Context: an optimization exercise on an open-source flow, tuned for small area, a short achievable clock period and few clock cycles. The choices shown serve that exercise and are no tape-out recipe.
Where RTL was checked, it was by simulation tests only, not by an equivalence proof against the original.
The series may have gaps, and a smaller design here may also do less where the tests do not look.
No functional check of the RTL was part of runs 5 to 7.

**flow/design.v**
```verilog
module pfx_add #(parameter W = 32)
               (input[W-1:0]    a, b,
                input           ci,
                output[W-1:0]   s);
localparam L = 5;               
wire [W-1:0] g [0:L];
wire [W-1:0] p [0:L];
assign g[0] = a & b;
assign p[0] = a ^ b;
genvar k, i;
generate
    for (k = 0; k < L; k = k + 1) begin : lvl
        for (i = 0; i < W; i = i + 1) begin : bit_
            if (((i >> k) & 1) == 1) begin : comb
                localparam integer J = ((i >> k) << k) - 1;
                assign g[k+1][i] = g[k][i] | (p[k][i] & g[k][J]);
                assign p[k+1][i] = p[k][i] & p[k][J];
            end else begin : pass
                assign g[k+1][i] = g[k][i];
                assign p[k+1][i] = p[k][i];
            end
        end
    end
endgenerate
wire [W:0] c;
assign c[0] = ci;
generate
    for (i = 0; i < W; i = i + 1) begin : cy
        assign c[i+1] = g[L][i] | (p[L][i] & ci);
    end
endgenerate
assign s = p[0] ^ c[W-1:0];
endmodule
module pfx_ltu #(parameter W = 32)
               (input[W-1:0]    a, b,
                output          lt, eq);
localparam L = 5;               
wire [W-1:0] l [0:L];
wire [W-1:0] e [0:L];
assign l[0] = ~a & b;
assign e[0] = ~(a ^ b);
genvar k, i;
generate
    for (k = 0; k < L; k = k + 1) begin : lvl
        for (i = 0; i < (W >> (k + 1)); i = i + 1) begin : pair
            assign l[k+1][i] = l[k][2*i+1] | (e[k][2*i+1] & l[k][2*i]);
            assign e[k+1][i] = e[k][2*i+1] & e[k][2*i];
        end
    end
endgenerate
assign lt = l[L][0];
assign eq = e[L][0];
endmodule
module riscv_multicycle(input           clk, rst,
                        output[29:0]    mem_addr,
                        output[31:0]    mem_wdata,
                        output[3:0]     mem_wstrb,
                        input[31:0]     mem_rdata);
reg         xv;              
reg [29:0]  xpc;             
reg [31:7]  xir;             
reg [31:0]  xa, xb;          
reg [31:0]  xt;              
reg         x_ld, x_st, x_br, x_jal, x_jalr, x_lui, x_alu, x_imm, x_we;
reg [31:0]  rf [1:31];
wire [2:0]  f3 = xir[14:12];
wire [4:0]  xrd = xir[11:7];
wire [31:0] immI = {{20{xir[31]}}, xir[31:20]};
wire [31:0] immS = {{20{xir[31]}}, xir[31:25], xir[11:7]};
wire [31:0] asum;
pfx_add #(32) addradd(.a(xa), .b(xt), .ci(1'b0), .s(asum));
wire        sub   = x_alu & ~x_imm & xir[30];
wire [31:0] addv;
pfx_add #(32) aluadd(.a(xa), .b(xb ^ {32{sub}}), .ci(sub), .s(addv));
wire        ltu, eq;
pfx_ltu #(32) cmp(.a(xa), .b(xb), .lt(ltu), .eq(eq));
wire        lt    = ltu ^ xa[31] ^ xb[31];
wire [4:0]  sh    = xb[4:0];
wire        left  = (f3 == 3'b001);
wire [31:0] srcs;
genvar gi;
generate for (gi = 0; gi < 32; gi = gi + 1) begin : rev
    assign srcs[gi] = left ? xa[31-gi] : xa[gi];
end endgenerate
wire        fill  = ~left & xir[30] & xa[31];
wire [31:0] shr   = $signed({fill, srcs}) >>> sh;
wire [31:0] shv;
generate for (gi = 0; gi < 32; gi = gi + 1) begin : rev2
    assign shv[gi] = left ? shr[31-gi] : shr[gi];
end endgenerate
reg  [31:0] aluv;
always @(*) begin
    case (f3)
        3'b000: aluv = addv;
        3'b001: aluv = shv;
        3'b010: aluv = {31'b0, lt};
        3'b011: aluv = {31'b0, ltu};
        3'b100: aluv = xa ^ xb;
        3'b101: aluv = shv;
        3'b110: aluv = xa | xb;
        default: aluv = xa & xb;
    endcase
end
reg         bt;
always @(*) begin
    case (f3)
        3'b000: bt = eq;
        3'b001: bt = ~eq;
        3'b100: bt = lt;
        3'b101: bt = ~lt;
        3'b110: bt = ltu;
        3'b111: bt = ~ltu;
        default: bt = 1'b0;
    endcase
end
wire [29:0] xpc1 = xpc + 30'd1;
wire [29:0] tsh;
pfx_add #(30) tgtadd(.a(xpc), .b(xt[31:2]), .ci(1'b0), .s(tsh));
wire [31:0] tsum = {tsh, xt[1:0]};
wire [1:0]  bo = asum[1:0];
reg  [31:0] ldv;
always @(*) begin
    case (f3[1:0])
        2'b00: begin
            case (bo)
                2'b00: ldv[7:0] = mem_rdata[7:0];
                2'b01: ldv[7:0] = mem_rdata[15:8];
                2'b10: ldv[7:0] = mem_rdata[23:16];
                default: ldv[7:0] = mem_rdata[31:24];
            endcase
            ldv[31:8] = {24{~f3[2] & ldv[7]}};
        end
        2'b01: begin
            ldv[15:0] = bo[1] ? mem_rdata[31:16] : mem_rdata[15:0];
            ldv[31:16] = {16{~f3[2] & ldv[15]}};
        end
        default: ldv = mem_rdata;
    endcase
end
wire [31:0] wd = x_ld ? ldv :
                 (x_jal | x_jalr) ? {xpc1, 2'b00} :
                 x_alu ? aluv :
                 x_lui ? xt : tsum;
wire        we = xv & x_we;
assign mem_wdata = (f3[1:0] == 2'b00) ? {4{xb[7:0]}} :
                   (f3[1:0] == 2'b01) ? {2{xb[15:0]}} : xb;
reg  [3:0]  strb;
always @(*) begin
    case (f3[1:0])
        2'b00: strb = 4'b0001 << bo;
        2'b01: strb = bo[1] ? 4'b1100 : 4'b0011;
        default: strb = 4'b1111;
    endcase
end
assign mem_wstrb = (xv & x_st) ? strb : 4'b0000;
wire        xmem  = xv & (x_ld | x_st);
assign mem_addr = (xv & (x_ld | x_st | x_jalr)) ? asum[31:2] :
                  (xv & (x_jal | (x_br & bt))) ? tsum[31:2] : xpc1;
wire [31:0] ins = mem_rdata;
wire [6:0]  op  = ins[6:0];
wire [4:0]  rs1 = ins[19:15];
wire [4:0]  rs2 = ins[24:20];
wire [4:0]  rd  = ins[11:7];
wire        f_ld    = (op == 7'b0000011);
wire        f_st    = (op == 7'b0100011);
wire        f_br    = (op == 7'b1100011);
wire        f_jal   = (op == 7'b1101111);
wire        f_jalr  = (op == 7'b1100111);
wire        f_lui   = (op == 7'b0110111);
wire        f_auipc = (op == 7'b0010111);
wire        f_op    = (op == 7'b0110011);
wire        f_opimm = (op == 7'b0010011);
wire        f_we    = (rd != 5'd0) & (f_ld | f_jal | f_jalr | f_lui | f_auipc | f_op | f_opimm);
wire [31:0] fimm = f_st  ? {{20{ins[31]}}, ins[31:25], ins[11:7]} :
                   (f_ld | f_jalr) ? {{20{ins[31]}}, ins[31:20]} :
                   f_br  ? {{20{ins[31]}}, ins[7], ins[30:25], ins[11:8], 1'b0} :
                   f_jal ? {{12{ins[31]}}, ins[19:12], ins[20], ins[30:21], 1'b0} :
                           {ins[31:12], 12'b0};
reg  [31:0] r1, r2;
integer     ri;
always @(*) begin
    r1 = 32'b0;
    r2 = 32'b0;
    for (ri = 1; ri < 32; ri = ri + 1) begin
        r1 = r1 | ({32{rs1 == ri}} & rf[ri]);
        r2 = r2 | ({32{rs2 == ri}} & rf[ri]);
    end
end
wire [31:0] va = (we && rs1 == xrd) ? wd : r1;
wire [31:0] vb = f_opimm ? {{20{ins[31]}}, ins[31:20]} :
                 ((we && rs2 == xrd) ? wd : r2);
always @(posedge clk) begin
    if (we) rf[xrd] <= wd;
end
always @(posedge clk or posedge rst) begin
    if (rst) begin
        xv  <= 1'b0;
        xpc <= {30{1'b1}};
    end
    else begin
        xv  <= ~xmem;
        if (~xmem) xpc <= mem_addr;
    end
end
always @(posedge clk) begin
    xir     <= ins[31:7];
    xa      <= va;
    xb      <= vb;
    xt      <= fimm;
    x_ld    <= f_ld;
    x_st    <= f_st;
    x_br    <= f_br;
    x_jal   <= f_jal;
    x_jalr  <= f_jalr;
    x_lui   <= f_lui;
    x_alu   <= f_op | f_opimm;
    x_imm   <= f_opimm;
    x_we    <= f_we;
end
endmodule
```
**flow/constraint.sdc**
```tcl
create_clock -name core_clock -period 11.0 [get_ports {clk}]
set_input_delay 2.2000 -clock core_clock [delete_from_list [all_inputs] [get_ports {clk}]]
set_output_delay 2.2000 -clock core_clock [all_outputs]
set_load 0.01 [all_outputs]
```
**flow/config.mk**
```make
export PLATFORM = sky130hd
export DESIGN_NAME = riscv_multicycle
export DESIGN_NICKNAME = riscv_multicycle
export VERILOG_FILES = /design/flow/design.v
export SDC_FILE = /design/flow/constraint.sdc
export NUM_CORES = 4
export LEC_CHECK = 0
export CAP_MARGIN = 20
export CORE_MARGIN = 2
export CORE_UTILIZATION = 40
export SETUP_SLACK_MARGIN = 5
export SLEW_MARGIN = 20
```
**flow/run.sh**
```bash
#!/bin/bash
# synth_recipe.tcl (not shown) runs the flow's synth.tcl, then flattens the netlist and writes it again
# the make line also repeats each setting of config.mk as NAME=value (left out here)
make -C /OpenROAD-flow-scripts/flow DESIGN_CONFIG=/design/flow/config.mk WORK_HOME=/design/flow/orfs CLKGATE_MAP_FILE= SYNTH_SCRIPT=/design/flow/synth_recipe.tcl finish
```
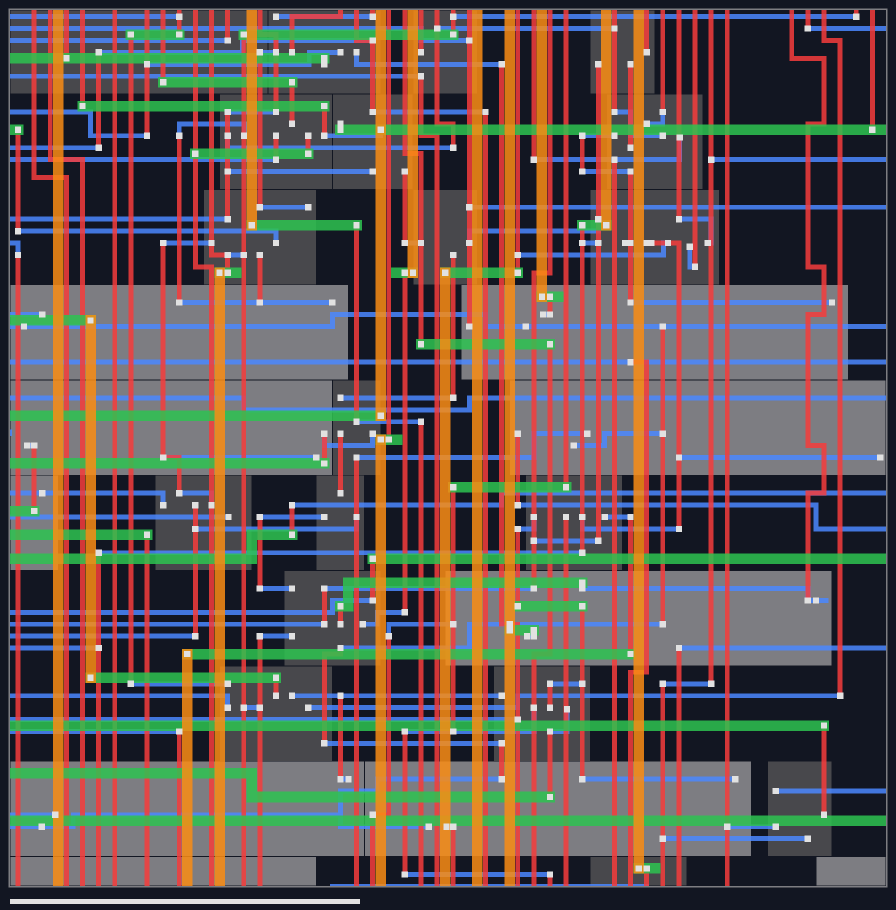
Run 1: layout detail
Bar = 10 um. Window x 184 to 209, y 263 to 288 um. Cells in gray, sequential cells in the stronger gray; small squares are vias.
color	layer
green	metal 3
red	metal 2
blue	metal 1
orange	metal 4
netlist names of flops here include	rf (7)
most frequent	edfxtp_1 (7), a22oi_1 (5), a221oi_1 (3)
cells with their middle in the window	25
sequential cells in the window	7

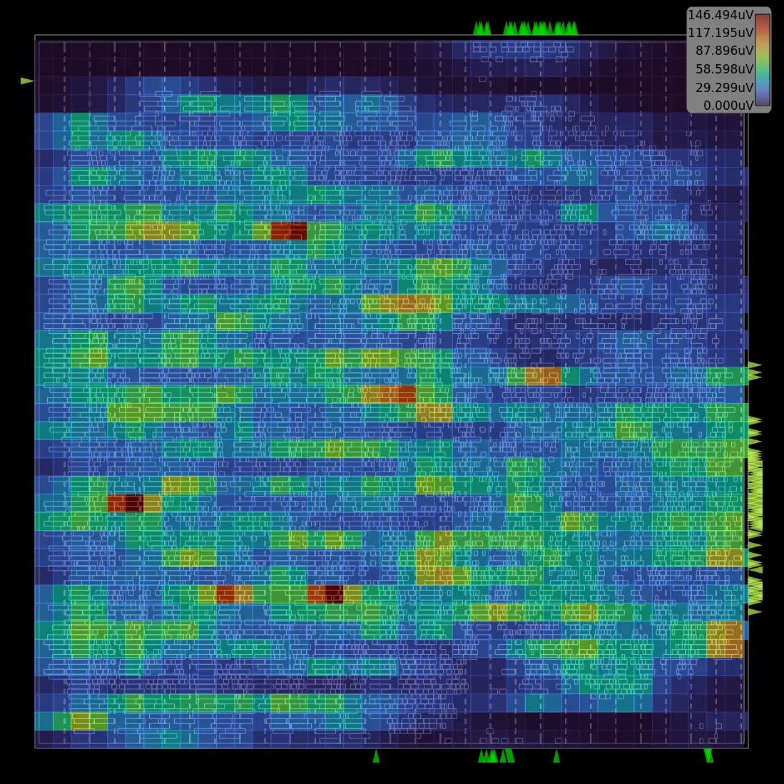
Run 1: supply voltage drop heat map

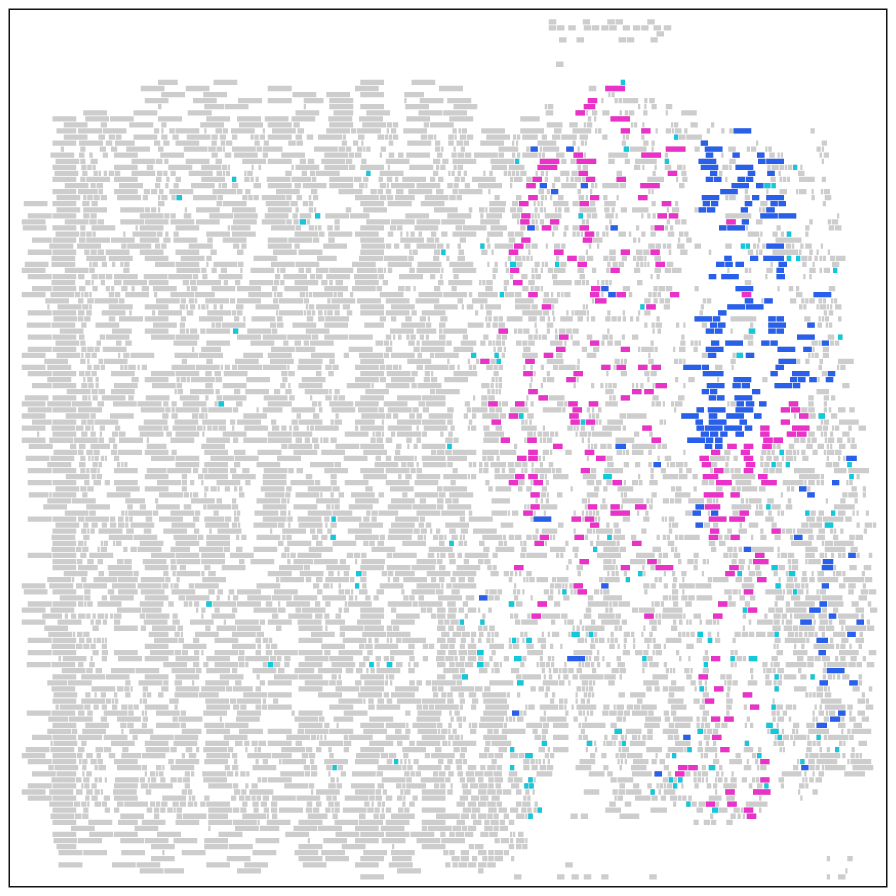
Run 1: gate families picked out
color	family	cells	most used
blue	multiplexers	177	mux2i_1
cyan	AND and OR gates	125	and3_1
magenta	adder and majority cells	196	ha_1

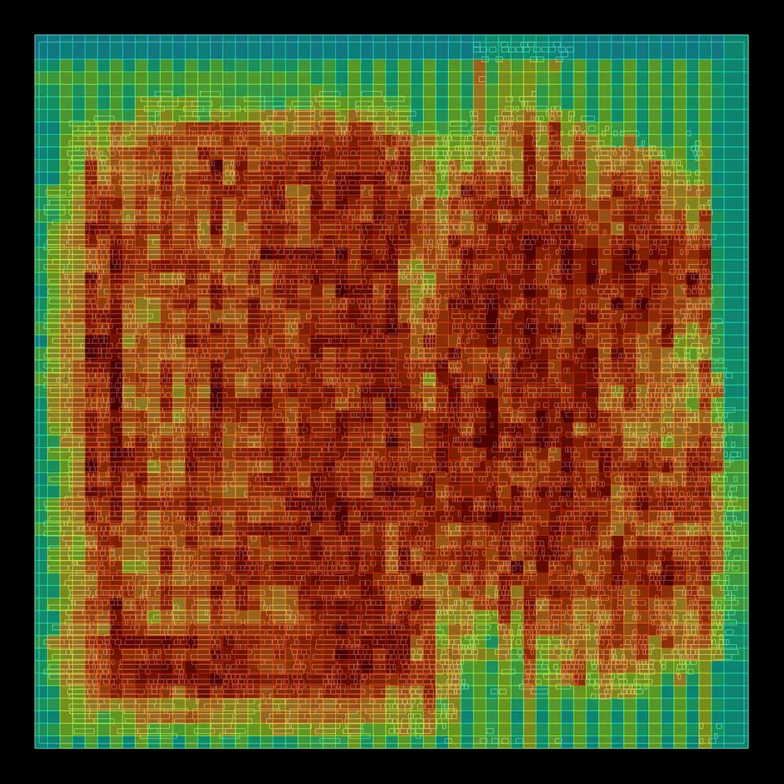
Run 1: routing congestion
most used routing layer in global routing: met2
met2 usage in global routing: 0.602
Post-Route Utilization: 0.472

==> impl_metrics.yaml, run 1 <==
run_status:
  result_of_the_run: "timing/DRC/antenna clean"
synthesis:
  netlist_instances: 5232
  synth_most_common_cell: "edfxtp_1"
  synth.yosys.seq_area_share: 0.544
  synthDominantAreaCellType: "edfxtp_1"
  synth_compound_area_frac: 0.220
  syn-mean-instance-area_um2: 11.6
  yosysUniqueCellTypes: 98
  postSynthNetCount: 5462
  synth_seq_cells: 1137
  dominantRegCellSynth: "edfxtp_1"
  post_synth_fa_ha_maj_area_fraction: 0.0418
  synth_top_family_by_area: "compound AO/OA/AOI/OAI gates"
  number_of_flops_mapped_to_enable_cells_by_yosys: 992
finish:
  final_net_count: 5599
  layout.non_clock_buffers: 387
  post-route-cell-area_mm2: 0.0708
  clock_buffers: 137
  clockNetworkAreaShare: 0.0572
  most-common-layout-cells: "edfxtp_1 (992), a22oi_1 (564), nand2_1 (391)"
  seq_area_mm2: 0.0330
  finalNonFillerCells: 7500
  n_diodes: 15
clocking:
  cts-resized-gates: 299
  worst_skew_pair.late_latency_ns: 0.81
  cts_post_setup_buffers_inserted: 60
  hold_buffers: 0
placed_design:
  place.detailed.hpwl_mm: 202
  post-place-cells: 7172
  dpl-instance-area_mm2: 0.0648
  io_buffer_count: 99
setup_path:
  critPathLaunchType: "flop"
  timing.critical_path.slowest_stage_cell: "dfxtp_4"
  max_stage_delay_ns: 0.43
  crit_path_end_kind: "primary output"
  worstReg2RegEnd: "xb[3]$_DFF_P_"
  ff2ff_setup_slack_ns: 4.85
  r2r_start: "xir[5]$_DFF_P_"
  cp.depth: 13
  worst_path_cell_chain: "inv_2 > ha_2 > nor4_4 > nand4_1 > nor3_4 > mux2i_2 > a21o_1 > a32oi_4 > buf_6 > nand2_4 > or3_1 > nand3_1 > clkdlybuf4s15_2"
route:
  route.detailed.vias_per_inst: 7.58
  drcViolationCount: 0
  drt_iter0_drc: 13029
timing:
  slew_headroom: 0.0715
  timing_hold_violations_final: 0
  tightestPinTransition_ns: 1.38
  setup_tns_ns: 0
  setup_viol_count_final: 0
hold_path:
  holdPathEnd: "xpc[25]$_DFFE_PP1N_"
grt:
  first_global_vias: 52344
  grt_residual_overflow: 0
floorplanning:
  initial_utilization: 0.403
Testbench counts for the RTL of run 1, summed over its fixed seeds: cycles 74,868.
==> inputs of run 2 (changes only) <==
--- a/flow/config.mk
+++ b/flow/config.mk
@@ -7,6 +7,6 @@
 export LEC_CHECK = 0
 export CAP_MARGIN = 20
 export CORE_MARGIN = 2
-export CORE_UTILIZATION = 40
+export CORE_UTILIZATION = 45
 export SETUP_SLACK_MARGIN = 5
 export SLEW_MARGIN = 20
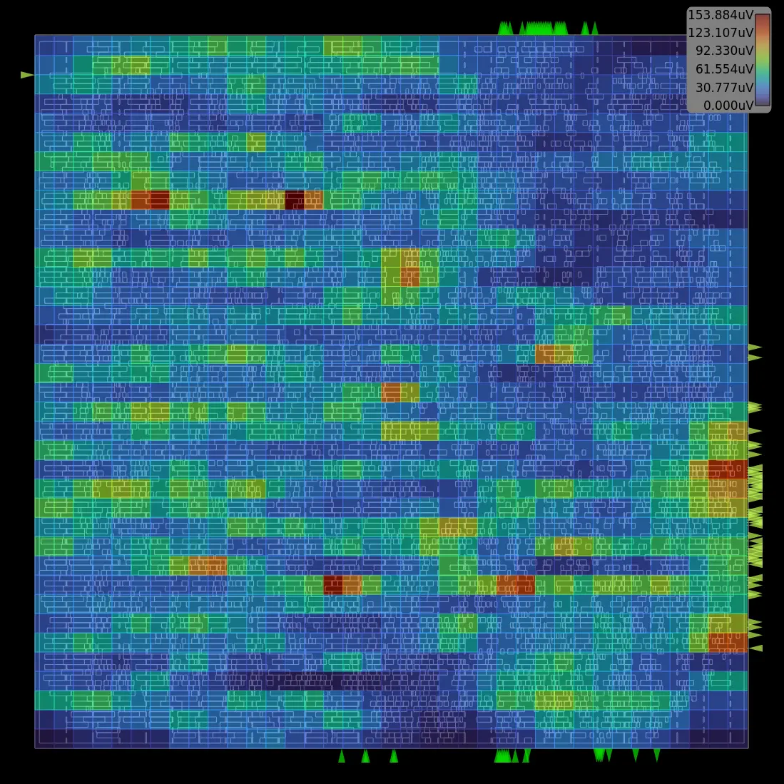
Run 2: supply voltage drop heat map

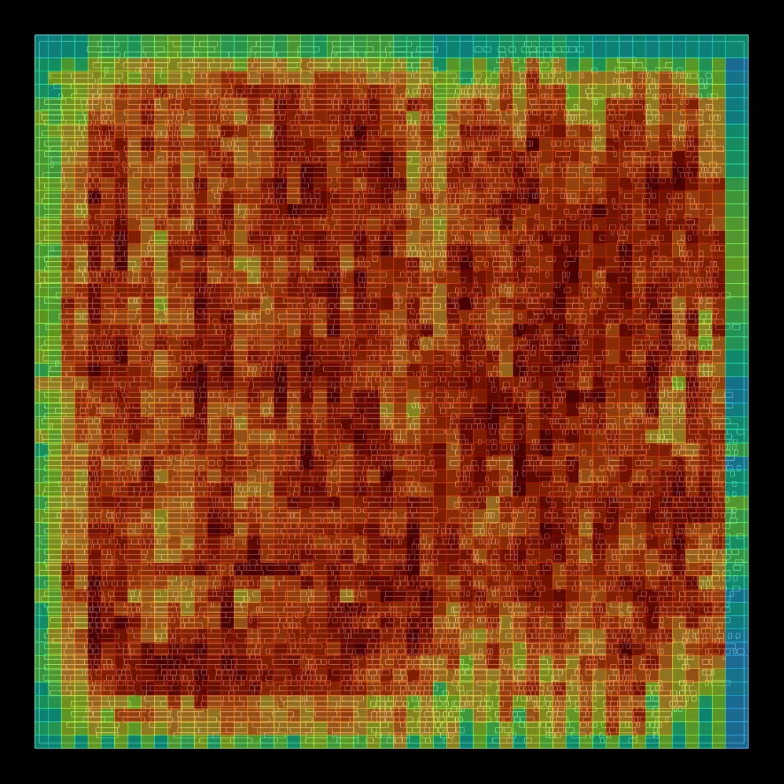
Run 2: routing congestion
met2 usage in global routing: 0.709
Total GRT Usage: 0.491

==> impl_metrics.yaml, run 2 <==
placed_design:
  dpl-instance-area_mm2: 0.0645
  io_buffer_count: 99
  place.detailed.hpwl_mm: 209
  post-place-cells: 6926
setup_path:
  crit_path_end_kind: "flop"
  cp.depth: 10
  worst_path_cell_chain: "or3b_4 > buf_4 > mux4_2 > mux4_2 > a222oi_1 > or2_2 > a31oi_2 > buf_4 > o21ai_1 > a21oi_1"
  r2r_start: "xir[6]$_DFF_P_"
  ff2ff_setup_slack_ns: 4.51
  critPathLaunchType: "flop"
  crit_startpoint: "xir[6]$_DFF_P_"
  worstSetupEndpoint: "xb[5]$_DFF_P_"
  max_stage_delay_ns: 0.91
  timing.critical_path.slowest_stage_cell: "a222oi_1"
  worstReg2RegEnd: "xb[5]$_DFF_P_"
route:
  drt_iter0_drc: 13311
  route.detailed.vias_per_inst: 7.90
  drcViolationCount: 0
synthesis:
  synth_top_family_by_area: "compound AO/OA/AOI/OAI gates"
  number_of_flops_mapped_to_enable_cells_by_yosys: 992
  netlist_instances: 5232
  yosysUniqueCellTypes: 98
  syn-mean-instance-area_um2: 11.6
  post_synth_fa_ha_maj_area_fraction: 0.0418
  synth.yosys.seq_area_share: 0.544
  synth_compound_area_frac: 0.220
  post_synth_mux_area_share: 0.0393
  synth_seq_cells: 1137
  postSynthNetCount: 5462
  synth_most_common_cell: "edfxtp_1"
  synthDominantAreaCellType: "edfxtp_1"
finish:
  largest_register_by_flop_count: "rf"
  post-route-cell-area_mm2: 0.0710
  final_core_util: 0.532
  fillCellCount: 11599
  most-common-layout-cells: "edfxtp_1 (992), a22oi_1 (564), nand2_1 (391)"
  seq_area_mm2: 0.0330
  n_diodes: 13
  final_net_count: 5626
  clock_buffers: 141
  layout.cells.largest_class: "registers"
  clockNetworkAreaShare: 0.0585
  finalNonFillerCells: 7284
  layout.non_clock_buffers: 408
timing:
  slew_headroom: 0.137
  setup_viol_count_final: 0
  fin_crit_ns: 6.49
  tightestPinTransition_ns: 1.28
  setup_tns_ns: 0
  hold_slack_ns: 0.554
  timing_hold_violations_final: 0
floorplanning:
  initial_utilization: 0.453
grt:
  grt.busiest_layer: "met2"
  antenna_found_initial: 31
  grt_first_pass_wirelength_mm: 460
  grt_residual_overflow: 0
hold_path:
  holdPathEnd: "xpc[24]$_DFFE_PP1N_"
clocking:
  cts_post_setup_buffers_inserted: 67
  worst_skew_pair.late_latency_ns: 0.82
  cts-resized-gates: 331
  hold_buffers: 0
run:
  max-cap-violations: 0
run_status:
  result_of_the_run: "timing/DRC/antenna clean"
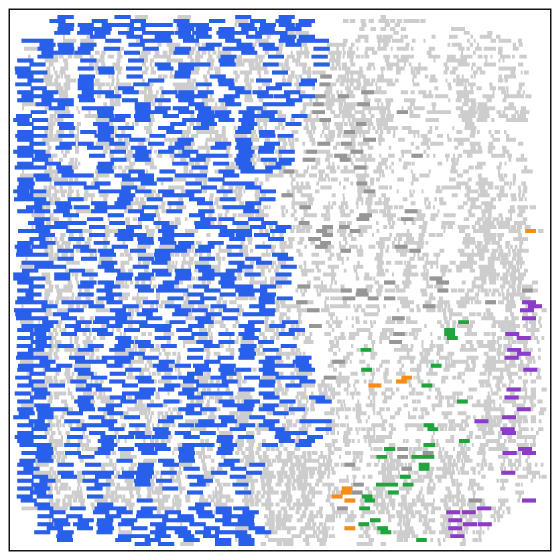
Run 2: sequential cells grouped by signal name
Other sequential cells in the stronger gray, the rest of the logic in the fainter gray.
color	netlist name	placed flops
orange	xir	9
green	xt	32
blue	rf	992
purple	xpc	30
not colored	74

==> inputs of run 3 (changes only) <==
--- a/flow/config.mk
+++ b/flow/config.mk
@@ -7,6 +7,6 @@
 export LEC_CHECK = 0
 export CAP_MARGIN = 20
 export CORE_MARGIN = 2
-export CORE_UTILIZATION = 45
+export CORE_UTILIZATION = 50
 export SETUP_SLACK_MARGIN = 5
 export SLEW_MARGIN = 20
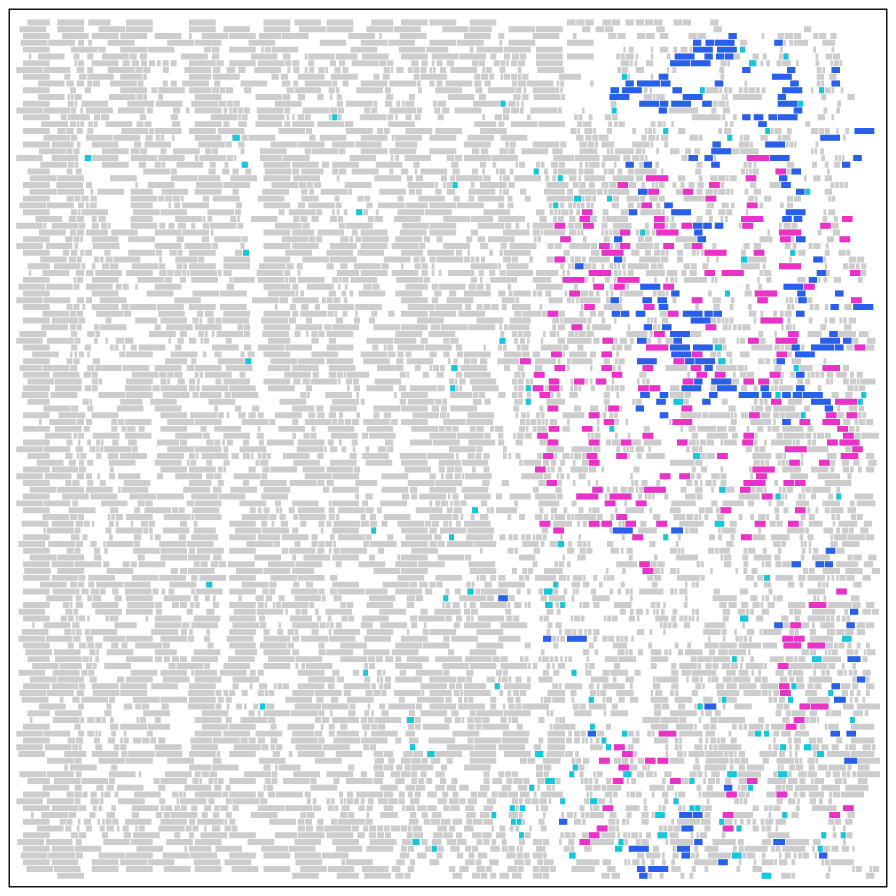
Run 3: gate families picked out
color	family	cells	most used
cyan	AND and OR gates	125	and3_1
magenta	adder and majority cells	196	ha_1
blue	multiplexers	177	mux2i_1

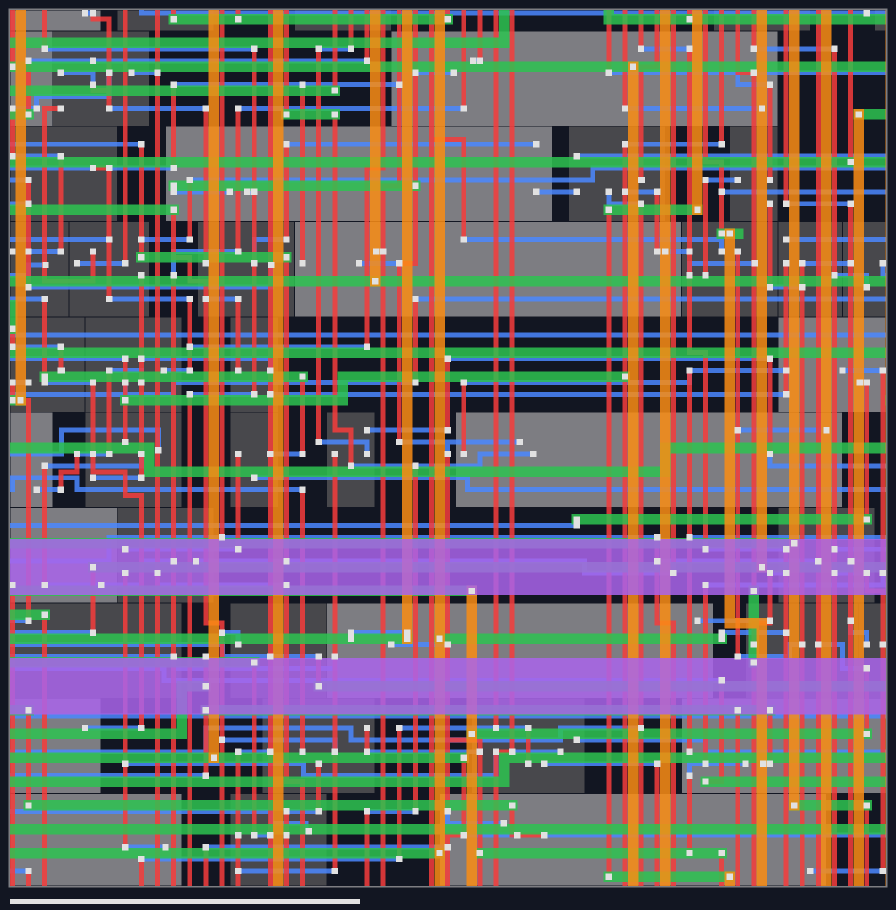
Run 3: layout detail
Bar = 10 um. Window x 163 to 188, y 234 to 259 um. Cells in gray, sequential cells in the stronger gray; small squares are vias.
color	layer
orange	metal 4
purple	metal 5
green	metal 3
red	metal 2
blue	metal 1
sequential cells in the window	7
cells with their middle in the window	30
most frequent	a22oi_1 (11), edfxtp_1 (7), nand2_1 (4)
netlist names of flops here include	rf (7)

==> impl_metrics.yaml, run 3 <==
synthesis:
  synth_xor_xnor_area_share: 0.0182
  synthDominantAreaCellType: "edfxtp_1"
  synth.yosys.seq_area_share: 0.544
  syn-mean-instance-area_um2: 11.6
  post_synth_fa_ha_maj_area_fraction: 0.0418
  synth_seq_cells: 1137
  dominantRegCellSynth: "edfxtp_1"
  number_of_flops_mapped_to_enable_cells_by_yosys: 992
  synth_top_family_by_area: "compound AO/OA/AOI/OAI gates"
  yosysUniqueCellTypes: 98
  post_synth_mux_area_share: 0.0393
  postSynthNetCount: 5462
  netlist_top_cells_count: "edfxtp_1 (992), a22oi_1 (565), nand2_1 (397)"
  synth_compound_area_frac: 0.220
  synth_most_common_cell: "edfxtp_1"
grt:
  met2_usage_in_global_routing: 0.753
  grt_residual_overflow: 0
  grt.busiest_layer: "met2"
  first_global_vias: 53570
  antenna_found_initial: 34
  grt_first_pass_wirelength_mm: 461
  total_grt_usage: 0.551
route:
  drt_iter0_drc: 13408
  drcViolationCount: 0
  top_layer: "met5"
  antenna_violating_nets_post_route: 0
  num_vias: 58890
  route.detailed.vias_per_inst: 8.23
timing:
  fmax_mhz: 158
  slew_headroom: 0.0265
  hold_slack_ns: 0.559
  setup_tns_ns: 0
  timing_hold_violations_final: 0
  setup_viol_count_final: 0
  fin_crit_ns: 6.33
  drv_slew: 0
hold_path:
  holdPathEnd: "xpc[12]$_DFFE_PP1N_"
  holdCritStartpoint: "xpc[12]$_DFFE_PP1N_"
  timing.hold.worst_path_depth: 2
  min-delay-path-class: "flop to flop"
placed_design:
  post-place-cells: 6764
  dpl-instance-area_mm2: 0.0643
  place.detailed.hpwl_mm: 204
  io_buffer_count: 99
finish:
  largest_register_by_flop_count: "rf"
  num-nonclk-inverters: 127
  layout-drive-gt1-share: 0.191
  post-route-cell-area_mm2: 0.0714
  layout.cells.largest_class: "registers"
  finalNonFillerCells: 7152
  final_net_count: 5641
  area_share_nonclk_buffers: 0.0517
  fillCellCount: 9803
  clock_buffers: 137
  layout.non_clock_buffers: 426
  final_core_util: 0.595
  seq_area_mm2: 0.0331
  n_diodes: 30
  most-common-layout-cells: "edfxtp_1 (992), a22oi_1 (564), nand2_1 (390)"
  clockNetworkAreaShare: 0.0581
clocking:
  worst_skew_pair.late_latency_ns: 0.82
  clk_pin_slew_worst_paths_ns: 0.07
  hold_buffers: 0
  cts-resized-gates: 403
  cts_post_setup_buffers_inserted: 98
setup_path:
  ff2ff_setup_slack_ns: 4.87
  r2r_start: "xir[7]$_DFF_P_"
  timing.critical_path.slowest_stage_cell: "nor4_4"
  worstReg2RegEnd: "xa[26]$_DFF_P_"
  worst_path_cell_chain: "inv_4 > ha_4 > nor4_4 > nand3_2 > nor3_4 > mux2i_2 > a21o_1 > a32oi_4 > buf_12 > buf_6 > buf_6 > and3_4 > a31oi_4 > mux2i_1 > buf_2"
  worstSetupEndpoint: "mem_addr[11]"
  max_stage_delay_ns: 0.40
  crit_path_end_kind: "primary output"
  critPathLaunchType: "flop"
  crit_startpoint: "xb[30]$_DFF_P_"
  cp.depth: 15
floorplanning:
  dieHeight_um: 352
  initial_utilization: 0.504
  nWellTaps: 1612
  num_io_pins: 100
run_status:
  result_of_the_run: "timing/DRC/antenna clean"
run:
  max-cap-violations: 0
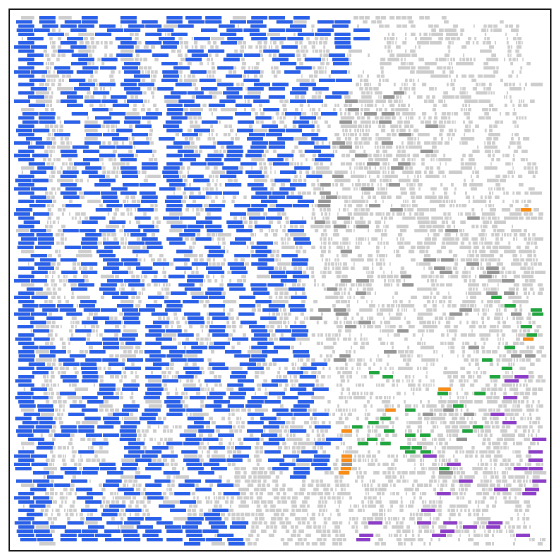
Run 3: sequential cells grouped by signal name
Other sequential cells in the stronger gray, the rest of the logic in the fainter gray.
color	netlist name	placed flops
green	xt	32
purple	xpc	30
blue	rf	992
orange	xir	9
not colored	74

==> inputs of run 4 (changes only) <==
--- a/flow/design.v
+++ b/flow/design.v
@@ -58,6 +58,7 @@
                         input[31:0]     mem_rdata);
 reg         xv;              
 reg [29:0]  xpc;             
+reg [29:0]  npc;             
 reg [31:7]  xir;             
 reg [31:0]  xa, xb;          
 reg [31:0]  xt;              
@@ -154,8 +155,11 @@
 end
 assign mem_wstrb = (xv & x_st) ? strb : 4'b0000;
 wire        xmem  = xv & (x_ld | x_st);
+wire        guess = xt[31];                  
+wire        wrong = xv & x_br & (bt ^ guess);
 assign mem_addr = (xv & (x_ld | x_st | x_jalr)) ? asum[31:2] :
-                  (xv & (x_jal | (x_br & bt))) ? tsum[31:2] : xpc1;
+                  (xv & (x_jal | (x_br & guess))) ? tsum[31:2] :
+                  xv ? xpc1 : npc;
 wire [31:0] ins = mem_rdata;
 wire [6:0]  op  = ins[6:0];
 wire [4:0]  rs1 = ins[19:15];
@@ -195,14 +199,15 @@
 always @(posedge clk or posedge rst) begin
     if (rst) begin
         xv  <= 1'b0;
-        xpc <= {30{1'b1}};
+        npc <= 30'b0;
     end
     else begin
-        xv  <= ~xmem;
-        if (~xmem) xpc <= mem_addr;
+        xv  <= ~(xmem | wrong);
+        npc <= (x_br & bt) ? tsum[31:2] : xpc1;
     end
 end
 always @(posedge clk) begin
+    xpc     <= mem_addr;
     xir     <= ins[31:7];
     xa      <= va;
     xb      <= vb;
--- a/flow/config.mk
+++ b/flow/config.mk
@@ -7,6 +7,6 @@
 export LEC_CHECK = 0
 export CAP_MARGIN = 20
 export CORE_MARGIN = 2
-export CORE_UTILIZATION = 50
+export CORE_UTILIZATION = 40
 export SETUP_SLACK_MARGIN = 5
 export SLEW_MARGIN = 20
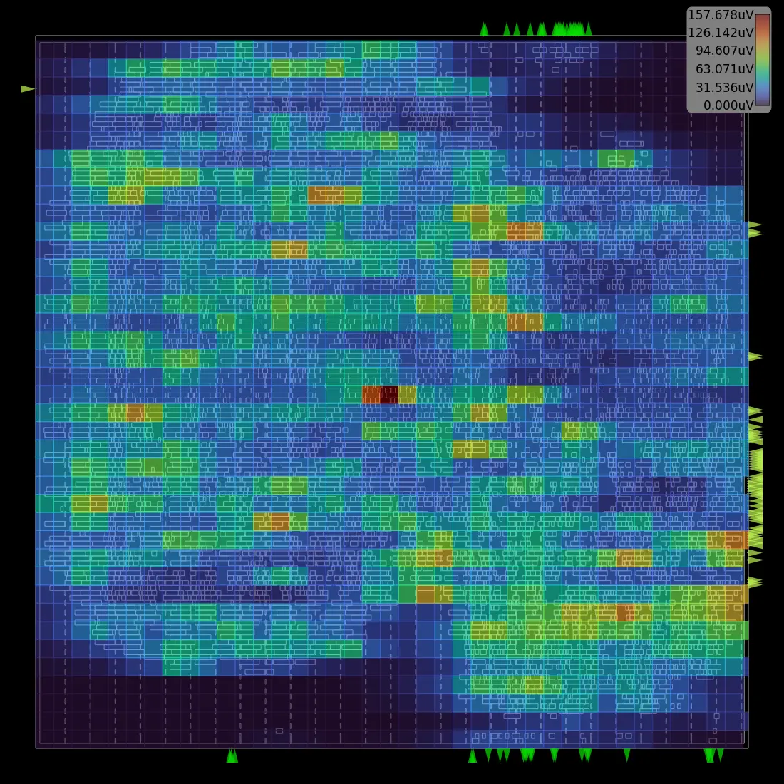
Run 4: supply voltage drop heat map

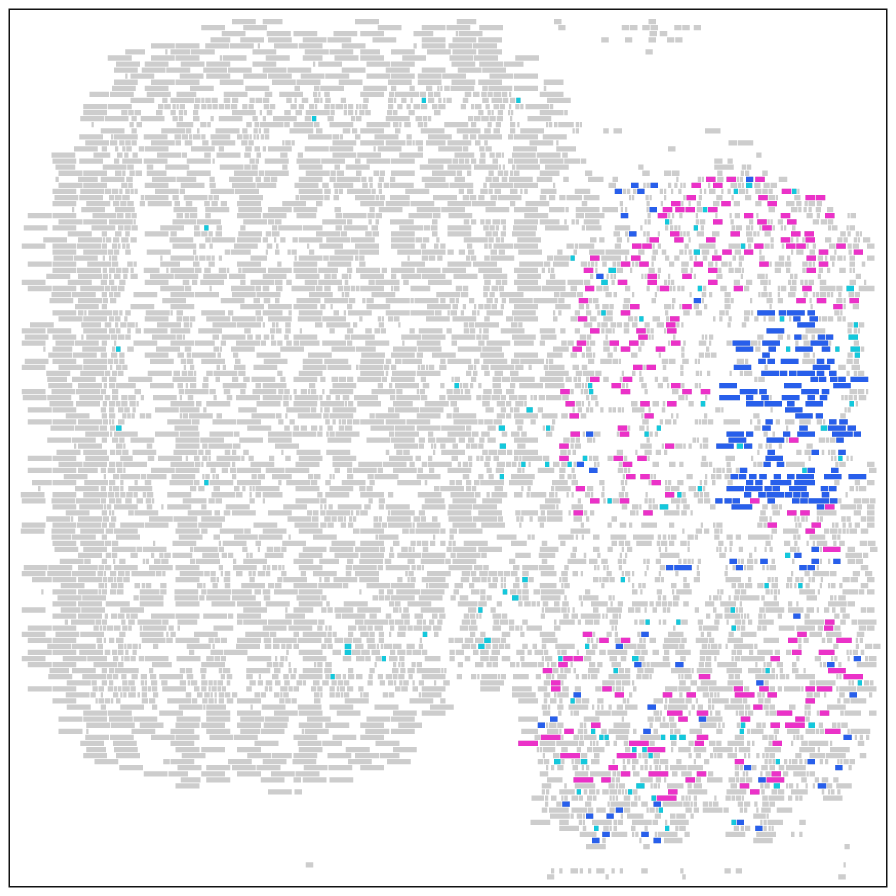
Run 4: gate families picked out
color	family	cells
magenta	adder and majority cells	196
cyan	AND and OR gates	103
blue	multiplexers	177

==> impl_metrics.yaml, run 4 <==
synthesis:
  synth_compound_area_frac: 0.219
  postSynthNetCount: 5375
  synth.yosys.seq_area_share: 0.553
  synthDominantAreaCellType: "edfxtp_1"
  syn-mean-instance-area_um2: 11.8
  synth_xor_xnor_area_share: 0.0183
  number_of_flops_mapped_to_enable_cells_by_yosys: 992
  synth_most_common_cell: "edfxtp_1"
  post_synth_mux_area_share: 0.0396
  synth_seq_cells: 1167
  yosysUniqueCellTypes: 98
  synth_top_family_by_area: "compound AO/OA/AOI/OAI gates"
  netlist_top_cells_count: "edfxtp_1 (992), a22oi_1 (584), nand2_1 (371)"
  post_synth_fa_ha_maj_area_fraction: 0.0418
  dominantRegCellSynth: "edfxtp_1"
  netlist_instances: 5145
route:
  top_layer: "met5"
  antenna_violating_nets_post_route: 0
  drt_iter0_drc: 13387
  dr.pass1.iters: 13
  route.detailed.vias_per_inst: 7.59
  drcViolationCount: 0
  drt-total-wl_mm: 318
  detailroute.wirelength.met2_mm: 128
hold_path:
  min-delay-path-class: "flop to flop"
  timing.hold.worst_path_depth: 2
  holdPathEnd: "xpc[19]$_DFF_P_"
  holdCritStartpoint: "npc[19]$_DFF_PP0_"
setup_path:
  worstSetupEndpoint: "xb[20]$_DFF_P_"
  ff2ff_setup_slack_ns: 5.28
  worstReg2RegEnd: "npc[8]$_DFF_PP0_"
  worst_path_cell_chain: "clkdlybuf4s50_1 > nand3b_1 > nor2_4 > buf_4 > a22oi_1 > nand4_1 > nor3_1 > a21oi_1 > nor2_1 > a21oi_1"
  cp_most_frequent_cell: "a21oi_1"
  critPathLaunchType: "input port"
  cp.depth: 10
  crit_startpoint: "mem_rdata[23]"
  r2r_start: "xb[1]$_DFF_P_"
  crit_path_end_kind: "flop"
  max_stage_delay_ns: 1.03
  worst_ep_required_time_ns: 11.72
  critPathKind: "input port to flop"
  timing.critical_path.slowest_stage_cell: "clkdlybuf4s50_1"
clocking:
  clk_pin_slew_worst_paths_ns: 0.07
  cts-resized-gates: 212
  cts_tree: "done"
  hold_buffers: 0
  worst_skew_pair.late_latency_ns: 0.80
  h-tree-depth: 4
  cts_post_setup_buffers_inserted: 34
  cts_root_buf: "clkbuf_16"
timing:
  finalCritPeriodShare: 0.553
  fin_crit_ns: 6.08
  setup_tns_ns: 0
  tightestPinTransition_ns: 1.22
  setup_viol_count_final: 0
  timing_hold_violations_final: 0
  drv_slew: 0
  slew_headroom: 0.182
  hold_slack_ns: 0.530
  fmax_mhz: 164
grt:
  grt_first_pass_wirelength_mm: 426
  total_grt_usage: 0.401
  grt_residual_overflow: 0
  first_global_vias: 51859
  use_met3: 0.180
  antenna_found_initial: 14
  grt.busiest_layer: "met2"
placed_design:
  io_buffer_count: 99
  post-place-cells: 7108
  dpl-instance-area_mm2: 0.0650
  gpl.final_weighted_congestion: 1.03
  place.detailed.hpwl_mm: 187
finish:
  comb.multi_input.count: 3482
  layout-drive-gt1-share: 0.152
  area_share_nonclk_buffers: 0.0414
  multi_input_area_mm2: 0.0266
  finalNonFillerCells: 7401
  layout.cells.largest_class: "registers"
  fillCellCount: 13438
  largest_register_by_flop_count: "rf"
  max_ffs_per_register: 992
  clockNetworkAreaShare: 0.0617
  num-nonclk-inverters: 128
  clock_buffers: 167
  most-common-layout-cells: "edfxtp_1 (992), a22oi_1 (582), nand2_1 (370)"
  n_diodes: 11
  post-route-cell-area_mm2: 0.0704
  final_core_util: 0.470
  final_net_count: 5499
  seq_area_mm2: 0.0335
  layout.non_clock_buffers: 360
floorplanning:
  num_io_pins: 100
  nWellTaps: 2016
  dieHeight_um: 393
  initial_utilization: 0.403
run_status:
  result_of_the_run: "timing/DRC/antenna clean"
run:
  max-cap-violations: 0
Testbench counts for the RTL of run 4, summed over its fixed seeds: cycles 78,554.
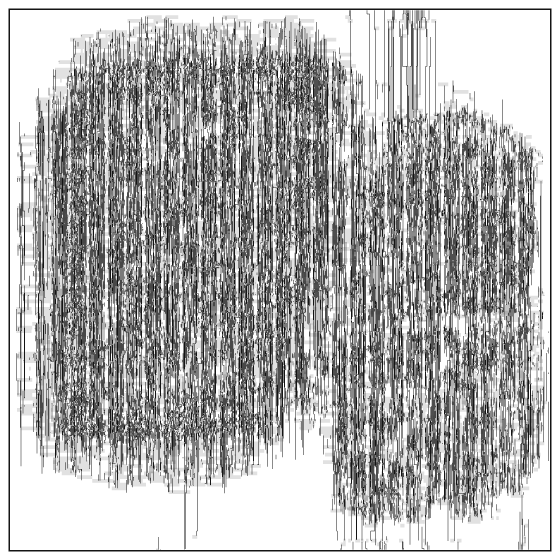
Run 4: the metal 2 layer
share of all routed wire	40%
main direction	vertical
longest straight run	157 um
wire length on this layer	128 mm
nets with wire on the layer	4634
count of vias placed by the detailed router: 56150
met2 usage in global routing: 0.569

## Run 5: files that changed since run 4, shown whole
==> flow/design.v <==
module riscv_multicycle(input           clk, rst,
                        output[29:0]    mem_addr,
                        output[31:0]    mem_wdata,
                        output[3:0]     mem_wstrb,
                        input[31:0]     mem_rdata);
reg         xv;              
reg [29:0]  xpc;             
reg [31:7]  xir;             
reg [31:0]  xa, xb;          
reg [31:0]  xt;              
reg         x_ld, x_st, x_br, x_jal, x_jalr, x_lui, x_alu, x_imm, x_we;
reg [31:0]  rf [1:31];
wire [2:0]  f3 = xir[14:12];
wire [4:0]  xrd = xir[11:7];
wire [31:0] immI = {{20{xir[31]}}, xir[31:20]};
wire [31:0] immS = {{20{xir[31]}}, xir[31:25], xir[11:7]};
wire [31:0] asum  = xa + (x_st ? immS : immI);
wire        sub   = x_alu & ~x_imm & xir[30];
wire [31:0] addv  = sub ? xa - xb : xa + xb;
wire        ltu   = xa < xb;
wire        lt    = $signed(xa) < $signed(xb);
wire        eq    = (xa == xb);
wire [4:0]  sh    = xb[4:0];
wire        left  = (f3 == 3'b001);
wire [31:0] srcs;
genvar gi;
generate for (gi = 0; gi < 32; gi = gi + 1) begin : rev
    assign srcs[gi] = left ? xa[31-gi] : xa[gi];
end endgenerate
wire        fill  = ~left & xir[30] & xa[31];
wire [31:0] shr   = $signed({fill, srcs}) >>> sh;
wire [31:0] shv;
generate for (gi = 0; gi < 32; gi = gi + 1) begin : rev2
    assign shv[gi] = left ? shr[31-gi] : shr[gi];
end endgenerate
reg  [31:0] aluv;
always @(*) begin
    case (f3)
        3'b000: aluv = addv;
        3'b001: aluv = shv;
        3'b010: aluv = {31'b0, lt};
        3'b011: aluv = {31'b0, ltu};
        3'b100: aluv = xa ^ xb;
        3'b101: aluv = shv;
        3'b110: aluv = xa | xb;
        default: aluv = xa & xb;
    endcase
end
reg         bt;
always @(*) begin
    case (f3)
        3'b000: bt = eq;
        3'b001: bt = ~eq;
        3'b100: bt = lt;
        3'b101: bt = ~lt;
        3'b110: bt = ltu;
        3'b111: bt = ~ltu;
        default: bt = 1'b0;
    endcase
end
wire [29:0] xpc1 = xpc + 30'd1;
wire [31:0] tsum = (x_lui ? 32'b0 : {xpc, 2'b00}) + xt;
wire [1:0]  bo = asum[1:0];
reg  [31:0] ldv;
always @(*) begin
    case (f3[1:0])
        2'b00: begin
            case (bo)
                2'b00: ldv[7:0] = mem_rdata[7:0];
                2'b01: ldv[7:0] = mem_rdata[15:8];
                2'b10: ldv[7:0] = mem_rdata[23:16];
                default: ldv[7:0] = mem_rdata[31:24];
            endcase
            ldv[31:8] = {24{~f3[2] & ldv[7]}};
        end
        2'b01: begin
            ldv[15:0] = bo[1] ? mem_rdata[31:16] : mem_rdata[15:0];
            ldv[31:16] = {16{~f3[2] & ldv[15]}};
        end
        default: ldv = mem_rdata;
    endcase
end
wire [31:0] wd = x_ld ? ldv :
                 (x_jal | x_jalr) ? {xpc1, 2'b00} :
                 x_alu ? aluv : tsum;
wire        we = xv & x_we;
assign mem_wdata = (f3[1:0] == 2'b00) ? {4{xb[7:0]}} :
                   (f3[1:0] == 2'b01) ? {2{xb[15:0]}} : xb;
reg  [3:0]  strb;
always @(*) begin
    case (f3[1:0])
        2'b00: strb = 4'b0001 << bo;
        2'b01: strb = bo[1] ? 4'b1100 : 4'b0011;
        default: strb = 4'b1111;
    endcase
end
assign mem_wstrb = (xv & x_st) ? strb : 4'b0000;
wire        xmem  = xv & (x_ld | x_st);
assign mem_addr = (xv & (x_ld | x_st | x_jalr)) ? asum[31:2] :
                  (xv & (x_jal | (x_br & bt))) ? tsum[31:2] : xpc1;
wire [31:0] ins = mem_rdata;
wire [6:0]  op  = ins[6:0];
wire [4:0]  rs1 = ins[19:15];
wire [4:0]  rs2 = ins[24:20];
wire [4:0]  rd  = ins[11:7];
wire        f_ld    = (op == 7'b0000011);
wire        f_st    = (op == 7'b0100011);
wire        f_br    = (op == 7'b1100011);
wire        f_jal   = (op == 7'b1101111);
wire        f_jalr  = (op == 7'b1100111);
wire        f_lui   = (op == 7'b0110111);
wire        f_auipc = (op == 7'b0010111);
wire        f_op    = (op == 7'b0110011);
wire        f_opimm = (op == 7'b0010011);
wire        f_we    = (rd != 5'd0) & (f_ld | f_jal | f_jalr | f_lui | f_auipc | f_op | f_opimm);
wire [31:0] fimm = f_br  ? {{20{ins[31]}}, ins[7], ins[30:25], ins[11:8], 1'b0} :
                   f_jal ? {{12{ins[31]}}, ins[19:12], ins[20], ins[30:21], 1'b0} :
                           {ins[31:12], 12'b0};
reg  [31:0] r1, r2;
integer     ri;
always @(*) begin
    r1 = 32'b0;
    r2 = 32'b0;
    for (ri = 1; ri < 32; ri = ri + 1) begin
        r1 = r1 | ({32{rs1 == ri}} & rf[ri]);
        r2 = r2 | ({32{rs2 == ri}} & rf[ri]);
    end
end
wire [31:0] va = (we && rs1 == xrd) ? wd : r1;
wire [31:0] vb = f_opimm ? {{20{ins[31]}}, ins[31:20]} :
                 ((we && rs2 == xrd) ? wd : r2);
always @(posedge clk) begin
    if (we) rf[xrd] <= wd;
end
always @(posedge clk or posedge rst) begin
    if (rst) begin
        xv  <= 1'b0;
        xpc <= {30{1'b1}};
    end
    else begin
        xv  <= ~xmem;
        if (~xmem) xpc <= mem_addr;
    end
end
always @(posedge clk) begin
    xir     <= ins[31:7];
    xa      <= va;
    xb      <= vb;
    xt      <= fimm;
    x_ld    <= f_ld;
    x_st    <= f_st;
    x_br    <= f_br;
    x_jal   <= f_jal;
    x_jalr  <= f_jalr;
    x_lui   <= f_lui;
    x_alu   <= f_op | f_opimm;
    x_imm   <= f_opimm;
    x_we    <= f_we;
end
endmodule
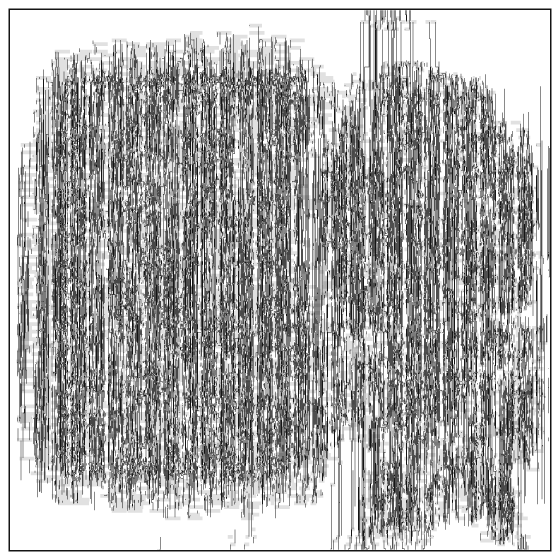
Run 5: the metal 2 layer
wire length on this layer	138 mm
share of all routed wire	41%
nets with wire on the layer	4899
main direction	vertical

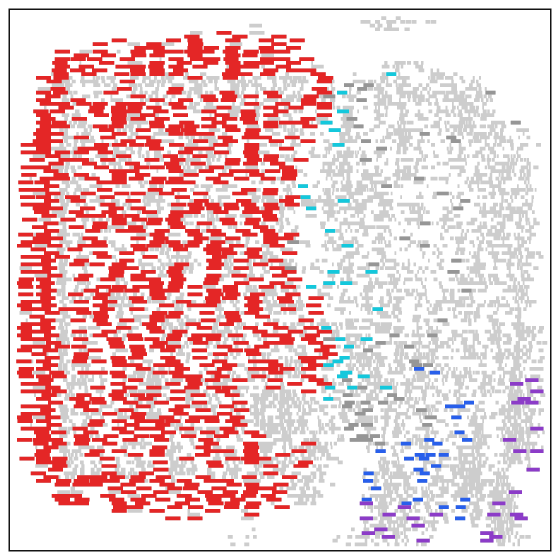
Run 5: sequential cells grouped by signal name
Other sequential cells in the stronger gray, the rest of the logic in the fainter gray.
color	netlist name	placed flops
blue	xt	31
cyan	xa	32
red	rf	992
purple	xpc	30

==> impl_metrics.yaml, run 5 <==
run_status:
  result_of_the_run: "timing/DRC/antenna clean"
synthesis:
  synth.yosys.seq_area_share: 0.545
  yosysUniqueCellTypes: 91
  number_of_flops_mapped_to_enable_cells_by_yosys: 992
  synth_most_common_cell: "edfxtp_1"
  post_synth_fa_ha_maj_area_fraction: 0.0337
  postSynthNetCount: 5432
  synth_seq_cells: 1146
  post_synth_mux_area_share: 0.0396
finish:
  fillCellCount: 13470
  final_core_util: 0.481
  post-route-cell-area_mm2: 0.0723
  final_net_count: 5658
  area_share_nonclk_buffers: 0.0606
  clockNetworkAreaShare: 0.0588
  seq_area_mm2: 0.0332
  n_diodes: 14
  multi_input_area_mm2: 0.0274
  comb.multi_input.count: 3557
  num-nonclk-inverters: 144
  clock_buffers: 145
timing:
  tightestPinTransition_ns: 1.37
  hold_slack_ns: 0.506
  fmax_mhz: 153
  timing_hold_violations_final: 0
  fin_crit_ns: 6.55
  setup_tns_ns: 0
  finalCritPeriodShare: 0.596
setup_path:
  crit_path_end_kind: "flop"
  cp.depth: 41
  cp_most_frequent_cell: "buf_4"
  crit_startpoint: "xb[3]$_DFF_P_"
  max_stage_delay_ns: 0.51
  ff2ff_setup_slack_ns: 4.45
  critPathLaunchType: "flop"
route:
  route.detailed.vias_per_inst: 7.72
  drt-total-wl_mm: 342
  drt_iter0_drc: 14086
  num_vias: 58618
  drcViolationCount: 0
placed_design:
  dpl-instance-area_mm2: 0.0651
  io_buffer_count: 99
  place.detailed.hpwl_mm: 202
grt:
  met2_usage_in_global_routing: 0.602
  use_met3: 0.172
  grt.busiest_layer: "met2"
  antenna_found_initial: 25
hold_path:
  timing.hold.worst_path_depth: 2
  holdCritStartpoint: "xpc[17]$_DFFE_PP1N_"
floorplanning:
  nWellTaps: 2016
run:
  max-cap-violations: 0
clocking:
  worst_skew_pair.late_latency_ns: 0.81
  cts_root_buf: "clkbuf_16"
  hold_buffers: 0
  cts_post_setup_buffers_inserted: 127
  cts_tree: "done"
  h-tree-depth: 3
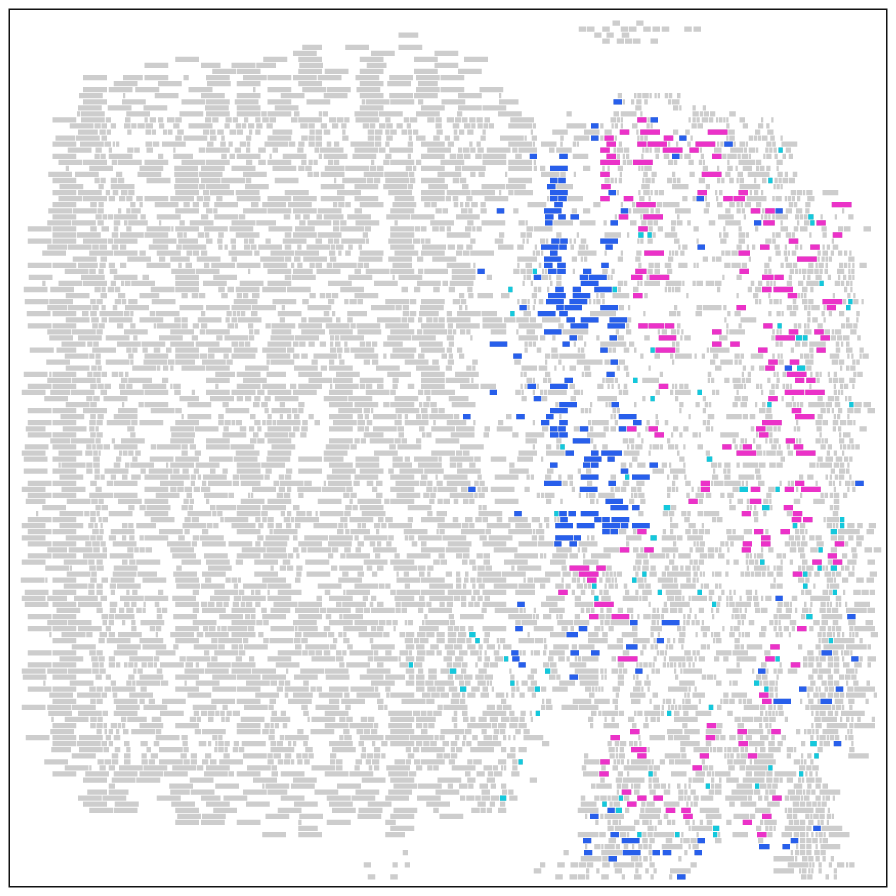
Run 5: gate families picked out
color	family	cells	most used
blue	multiplexers	180	mux2i_1
magenta	adder and majority cells	161	ha_1
cyan	AND and OR gates	83	and3_1
most common cell after layout, fill and taps aside: edfxtp_1
number of standard cells in the layout, taps in and fillers out: 7597
fraction of standard cell area in multi-input logic: 0.379

==> inputs of run 6 (changes only) <==
--- a/flow/design.v
+++ b/flow/design.v
@@ -14,7 +14,7 @@
 wire [4:0]  xrd = xir[11:7];
 wire [31:0] immI = {{20{xir[31]}}, xir[31:20]};
 wire [31:0] immS = {{20{xir[31]}}, xir[31:25], xir[11:7]};
-wire [31:0] asum  = xa + (x_st ? immS : immI);
+wire [31:0] asum  = xa + xt;
 wire        sub   = x_alu & ~x_imm & xir[30];
 wire [31:0] addv  = sub ? xa - xb : xa + xb;
 wire        ltu   = xa < xb;
@@ -113,7 +113,9 @@
 wire        f_op    = (op == 7'b0110011);
 wire        f_opimm = (op == 7'b0010011);
 wire        f_we    = (rd != 5'd0) & (f_ld | f_jal | f_jalr | f_lui | f_auipc | f_op | f_opimm);
-wire [31:0] fimm = f_br  ? {{20{ins[31]}}, ins[7], ins[30:25], ins[11:8], 1'b0} :
+wire [31:0] fimm = f_st  ? {{20{ins[31]}}, ins[31:25], ins[11:7]} :
+                   (f_ld | f_jalr) ? {{20{ins[31]}}, ins[31:20]} :
+                   f_br  ? {{20{ins[31]}}, ins[7], ins[30:25], ins[11:8], 1'b0} :
                    f_jal ? {{12{ins[31]}}, ins[19:12], ins[20], ins[30:21], 1'b0} :
                            {ins[31:12], 12'b0};
 reg  [31:0] r1, r2;
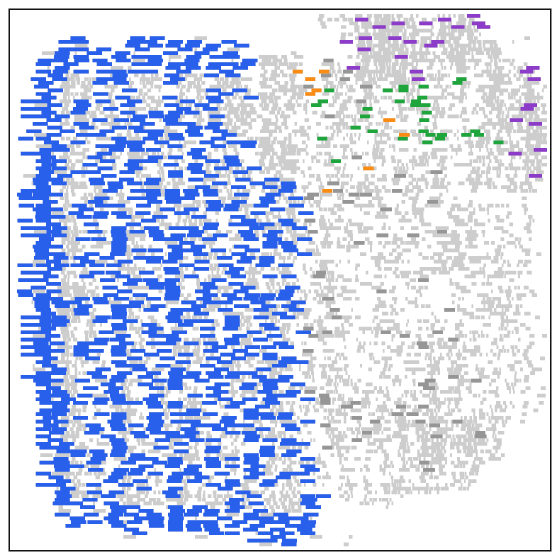
Run 6: sequential cells grouped by signal name
Other sequential cells in the stronger gray, the rest of the logic in the fainter gray.
color	netlist name	placed flops
purple	xpc	30
orange	xir	9
green	xt	32
blue	rf	992
register area: 0.0330 mm2
Post-Route Utilization: 0.476

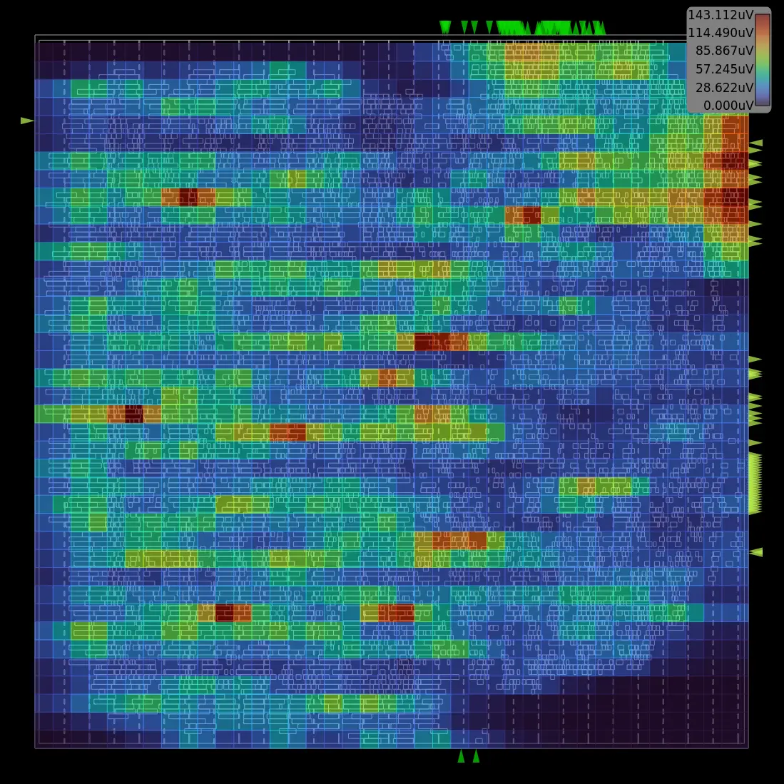
Run 6: supply voltage drop heat map

==> impl_metrics.yaml, run 6 <==
grt:
  grt_first_pass_wirelength_mm: 463
  grt_residual_overflow: 0
  antenna_found_initial: 20
  first_global_vias: 54986
  met2_usage_in_global_routing: 0.626
  total_grt_usage: 0.427
  grt.busiest_layer: "met2"
hold_path:
  holdCritStartpoint: "xpc[29]$_DFFE_PP1N_"
  min-delay-path-class: "flop to flop"
  timing.hold.worst_path_depth: 2
run_status:
  result_of_the_run: "timing/DRC/antenna clean"
route:
  drt-total-wl_mm: 346
  route.detailed.vias_per_inst: 7.47
  dr.pass1.iters: 14
  drt_iter0_drc: 12835
  drcViolationCount: 0
  antenna_violating_nets_post_route: 0
  detailroute.wirelength.met2_mm: 144
  num_vias: 58625
  top_layer: "met5"
synthesis:
  synth_compound_area_frac: 0.231
  dominantRegCellSynth: "edfxtp_1"
  synthDominantAreaCellType: "edfxtp_1"
  syn-mean-instance-area_um2: 11.1
  synth_top_family_by_area: "compound AO/OA/AOI/OAI gates"
  number_of_flops_mapped_to_enable_cells_by_yosys: 992
  yosysUniqueCellTypes: 103
  synth_xor_xnor_area_share: 0.0158
  post_synth_fa_ha_maj_area_fraction: 0.0335
  synth_seq_cells: 1137
  synth_most_common_cell: "edfxtp_1"
  netlist_top_cells_count: "edfxtp_1 (992), a22oi_1 (613), nand2_1 (444)"
  synth.yosys.seq_area_share: 0.539
clocking:
  hold_buffers: 0
  worst_skew_pair.late_latency_ns: 0.83
  cts_post_setup_buffers_inserted: 132
  clk_pin_slew_worst_paths_ns: 0.07
  cts_root_buf: "clkbuf_16"
  h-tree-depth: 3
timing:
  setup_viol_count_final: 0
  setup_tns_ns: 0
  fin_crit_ns: 6.75
  timing_hold_violations_final: 0
  fmax_mhz: 148
  drv_slew: 0
  hold_slack_ns: 0.498
  slew_headroom: 0.106
  finalCritPeriodShare: 0.614
  tightestPinTransition_ns: 1.33
finish:
  fillCellCount: 13703
  finalNonFillerCells: 7846
  num-nonclk-inverters: 149
  largest_register_by_flop_count: "rf"
  max_ffs_per_register: 992
  layout.cells.largest_class: "registers"
  final_net_count: 5897
  most_common_cell_after_layout_fill_and_taps_aside: "edfxtp_1"
  multi_input_area_mm2: 0.0276
  area_share_nonclk_buffers: 0.0607
  clock_buffers: 138
  layout-drive-gt1-share: 0.173
placed_design:
  dpl-instance-area_mm2: 0.0654
  post-place-cells: 7422
  io_buffer_count: 99
  place.detailed.hpwl_mm: 210
  gpl.final_weighted_congestion: 1.03
setup_path:
  worstSetupEndpoint: "mem_addr[22]"
  crit_path_end_kind: "primary output"
  worst_ep_required_time_ns: 8.80
  crit_startpoint: "xb[13]$_DFF_P_"
  r2r_start: "xb[13]$_DFF_P_"
  cp.depth: 18
  worst_path_cell_chain: "inv_2 > ha_4 > buf_4 > nor2b_1 > o211ai_1 > nand4_1 > o32ai_4 > o211ai_4 > or4_4 > a31oi_4 > buf_12 > buf_12 > buf_16 > mux2i_1 > nand2_1 > buf_4 > o21ai_2 > buf_2"
  timing.critical_path.slowest_stage_cell: "or4_4"
  critPathKind: "flop to primary output"
  ff2ff_setup_slack_ns: 4.27
floorplanning:
  nWellTaps: 2030
  num_io_pins: 100
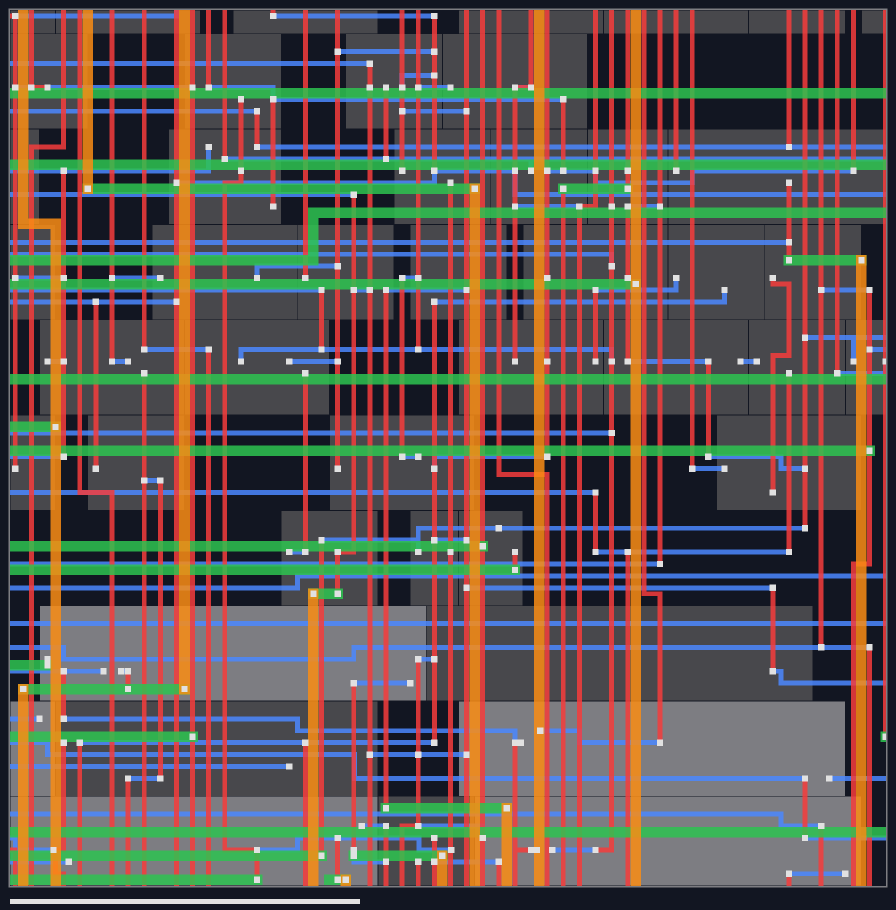
Run 6: layout detail
Bar = 10 um. Window x 185 to 210, y 264 to 289 um. Cells in gray, sequential cells in the stronger gray; small squares are vias.
color	layer
green	metal 3
red	metal 2
orange	metal 4
blue	metal 1
cells with their middle in the window	34
sequential cells in the window	4
most frequent	nor2_4 (10), buf_4 (9), edfxtp_1 (4)
netlist names of flops here include	rf (4)

--- run 7 (changed files replaced; the others as in run 6) ---
==> flow/design.v <==
module riscv_multicycle(input           clk, rst,
                        output[29:0]    mem_addr,
                        output[31:0]    mem_wdata,
                        output[3:0]     mem_wstrb,
                        input[31:0]     mem_rdata);
reg         xv;              
reg [29:0]  fpc;             
reg [29:0]  xpc;             
reg [31:7]  xir;             
reg [31:0]  xa, xb;          
reg         x_ld, x_st, x_br, x_jal, x_jalr, x_lui, x_auipc, x_alu, x_imm, x_we;
reg [31:0]  rf [1:31];
wire [2:0]  f3 = xir[14:12];
wire [4:0]  xrd = xir[11:7];
wire [31:0] immI = {{20{xir[31]}}, xir[31:20]};
wire [31:0] immS = {{20{xir[31]}}, xir[31:25], xir[11:7]};
wire [31:0] immB = {{20{xir[31]}}, xir[7], xir[30:25], xir[11:8], 1'b0};
wire [31:0] immJ = {{12{xir[31]}}, xir[19:12], xir[20], xir[30:21], 1'b0};
wire [31:0] immU = {xir[31:12], 12'b0};
wire [31:0] abase = (x_ld | x_st | x_jalr) ? xa : (x_lui ? 32'b0 : {xpc, 2'b00});
wire [31:0] aimm  = x_st ? immS : (x_br ? immB : (x_jal ? immJ : ((x_lui | x_auipc) ? immU : immI)));
wire [31:0] asum  = abase + aimm;
wire        sub   = x_alu & ~x_imm & xir[30];
wire [32:0] diff  = {1'b0, xa} - {1'b0, xb};
wire [31:0] addv  = sub ? diff[31:0] : xa + xb;
wire        ltu   = diff[32];
wire        lt    = (xa[31] ^ xb[31]) ? xa[31] : diff[31];
wire        eq    = (xa == xb);
wire [4:0]  sh    = xb[4:0];
wire        left  = (f3 == 3'b001);
wire [31:0] srcs;
genvar gi;
generate for (gi = 0; gi < 32; gi = gi + 1) begin : rev
    assign srcs[gi] = left ? xa[31-gi] : xa[gi];
end endgenerate
wire        fill  = ~left & xir[30] & xa[31];
wire [31:0] shr   = $signed({fill, srcs}) >>> sh;
wire [31:0] shv;
generate for (gi = 0; gi < 32; gi = gi + 1) begin : rev2
    assign shv[gi] = left ? shr[31-gi] : shr[gi];
end endgenerate
reg  [31:0] aluv;
always @(*) begin
    case (f3)
        3'b000: aluv = addv;
        3'b001: aluv = shv;
        3'b010: aluv = {31'b0, lt};
        3'b011: aluv = {31'b0, ltu};
        3'b100: aluv = xa ^ xb;
        3'b101: aluv = shv;
        3'b110: aluv = xa | xb;
        default: aluv = xa & xb;
    endcase
end
reg         bt;
always @(*) begin
    case (f3)
        3'b000: bt = eq;
        3'b001: bt = ~eq;
        3'b100: bt = lt;
        3'b101: bt = ~lt;
        3'b110: bt = ltu;
        3'b111: bt = ~ltu;
        default: bt = 1'b0;
    endcase
end
wire [29:0] xpc1 = xpc + 30'd1;
wire [1:0]  bo = asum[1:0];
reg  [31:0] ldv;
always @(*) begin
    case (f3[1:0])
        2'b00: begin
            case (bo)
                2'b00: ldv[7:0] = mem_rdata[7:0];
                2'b01: ldv[7:0] = mem_rdata[15:8];
                2'b10: ldv[7:0] = mem_rdata[23:16];
                default: ldv[7:0] = mem_rdata[31:24];
            endcase
            ldv[31:8] = {24{~f3[2] & ldv[7]}};
        end
        2'b01: begin
            ldv[15:0] = bo[1] ? mem_rdata[31:16] : mem_rdata[15:0];
            ldv[31:16] = {16{~f3[2] & ldv[15]}};
        end
        default: ldv = mem_rdata;
    endcase
end
wire [31:0] wd = x_ld ? ldv :
                 (x_jal | x_jalr) ? {xpc1, 2'b00} :
                 (x_lui | x_auipc) ? asum : aluv;
wire        we = xv & x_we;
assign mem_wdata = (f3[1:0] == 2'b00) ? {4{xb[7:0]}} :
                   (f3[1:0] == 2'b01) ? {2{xb[15:0]}} : xb;
reg  [3:0]  strb;
always @(*) begin
    case (f3[1:0])
        2'b00: strb = 4'b0001 << bo;
        2'b01: strb = bo[1] ? 4'b1100 : 4'b0011;
        default: strb = 4'b1111;
    endcase
end
assign mem_wstrb = (xv & x_st) ? strb : 4'b0000;
wire        xmem  = xv & (x_ld | x_st);
wire        redir = x_jal | x_jalr | (x_br & bt);
assign mem_addr = ~xv ? fpc :
                  ((x_ld | x_st | redir) ? asum[31:2] : xpc1);
wire [31:0] ins = mem_rdata;
wire [6:0]  op  = ins[6:0];
wire [4:0]  rs1 = ins[19:15];
wire [4:0]  rs2 = ins[24:20];
wire [4:0]  rd  = ins[11:7];
wire        f_ld    = (op == 7'b0000011);
wire        f_st    = (op == 7'b0100011);
wire        f_br    = (op == 7'b1100011);
wire        f_jal   = (op == 7'b1101111);
wire        f_jalr  = (op == 7'b1100111);
wire        f_lui   = (op == 7'b0110111);
wire        f_auipc = (op == 7'b0010111);
wire        f_op    = (op == 7'b0110011);
wire        f_opimm = (op == 7'b0010011);
wire        f_we    = (rd != 5'd0) & (f_ld | f_jal | f_jalr | f_lui | f_auipc | f_op | f_opimm);
wire [31:0] r1 = (rs1 == 5'd0) ? 32'b0 : rf[rs1];
wire [31:0] r2 = (rs2 == 5'd0) ? 32'b0 : rf[rs2];
wire [31:0] va = (we && rs1 == xrd) ? wd : r1;
wire [31:0] vb = f_opimm ? {{20{ins[31]}}, ins[31:20]} :
                 ((we && rs2 == xrd) ? wd : r2);
always @(posedge clk) begin
    if (we) rf[xrd] <= wd;
end
always @(posedge clk or posedge rst) begin
    if (rst) begin
        xv  <= 1'b0;
        fpc <= 30'b0;
    end
    else if (xmem) begin
        xv  <= 1'b0;
        fpc <= xpc1;
    end
    else begin
        xv  <= 1'b1;
    end
end
always @(posedge clk) begin
    if (~xmem) begin
        xpc     <= mem_addr;
        xir     <= ins[31:7];
        xa      <= va;
        xb      <= vb;
        x_ld    <= f_ld;
        x_st    <= f_st;
        x_br    <= f_br;
        x_jal   <= f_jal;
        x_jalr  <= f_jalr;
        x_lui   <= f_lui;
        x_auipc <= f_auipc;
        x_alu   <= f_op | f_opimm;
        x_imm   <= f_opimm;
        x_we    <= f_we;
    end
end
endmodule
==> flow/config.mk <==
export PLATFORM = sky130hd
export DESIGN_NAME = riscv_multicycle
export DESIGN_NICKNAME = riscv_multicycle
export VERILOG_FILES = /design/flow/design.v
export SDC_FILE = /design/flow/constraint.sdc
export NUM_CORES = 4
export LEC_CHECK = 0
export CAP_MARGIN = 20
export CORE_MARGIN = 2
export CORE_UTILIZATION = 40
export SLEW_MARGIN = 20
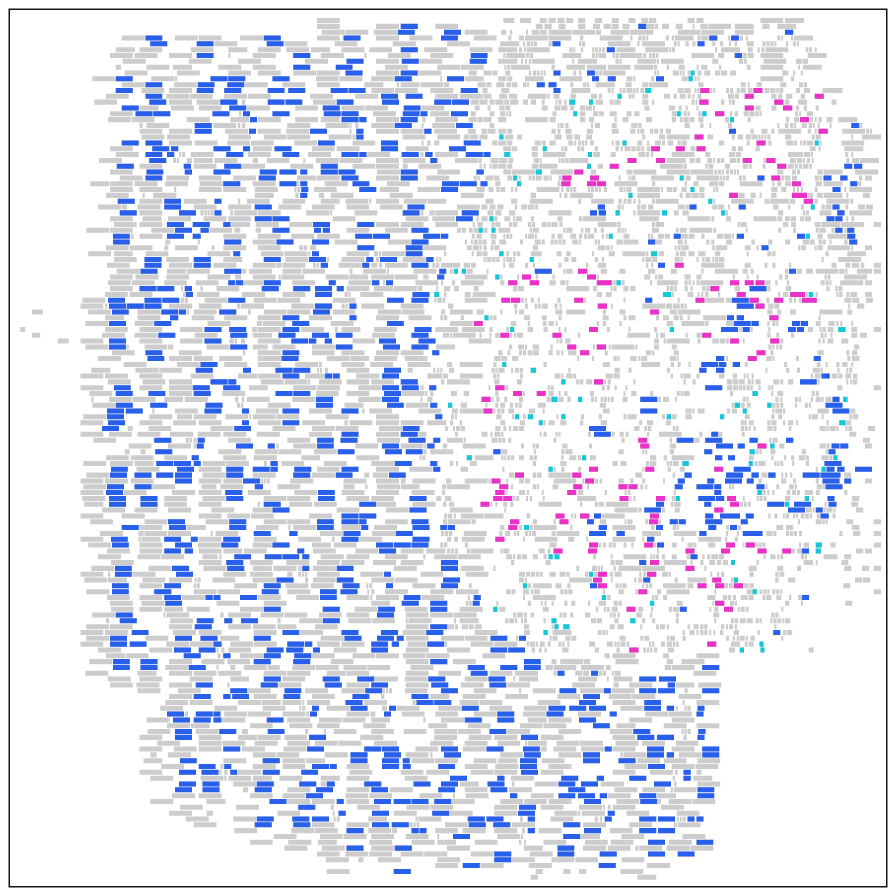
Run 7: gate families picked out
color	family	cells	most used
blue	multiplexers	859	mux4_2
magenta	adder and majority cells	133	ha_1
cyan	AND and OR gates	99	and3_1
fraction of standard cell area in multi-input logic: 0.403
number of standard cells in the layout, taps in and fillers out: 6902

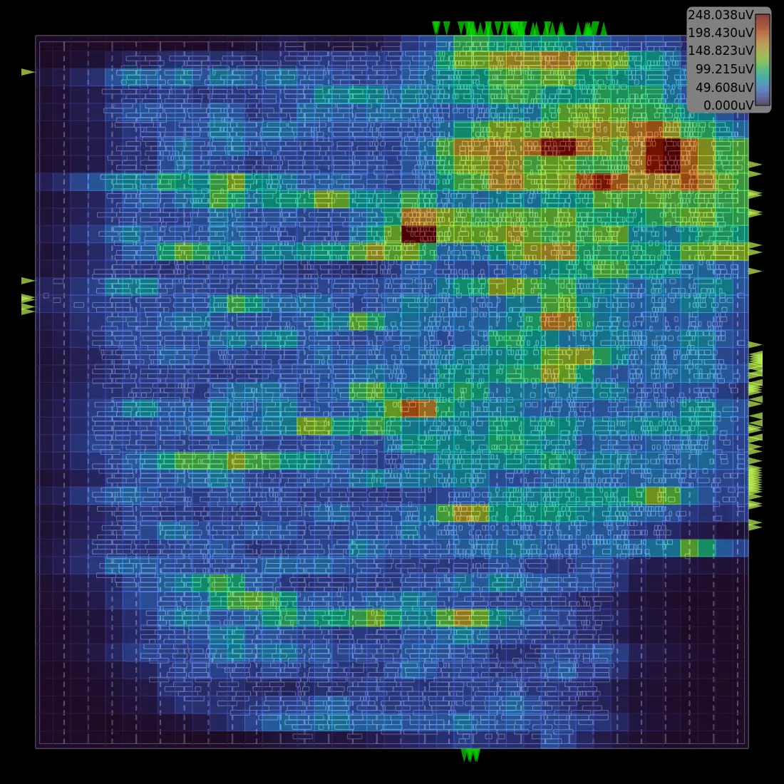
Run 7: supply voltage drop heat map

==> impl_metrics.yaml, run 7 <==
synthesis:
  number_of_flops_mapped_to_enable_cells_by_yosys: 1121
  synth.yosys.seq_area_share: 0.525
  dominantRegCellSynth: "edfxtp_1"
  netlist_instances: 4618
  synth_most_common_cell: "edfxtp_1"
  postSynthNetCount: 4785
  synth_xor_xnor_area_share: 0.0112
  yosysUniqueCellTypes: 89
  netlist_top_cells_count: "edfxtp_1 (1121), mux4_2 (600), nor2_1 (367)"
  synthDominantAreaCellType: "edfxtp_1"
  post_synth_mux_area_share: 0.247
  synth_top_family_by_area: "multiplexers"
  syn-mean-instance-area_um2: 14.2
setup_path:
  crit_path_end_kind: "primary output"
  timing.critical_path.slowest_stage_cell: "o31ai_1"
  worst_path_cell_chain: "inv_1 > ha_1 > nor3_1 > o31ai_1 > a21boi_0 > a221o_1 > o21ai_0 > a31oi_1 > a21oi_1 > o21bai_1 > fa_1 > o311ai_0 > a31oi_1 > nand3_2 > buf_4 > mux2_2 > a21oi_1 > clkdlybuf4s50_1"
  critPathKind: "flop to primary output"
  worstReg2RegEnd: "rf[25][31]$_DFFE_PP_"
  cp.depth: 18
  worstSetupEndpoint: "mem_addr[0]"
  worst_ep_required_time_ns: 8.80
  max_stage_delay_ns: 0.86
route:
  detailroute.wirelength.met2_mm: 115
  num_vias: 46388
  antenna_violating_nets_post_route: 0
  drt-total-wl_mm: 255
  drcViolationCount: 0
  top_layer: "met5"
  dr.pass1.iters: 8
grt:
  use_met3: 0.0508
  met2_usage_in_global_routing: 0.462
  total_grt_usage: 0.301
  grt.busiest_layer: "met2"
  grt_residual_overflow: 0
  antenna_found_initial: 8
  grt_first_pass_wirelength_mm: 355
  first_global_vias: 44978
clocking:
  cts-resized-gates: 0
  cts_post_setup_buffers_inserted: 0
  cts_root_buf: "clkbuf_16"
  worst_skew_pair.late_latency_ns: 0.78
  clk_pin_slew_worst_paths_ns: 0.07
  h-tree-depth: 3
  cts_tree: "done"
hold_path:
  min-delay-path-class: "flop to flop"
  timing.hold.worst_path_depth: 2
  holdPathEnd: "fpc[8]$_DFFE_PP0P_"
  holdCritStartpoint: "fpc[8]$_DFFE_PP0P_"
placed_design:
  gpl.final_weighted_congestion: 1.04
  io_buffer_count: 99
  place.detailed.hpwl_mm: 166
  dpl-instance-area_mm2: 0.0693
finish:
  area_share_nonclk_buffers: 0.0287
  multi_input_area_mm2: 0.0296
  max_ffs_per_register: 992
  num-nonclk-inverters: 138
  clockNetworkAreaShare: 0.0544
  clock_buffers: 140
  post-route-cell-area_mm2: 0.0734
  layout-drive-gt1-share: 0.228
  fillCellCount: 14250
  largest_register_by_flop_count: "rf"
  most-common-layout-cells: "edfxtp_1 (1121), mux4_2 (600), nor2_1 (330)"
  most_common_cell_after_layout_fill_and_taps_aside: "edfxtp_1"
  final_net_count: 4785
  layout.cells.largest_class: "registers"
  layout.non_clock_buffers: 234
  comb.multi_input.count: 2972
timing:
  setup_tns_ns: 0
  finalCritPeriodShare: 0.892
  fmax_mhz: 102
  hold_slack_ns: 0.488
  slew_headroom: 0.152
  drv_slew: 0
  setup_viol_count_final: 0
  timing_hold_violations_final: 0
floorplanning:
  nWellTaps: 2175
  dieHeight_um: 409
  initial_utilization: 0.403
  num_io_pins: 100
run:
  max-cap-violations: 0
run_status:
  result_of_the_run: "timing/DRC/antenna clean"
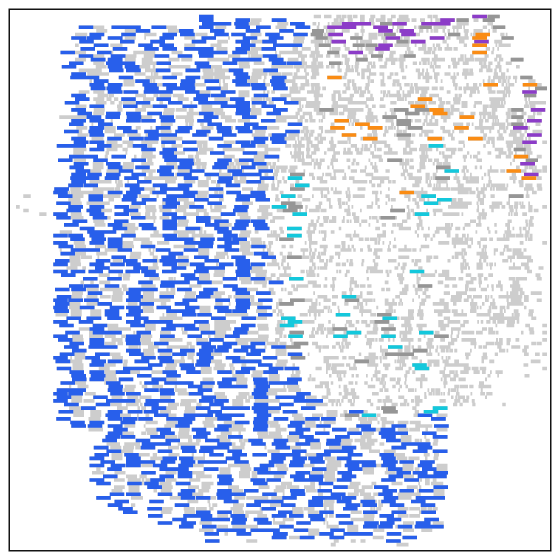
Run 7: sequential cells grouped by signal name
Other sequential cells in the stronger gray, the rest of the logic in the fainter gray.
color	netlist name	placed flops
cyan	xa	32
orange	xir	25
purple	xpc	30
blue	rf	992
Post-Route Utilization: 0.451
register area: 0.0344 mm2
sequential fraction of total cell area: 0.469

-- port drivers added, routing unchanged --
How much do the figures lean on ideal ports? The routed layouts below were timed once more, with nothing changed but the port constraints. Step 1: set_driving_cell puts a clkbuf_16 on clk and a buf_2 on each other input, an assumption about the parent block. Step 2 times the ports against the registers' clock, not the clock port: input delays grow and output delays shrink by t, the midpoint of the rising clock arrivals with the driver on. a / b / c = no drivers / after step 1 / after step 2; a / b = the first two.
run	t, ns	slack for setup (ns)	latest minus earliest clock arrival (ns)	cell pins on the clock port's net
run 1	0.849	4.550 / 4.467 / 3.943	0.086 / 0.086	1
run 2	0.849	4.511 / 4.511 / 3.914	0.096 / 0.096	1
run 3	0.849	4.671 / 4.596 / 3.905	0.089 / 0.089	1
run 4	0.851	4.916 / 4.881 / 4.113	0.066 / 0.066	1
run 5	0.851	4.446 / 4.423 / 4.144	0.072 / 0.072	1
run 6	0.859	4.249 / 4.171 / 4.055	0.107 / 0.106	1
run 7	0.831	1.191 / 1.103 / 1.933	0.071 / 0.071	1
After both steps every run listed still meets setup and hold. For run 4, which loses most, drivers alone change the setup slack by -0.035 ns; drivers and shift together by -0.803 ns.
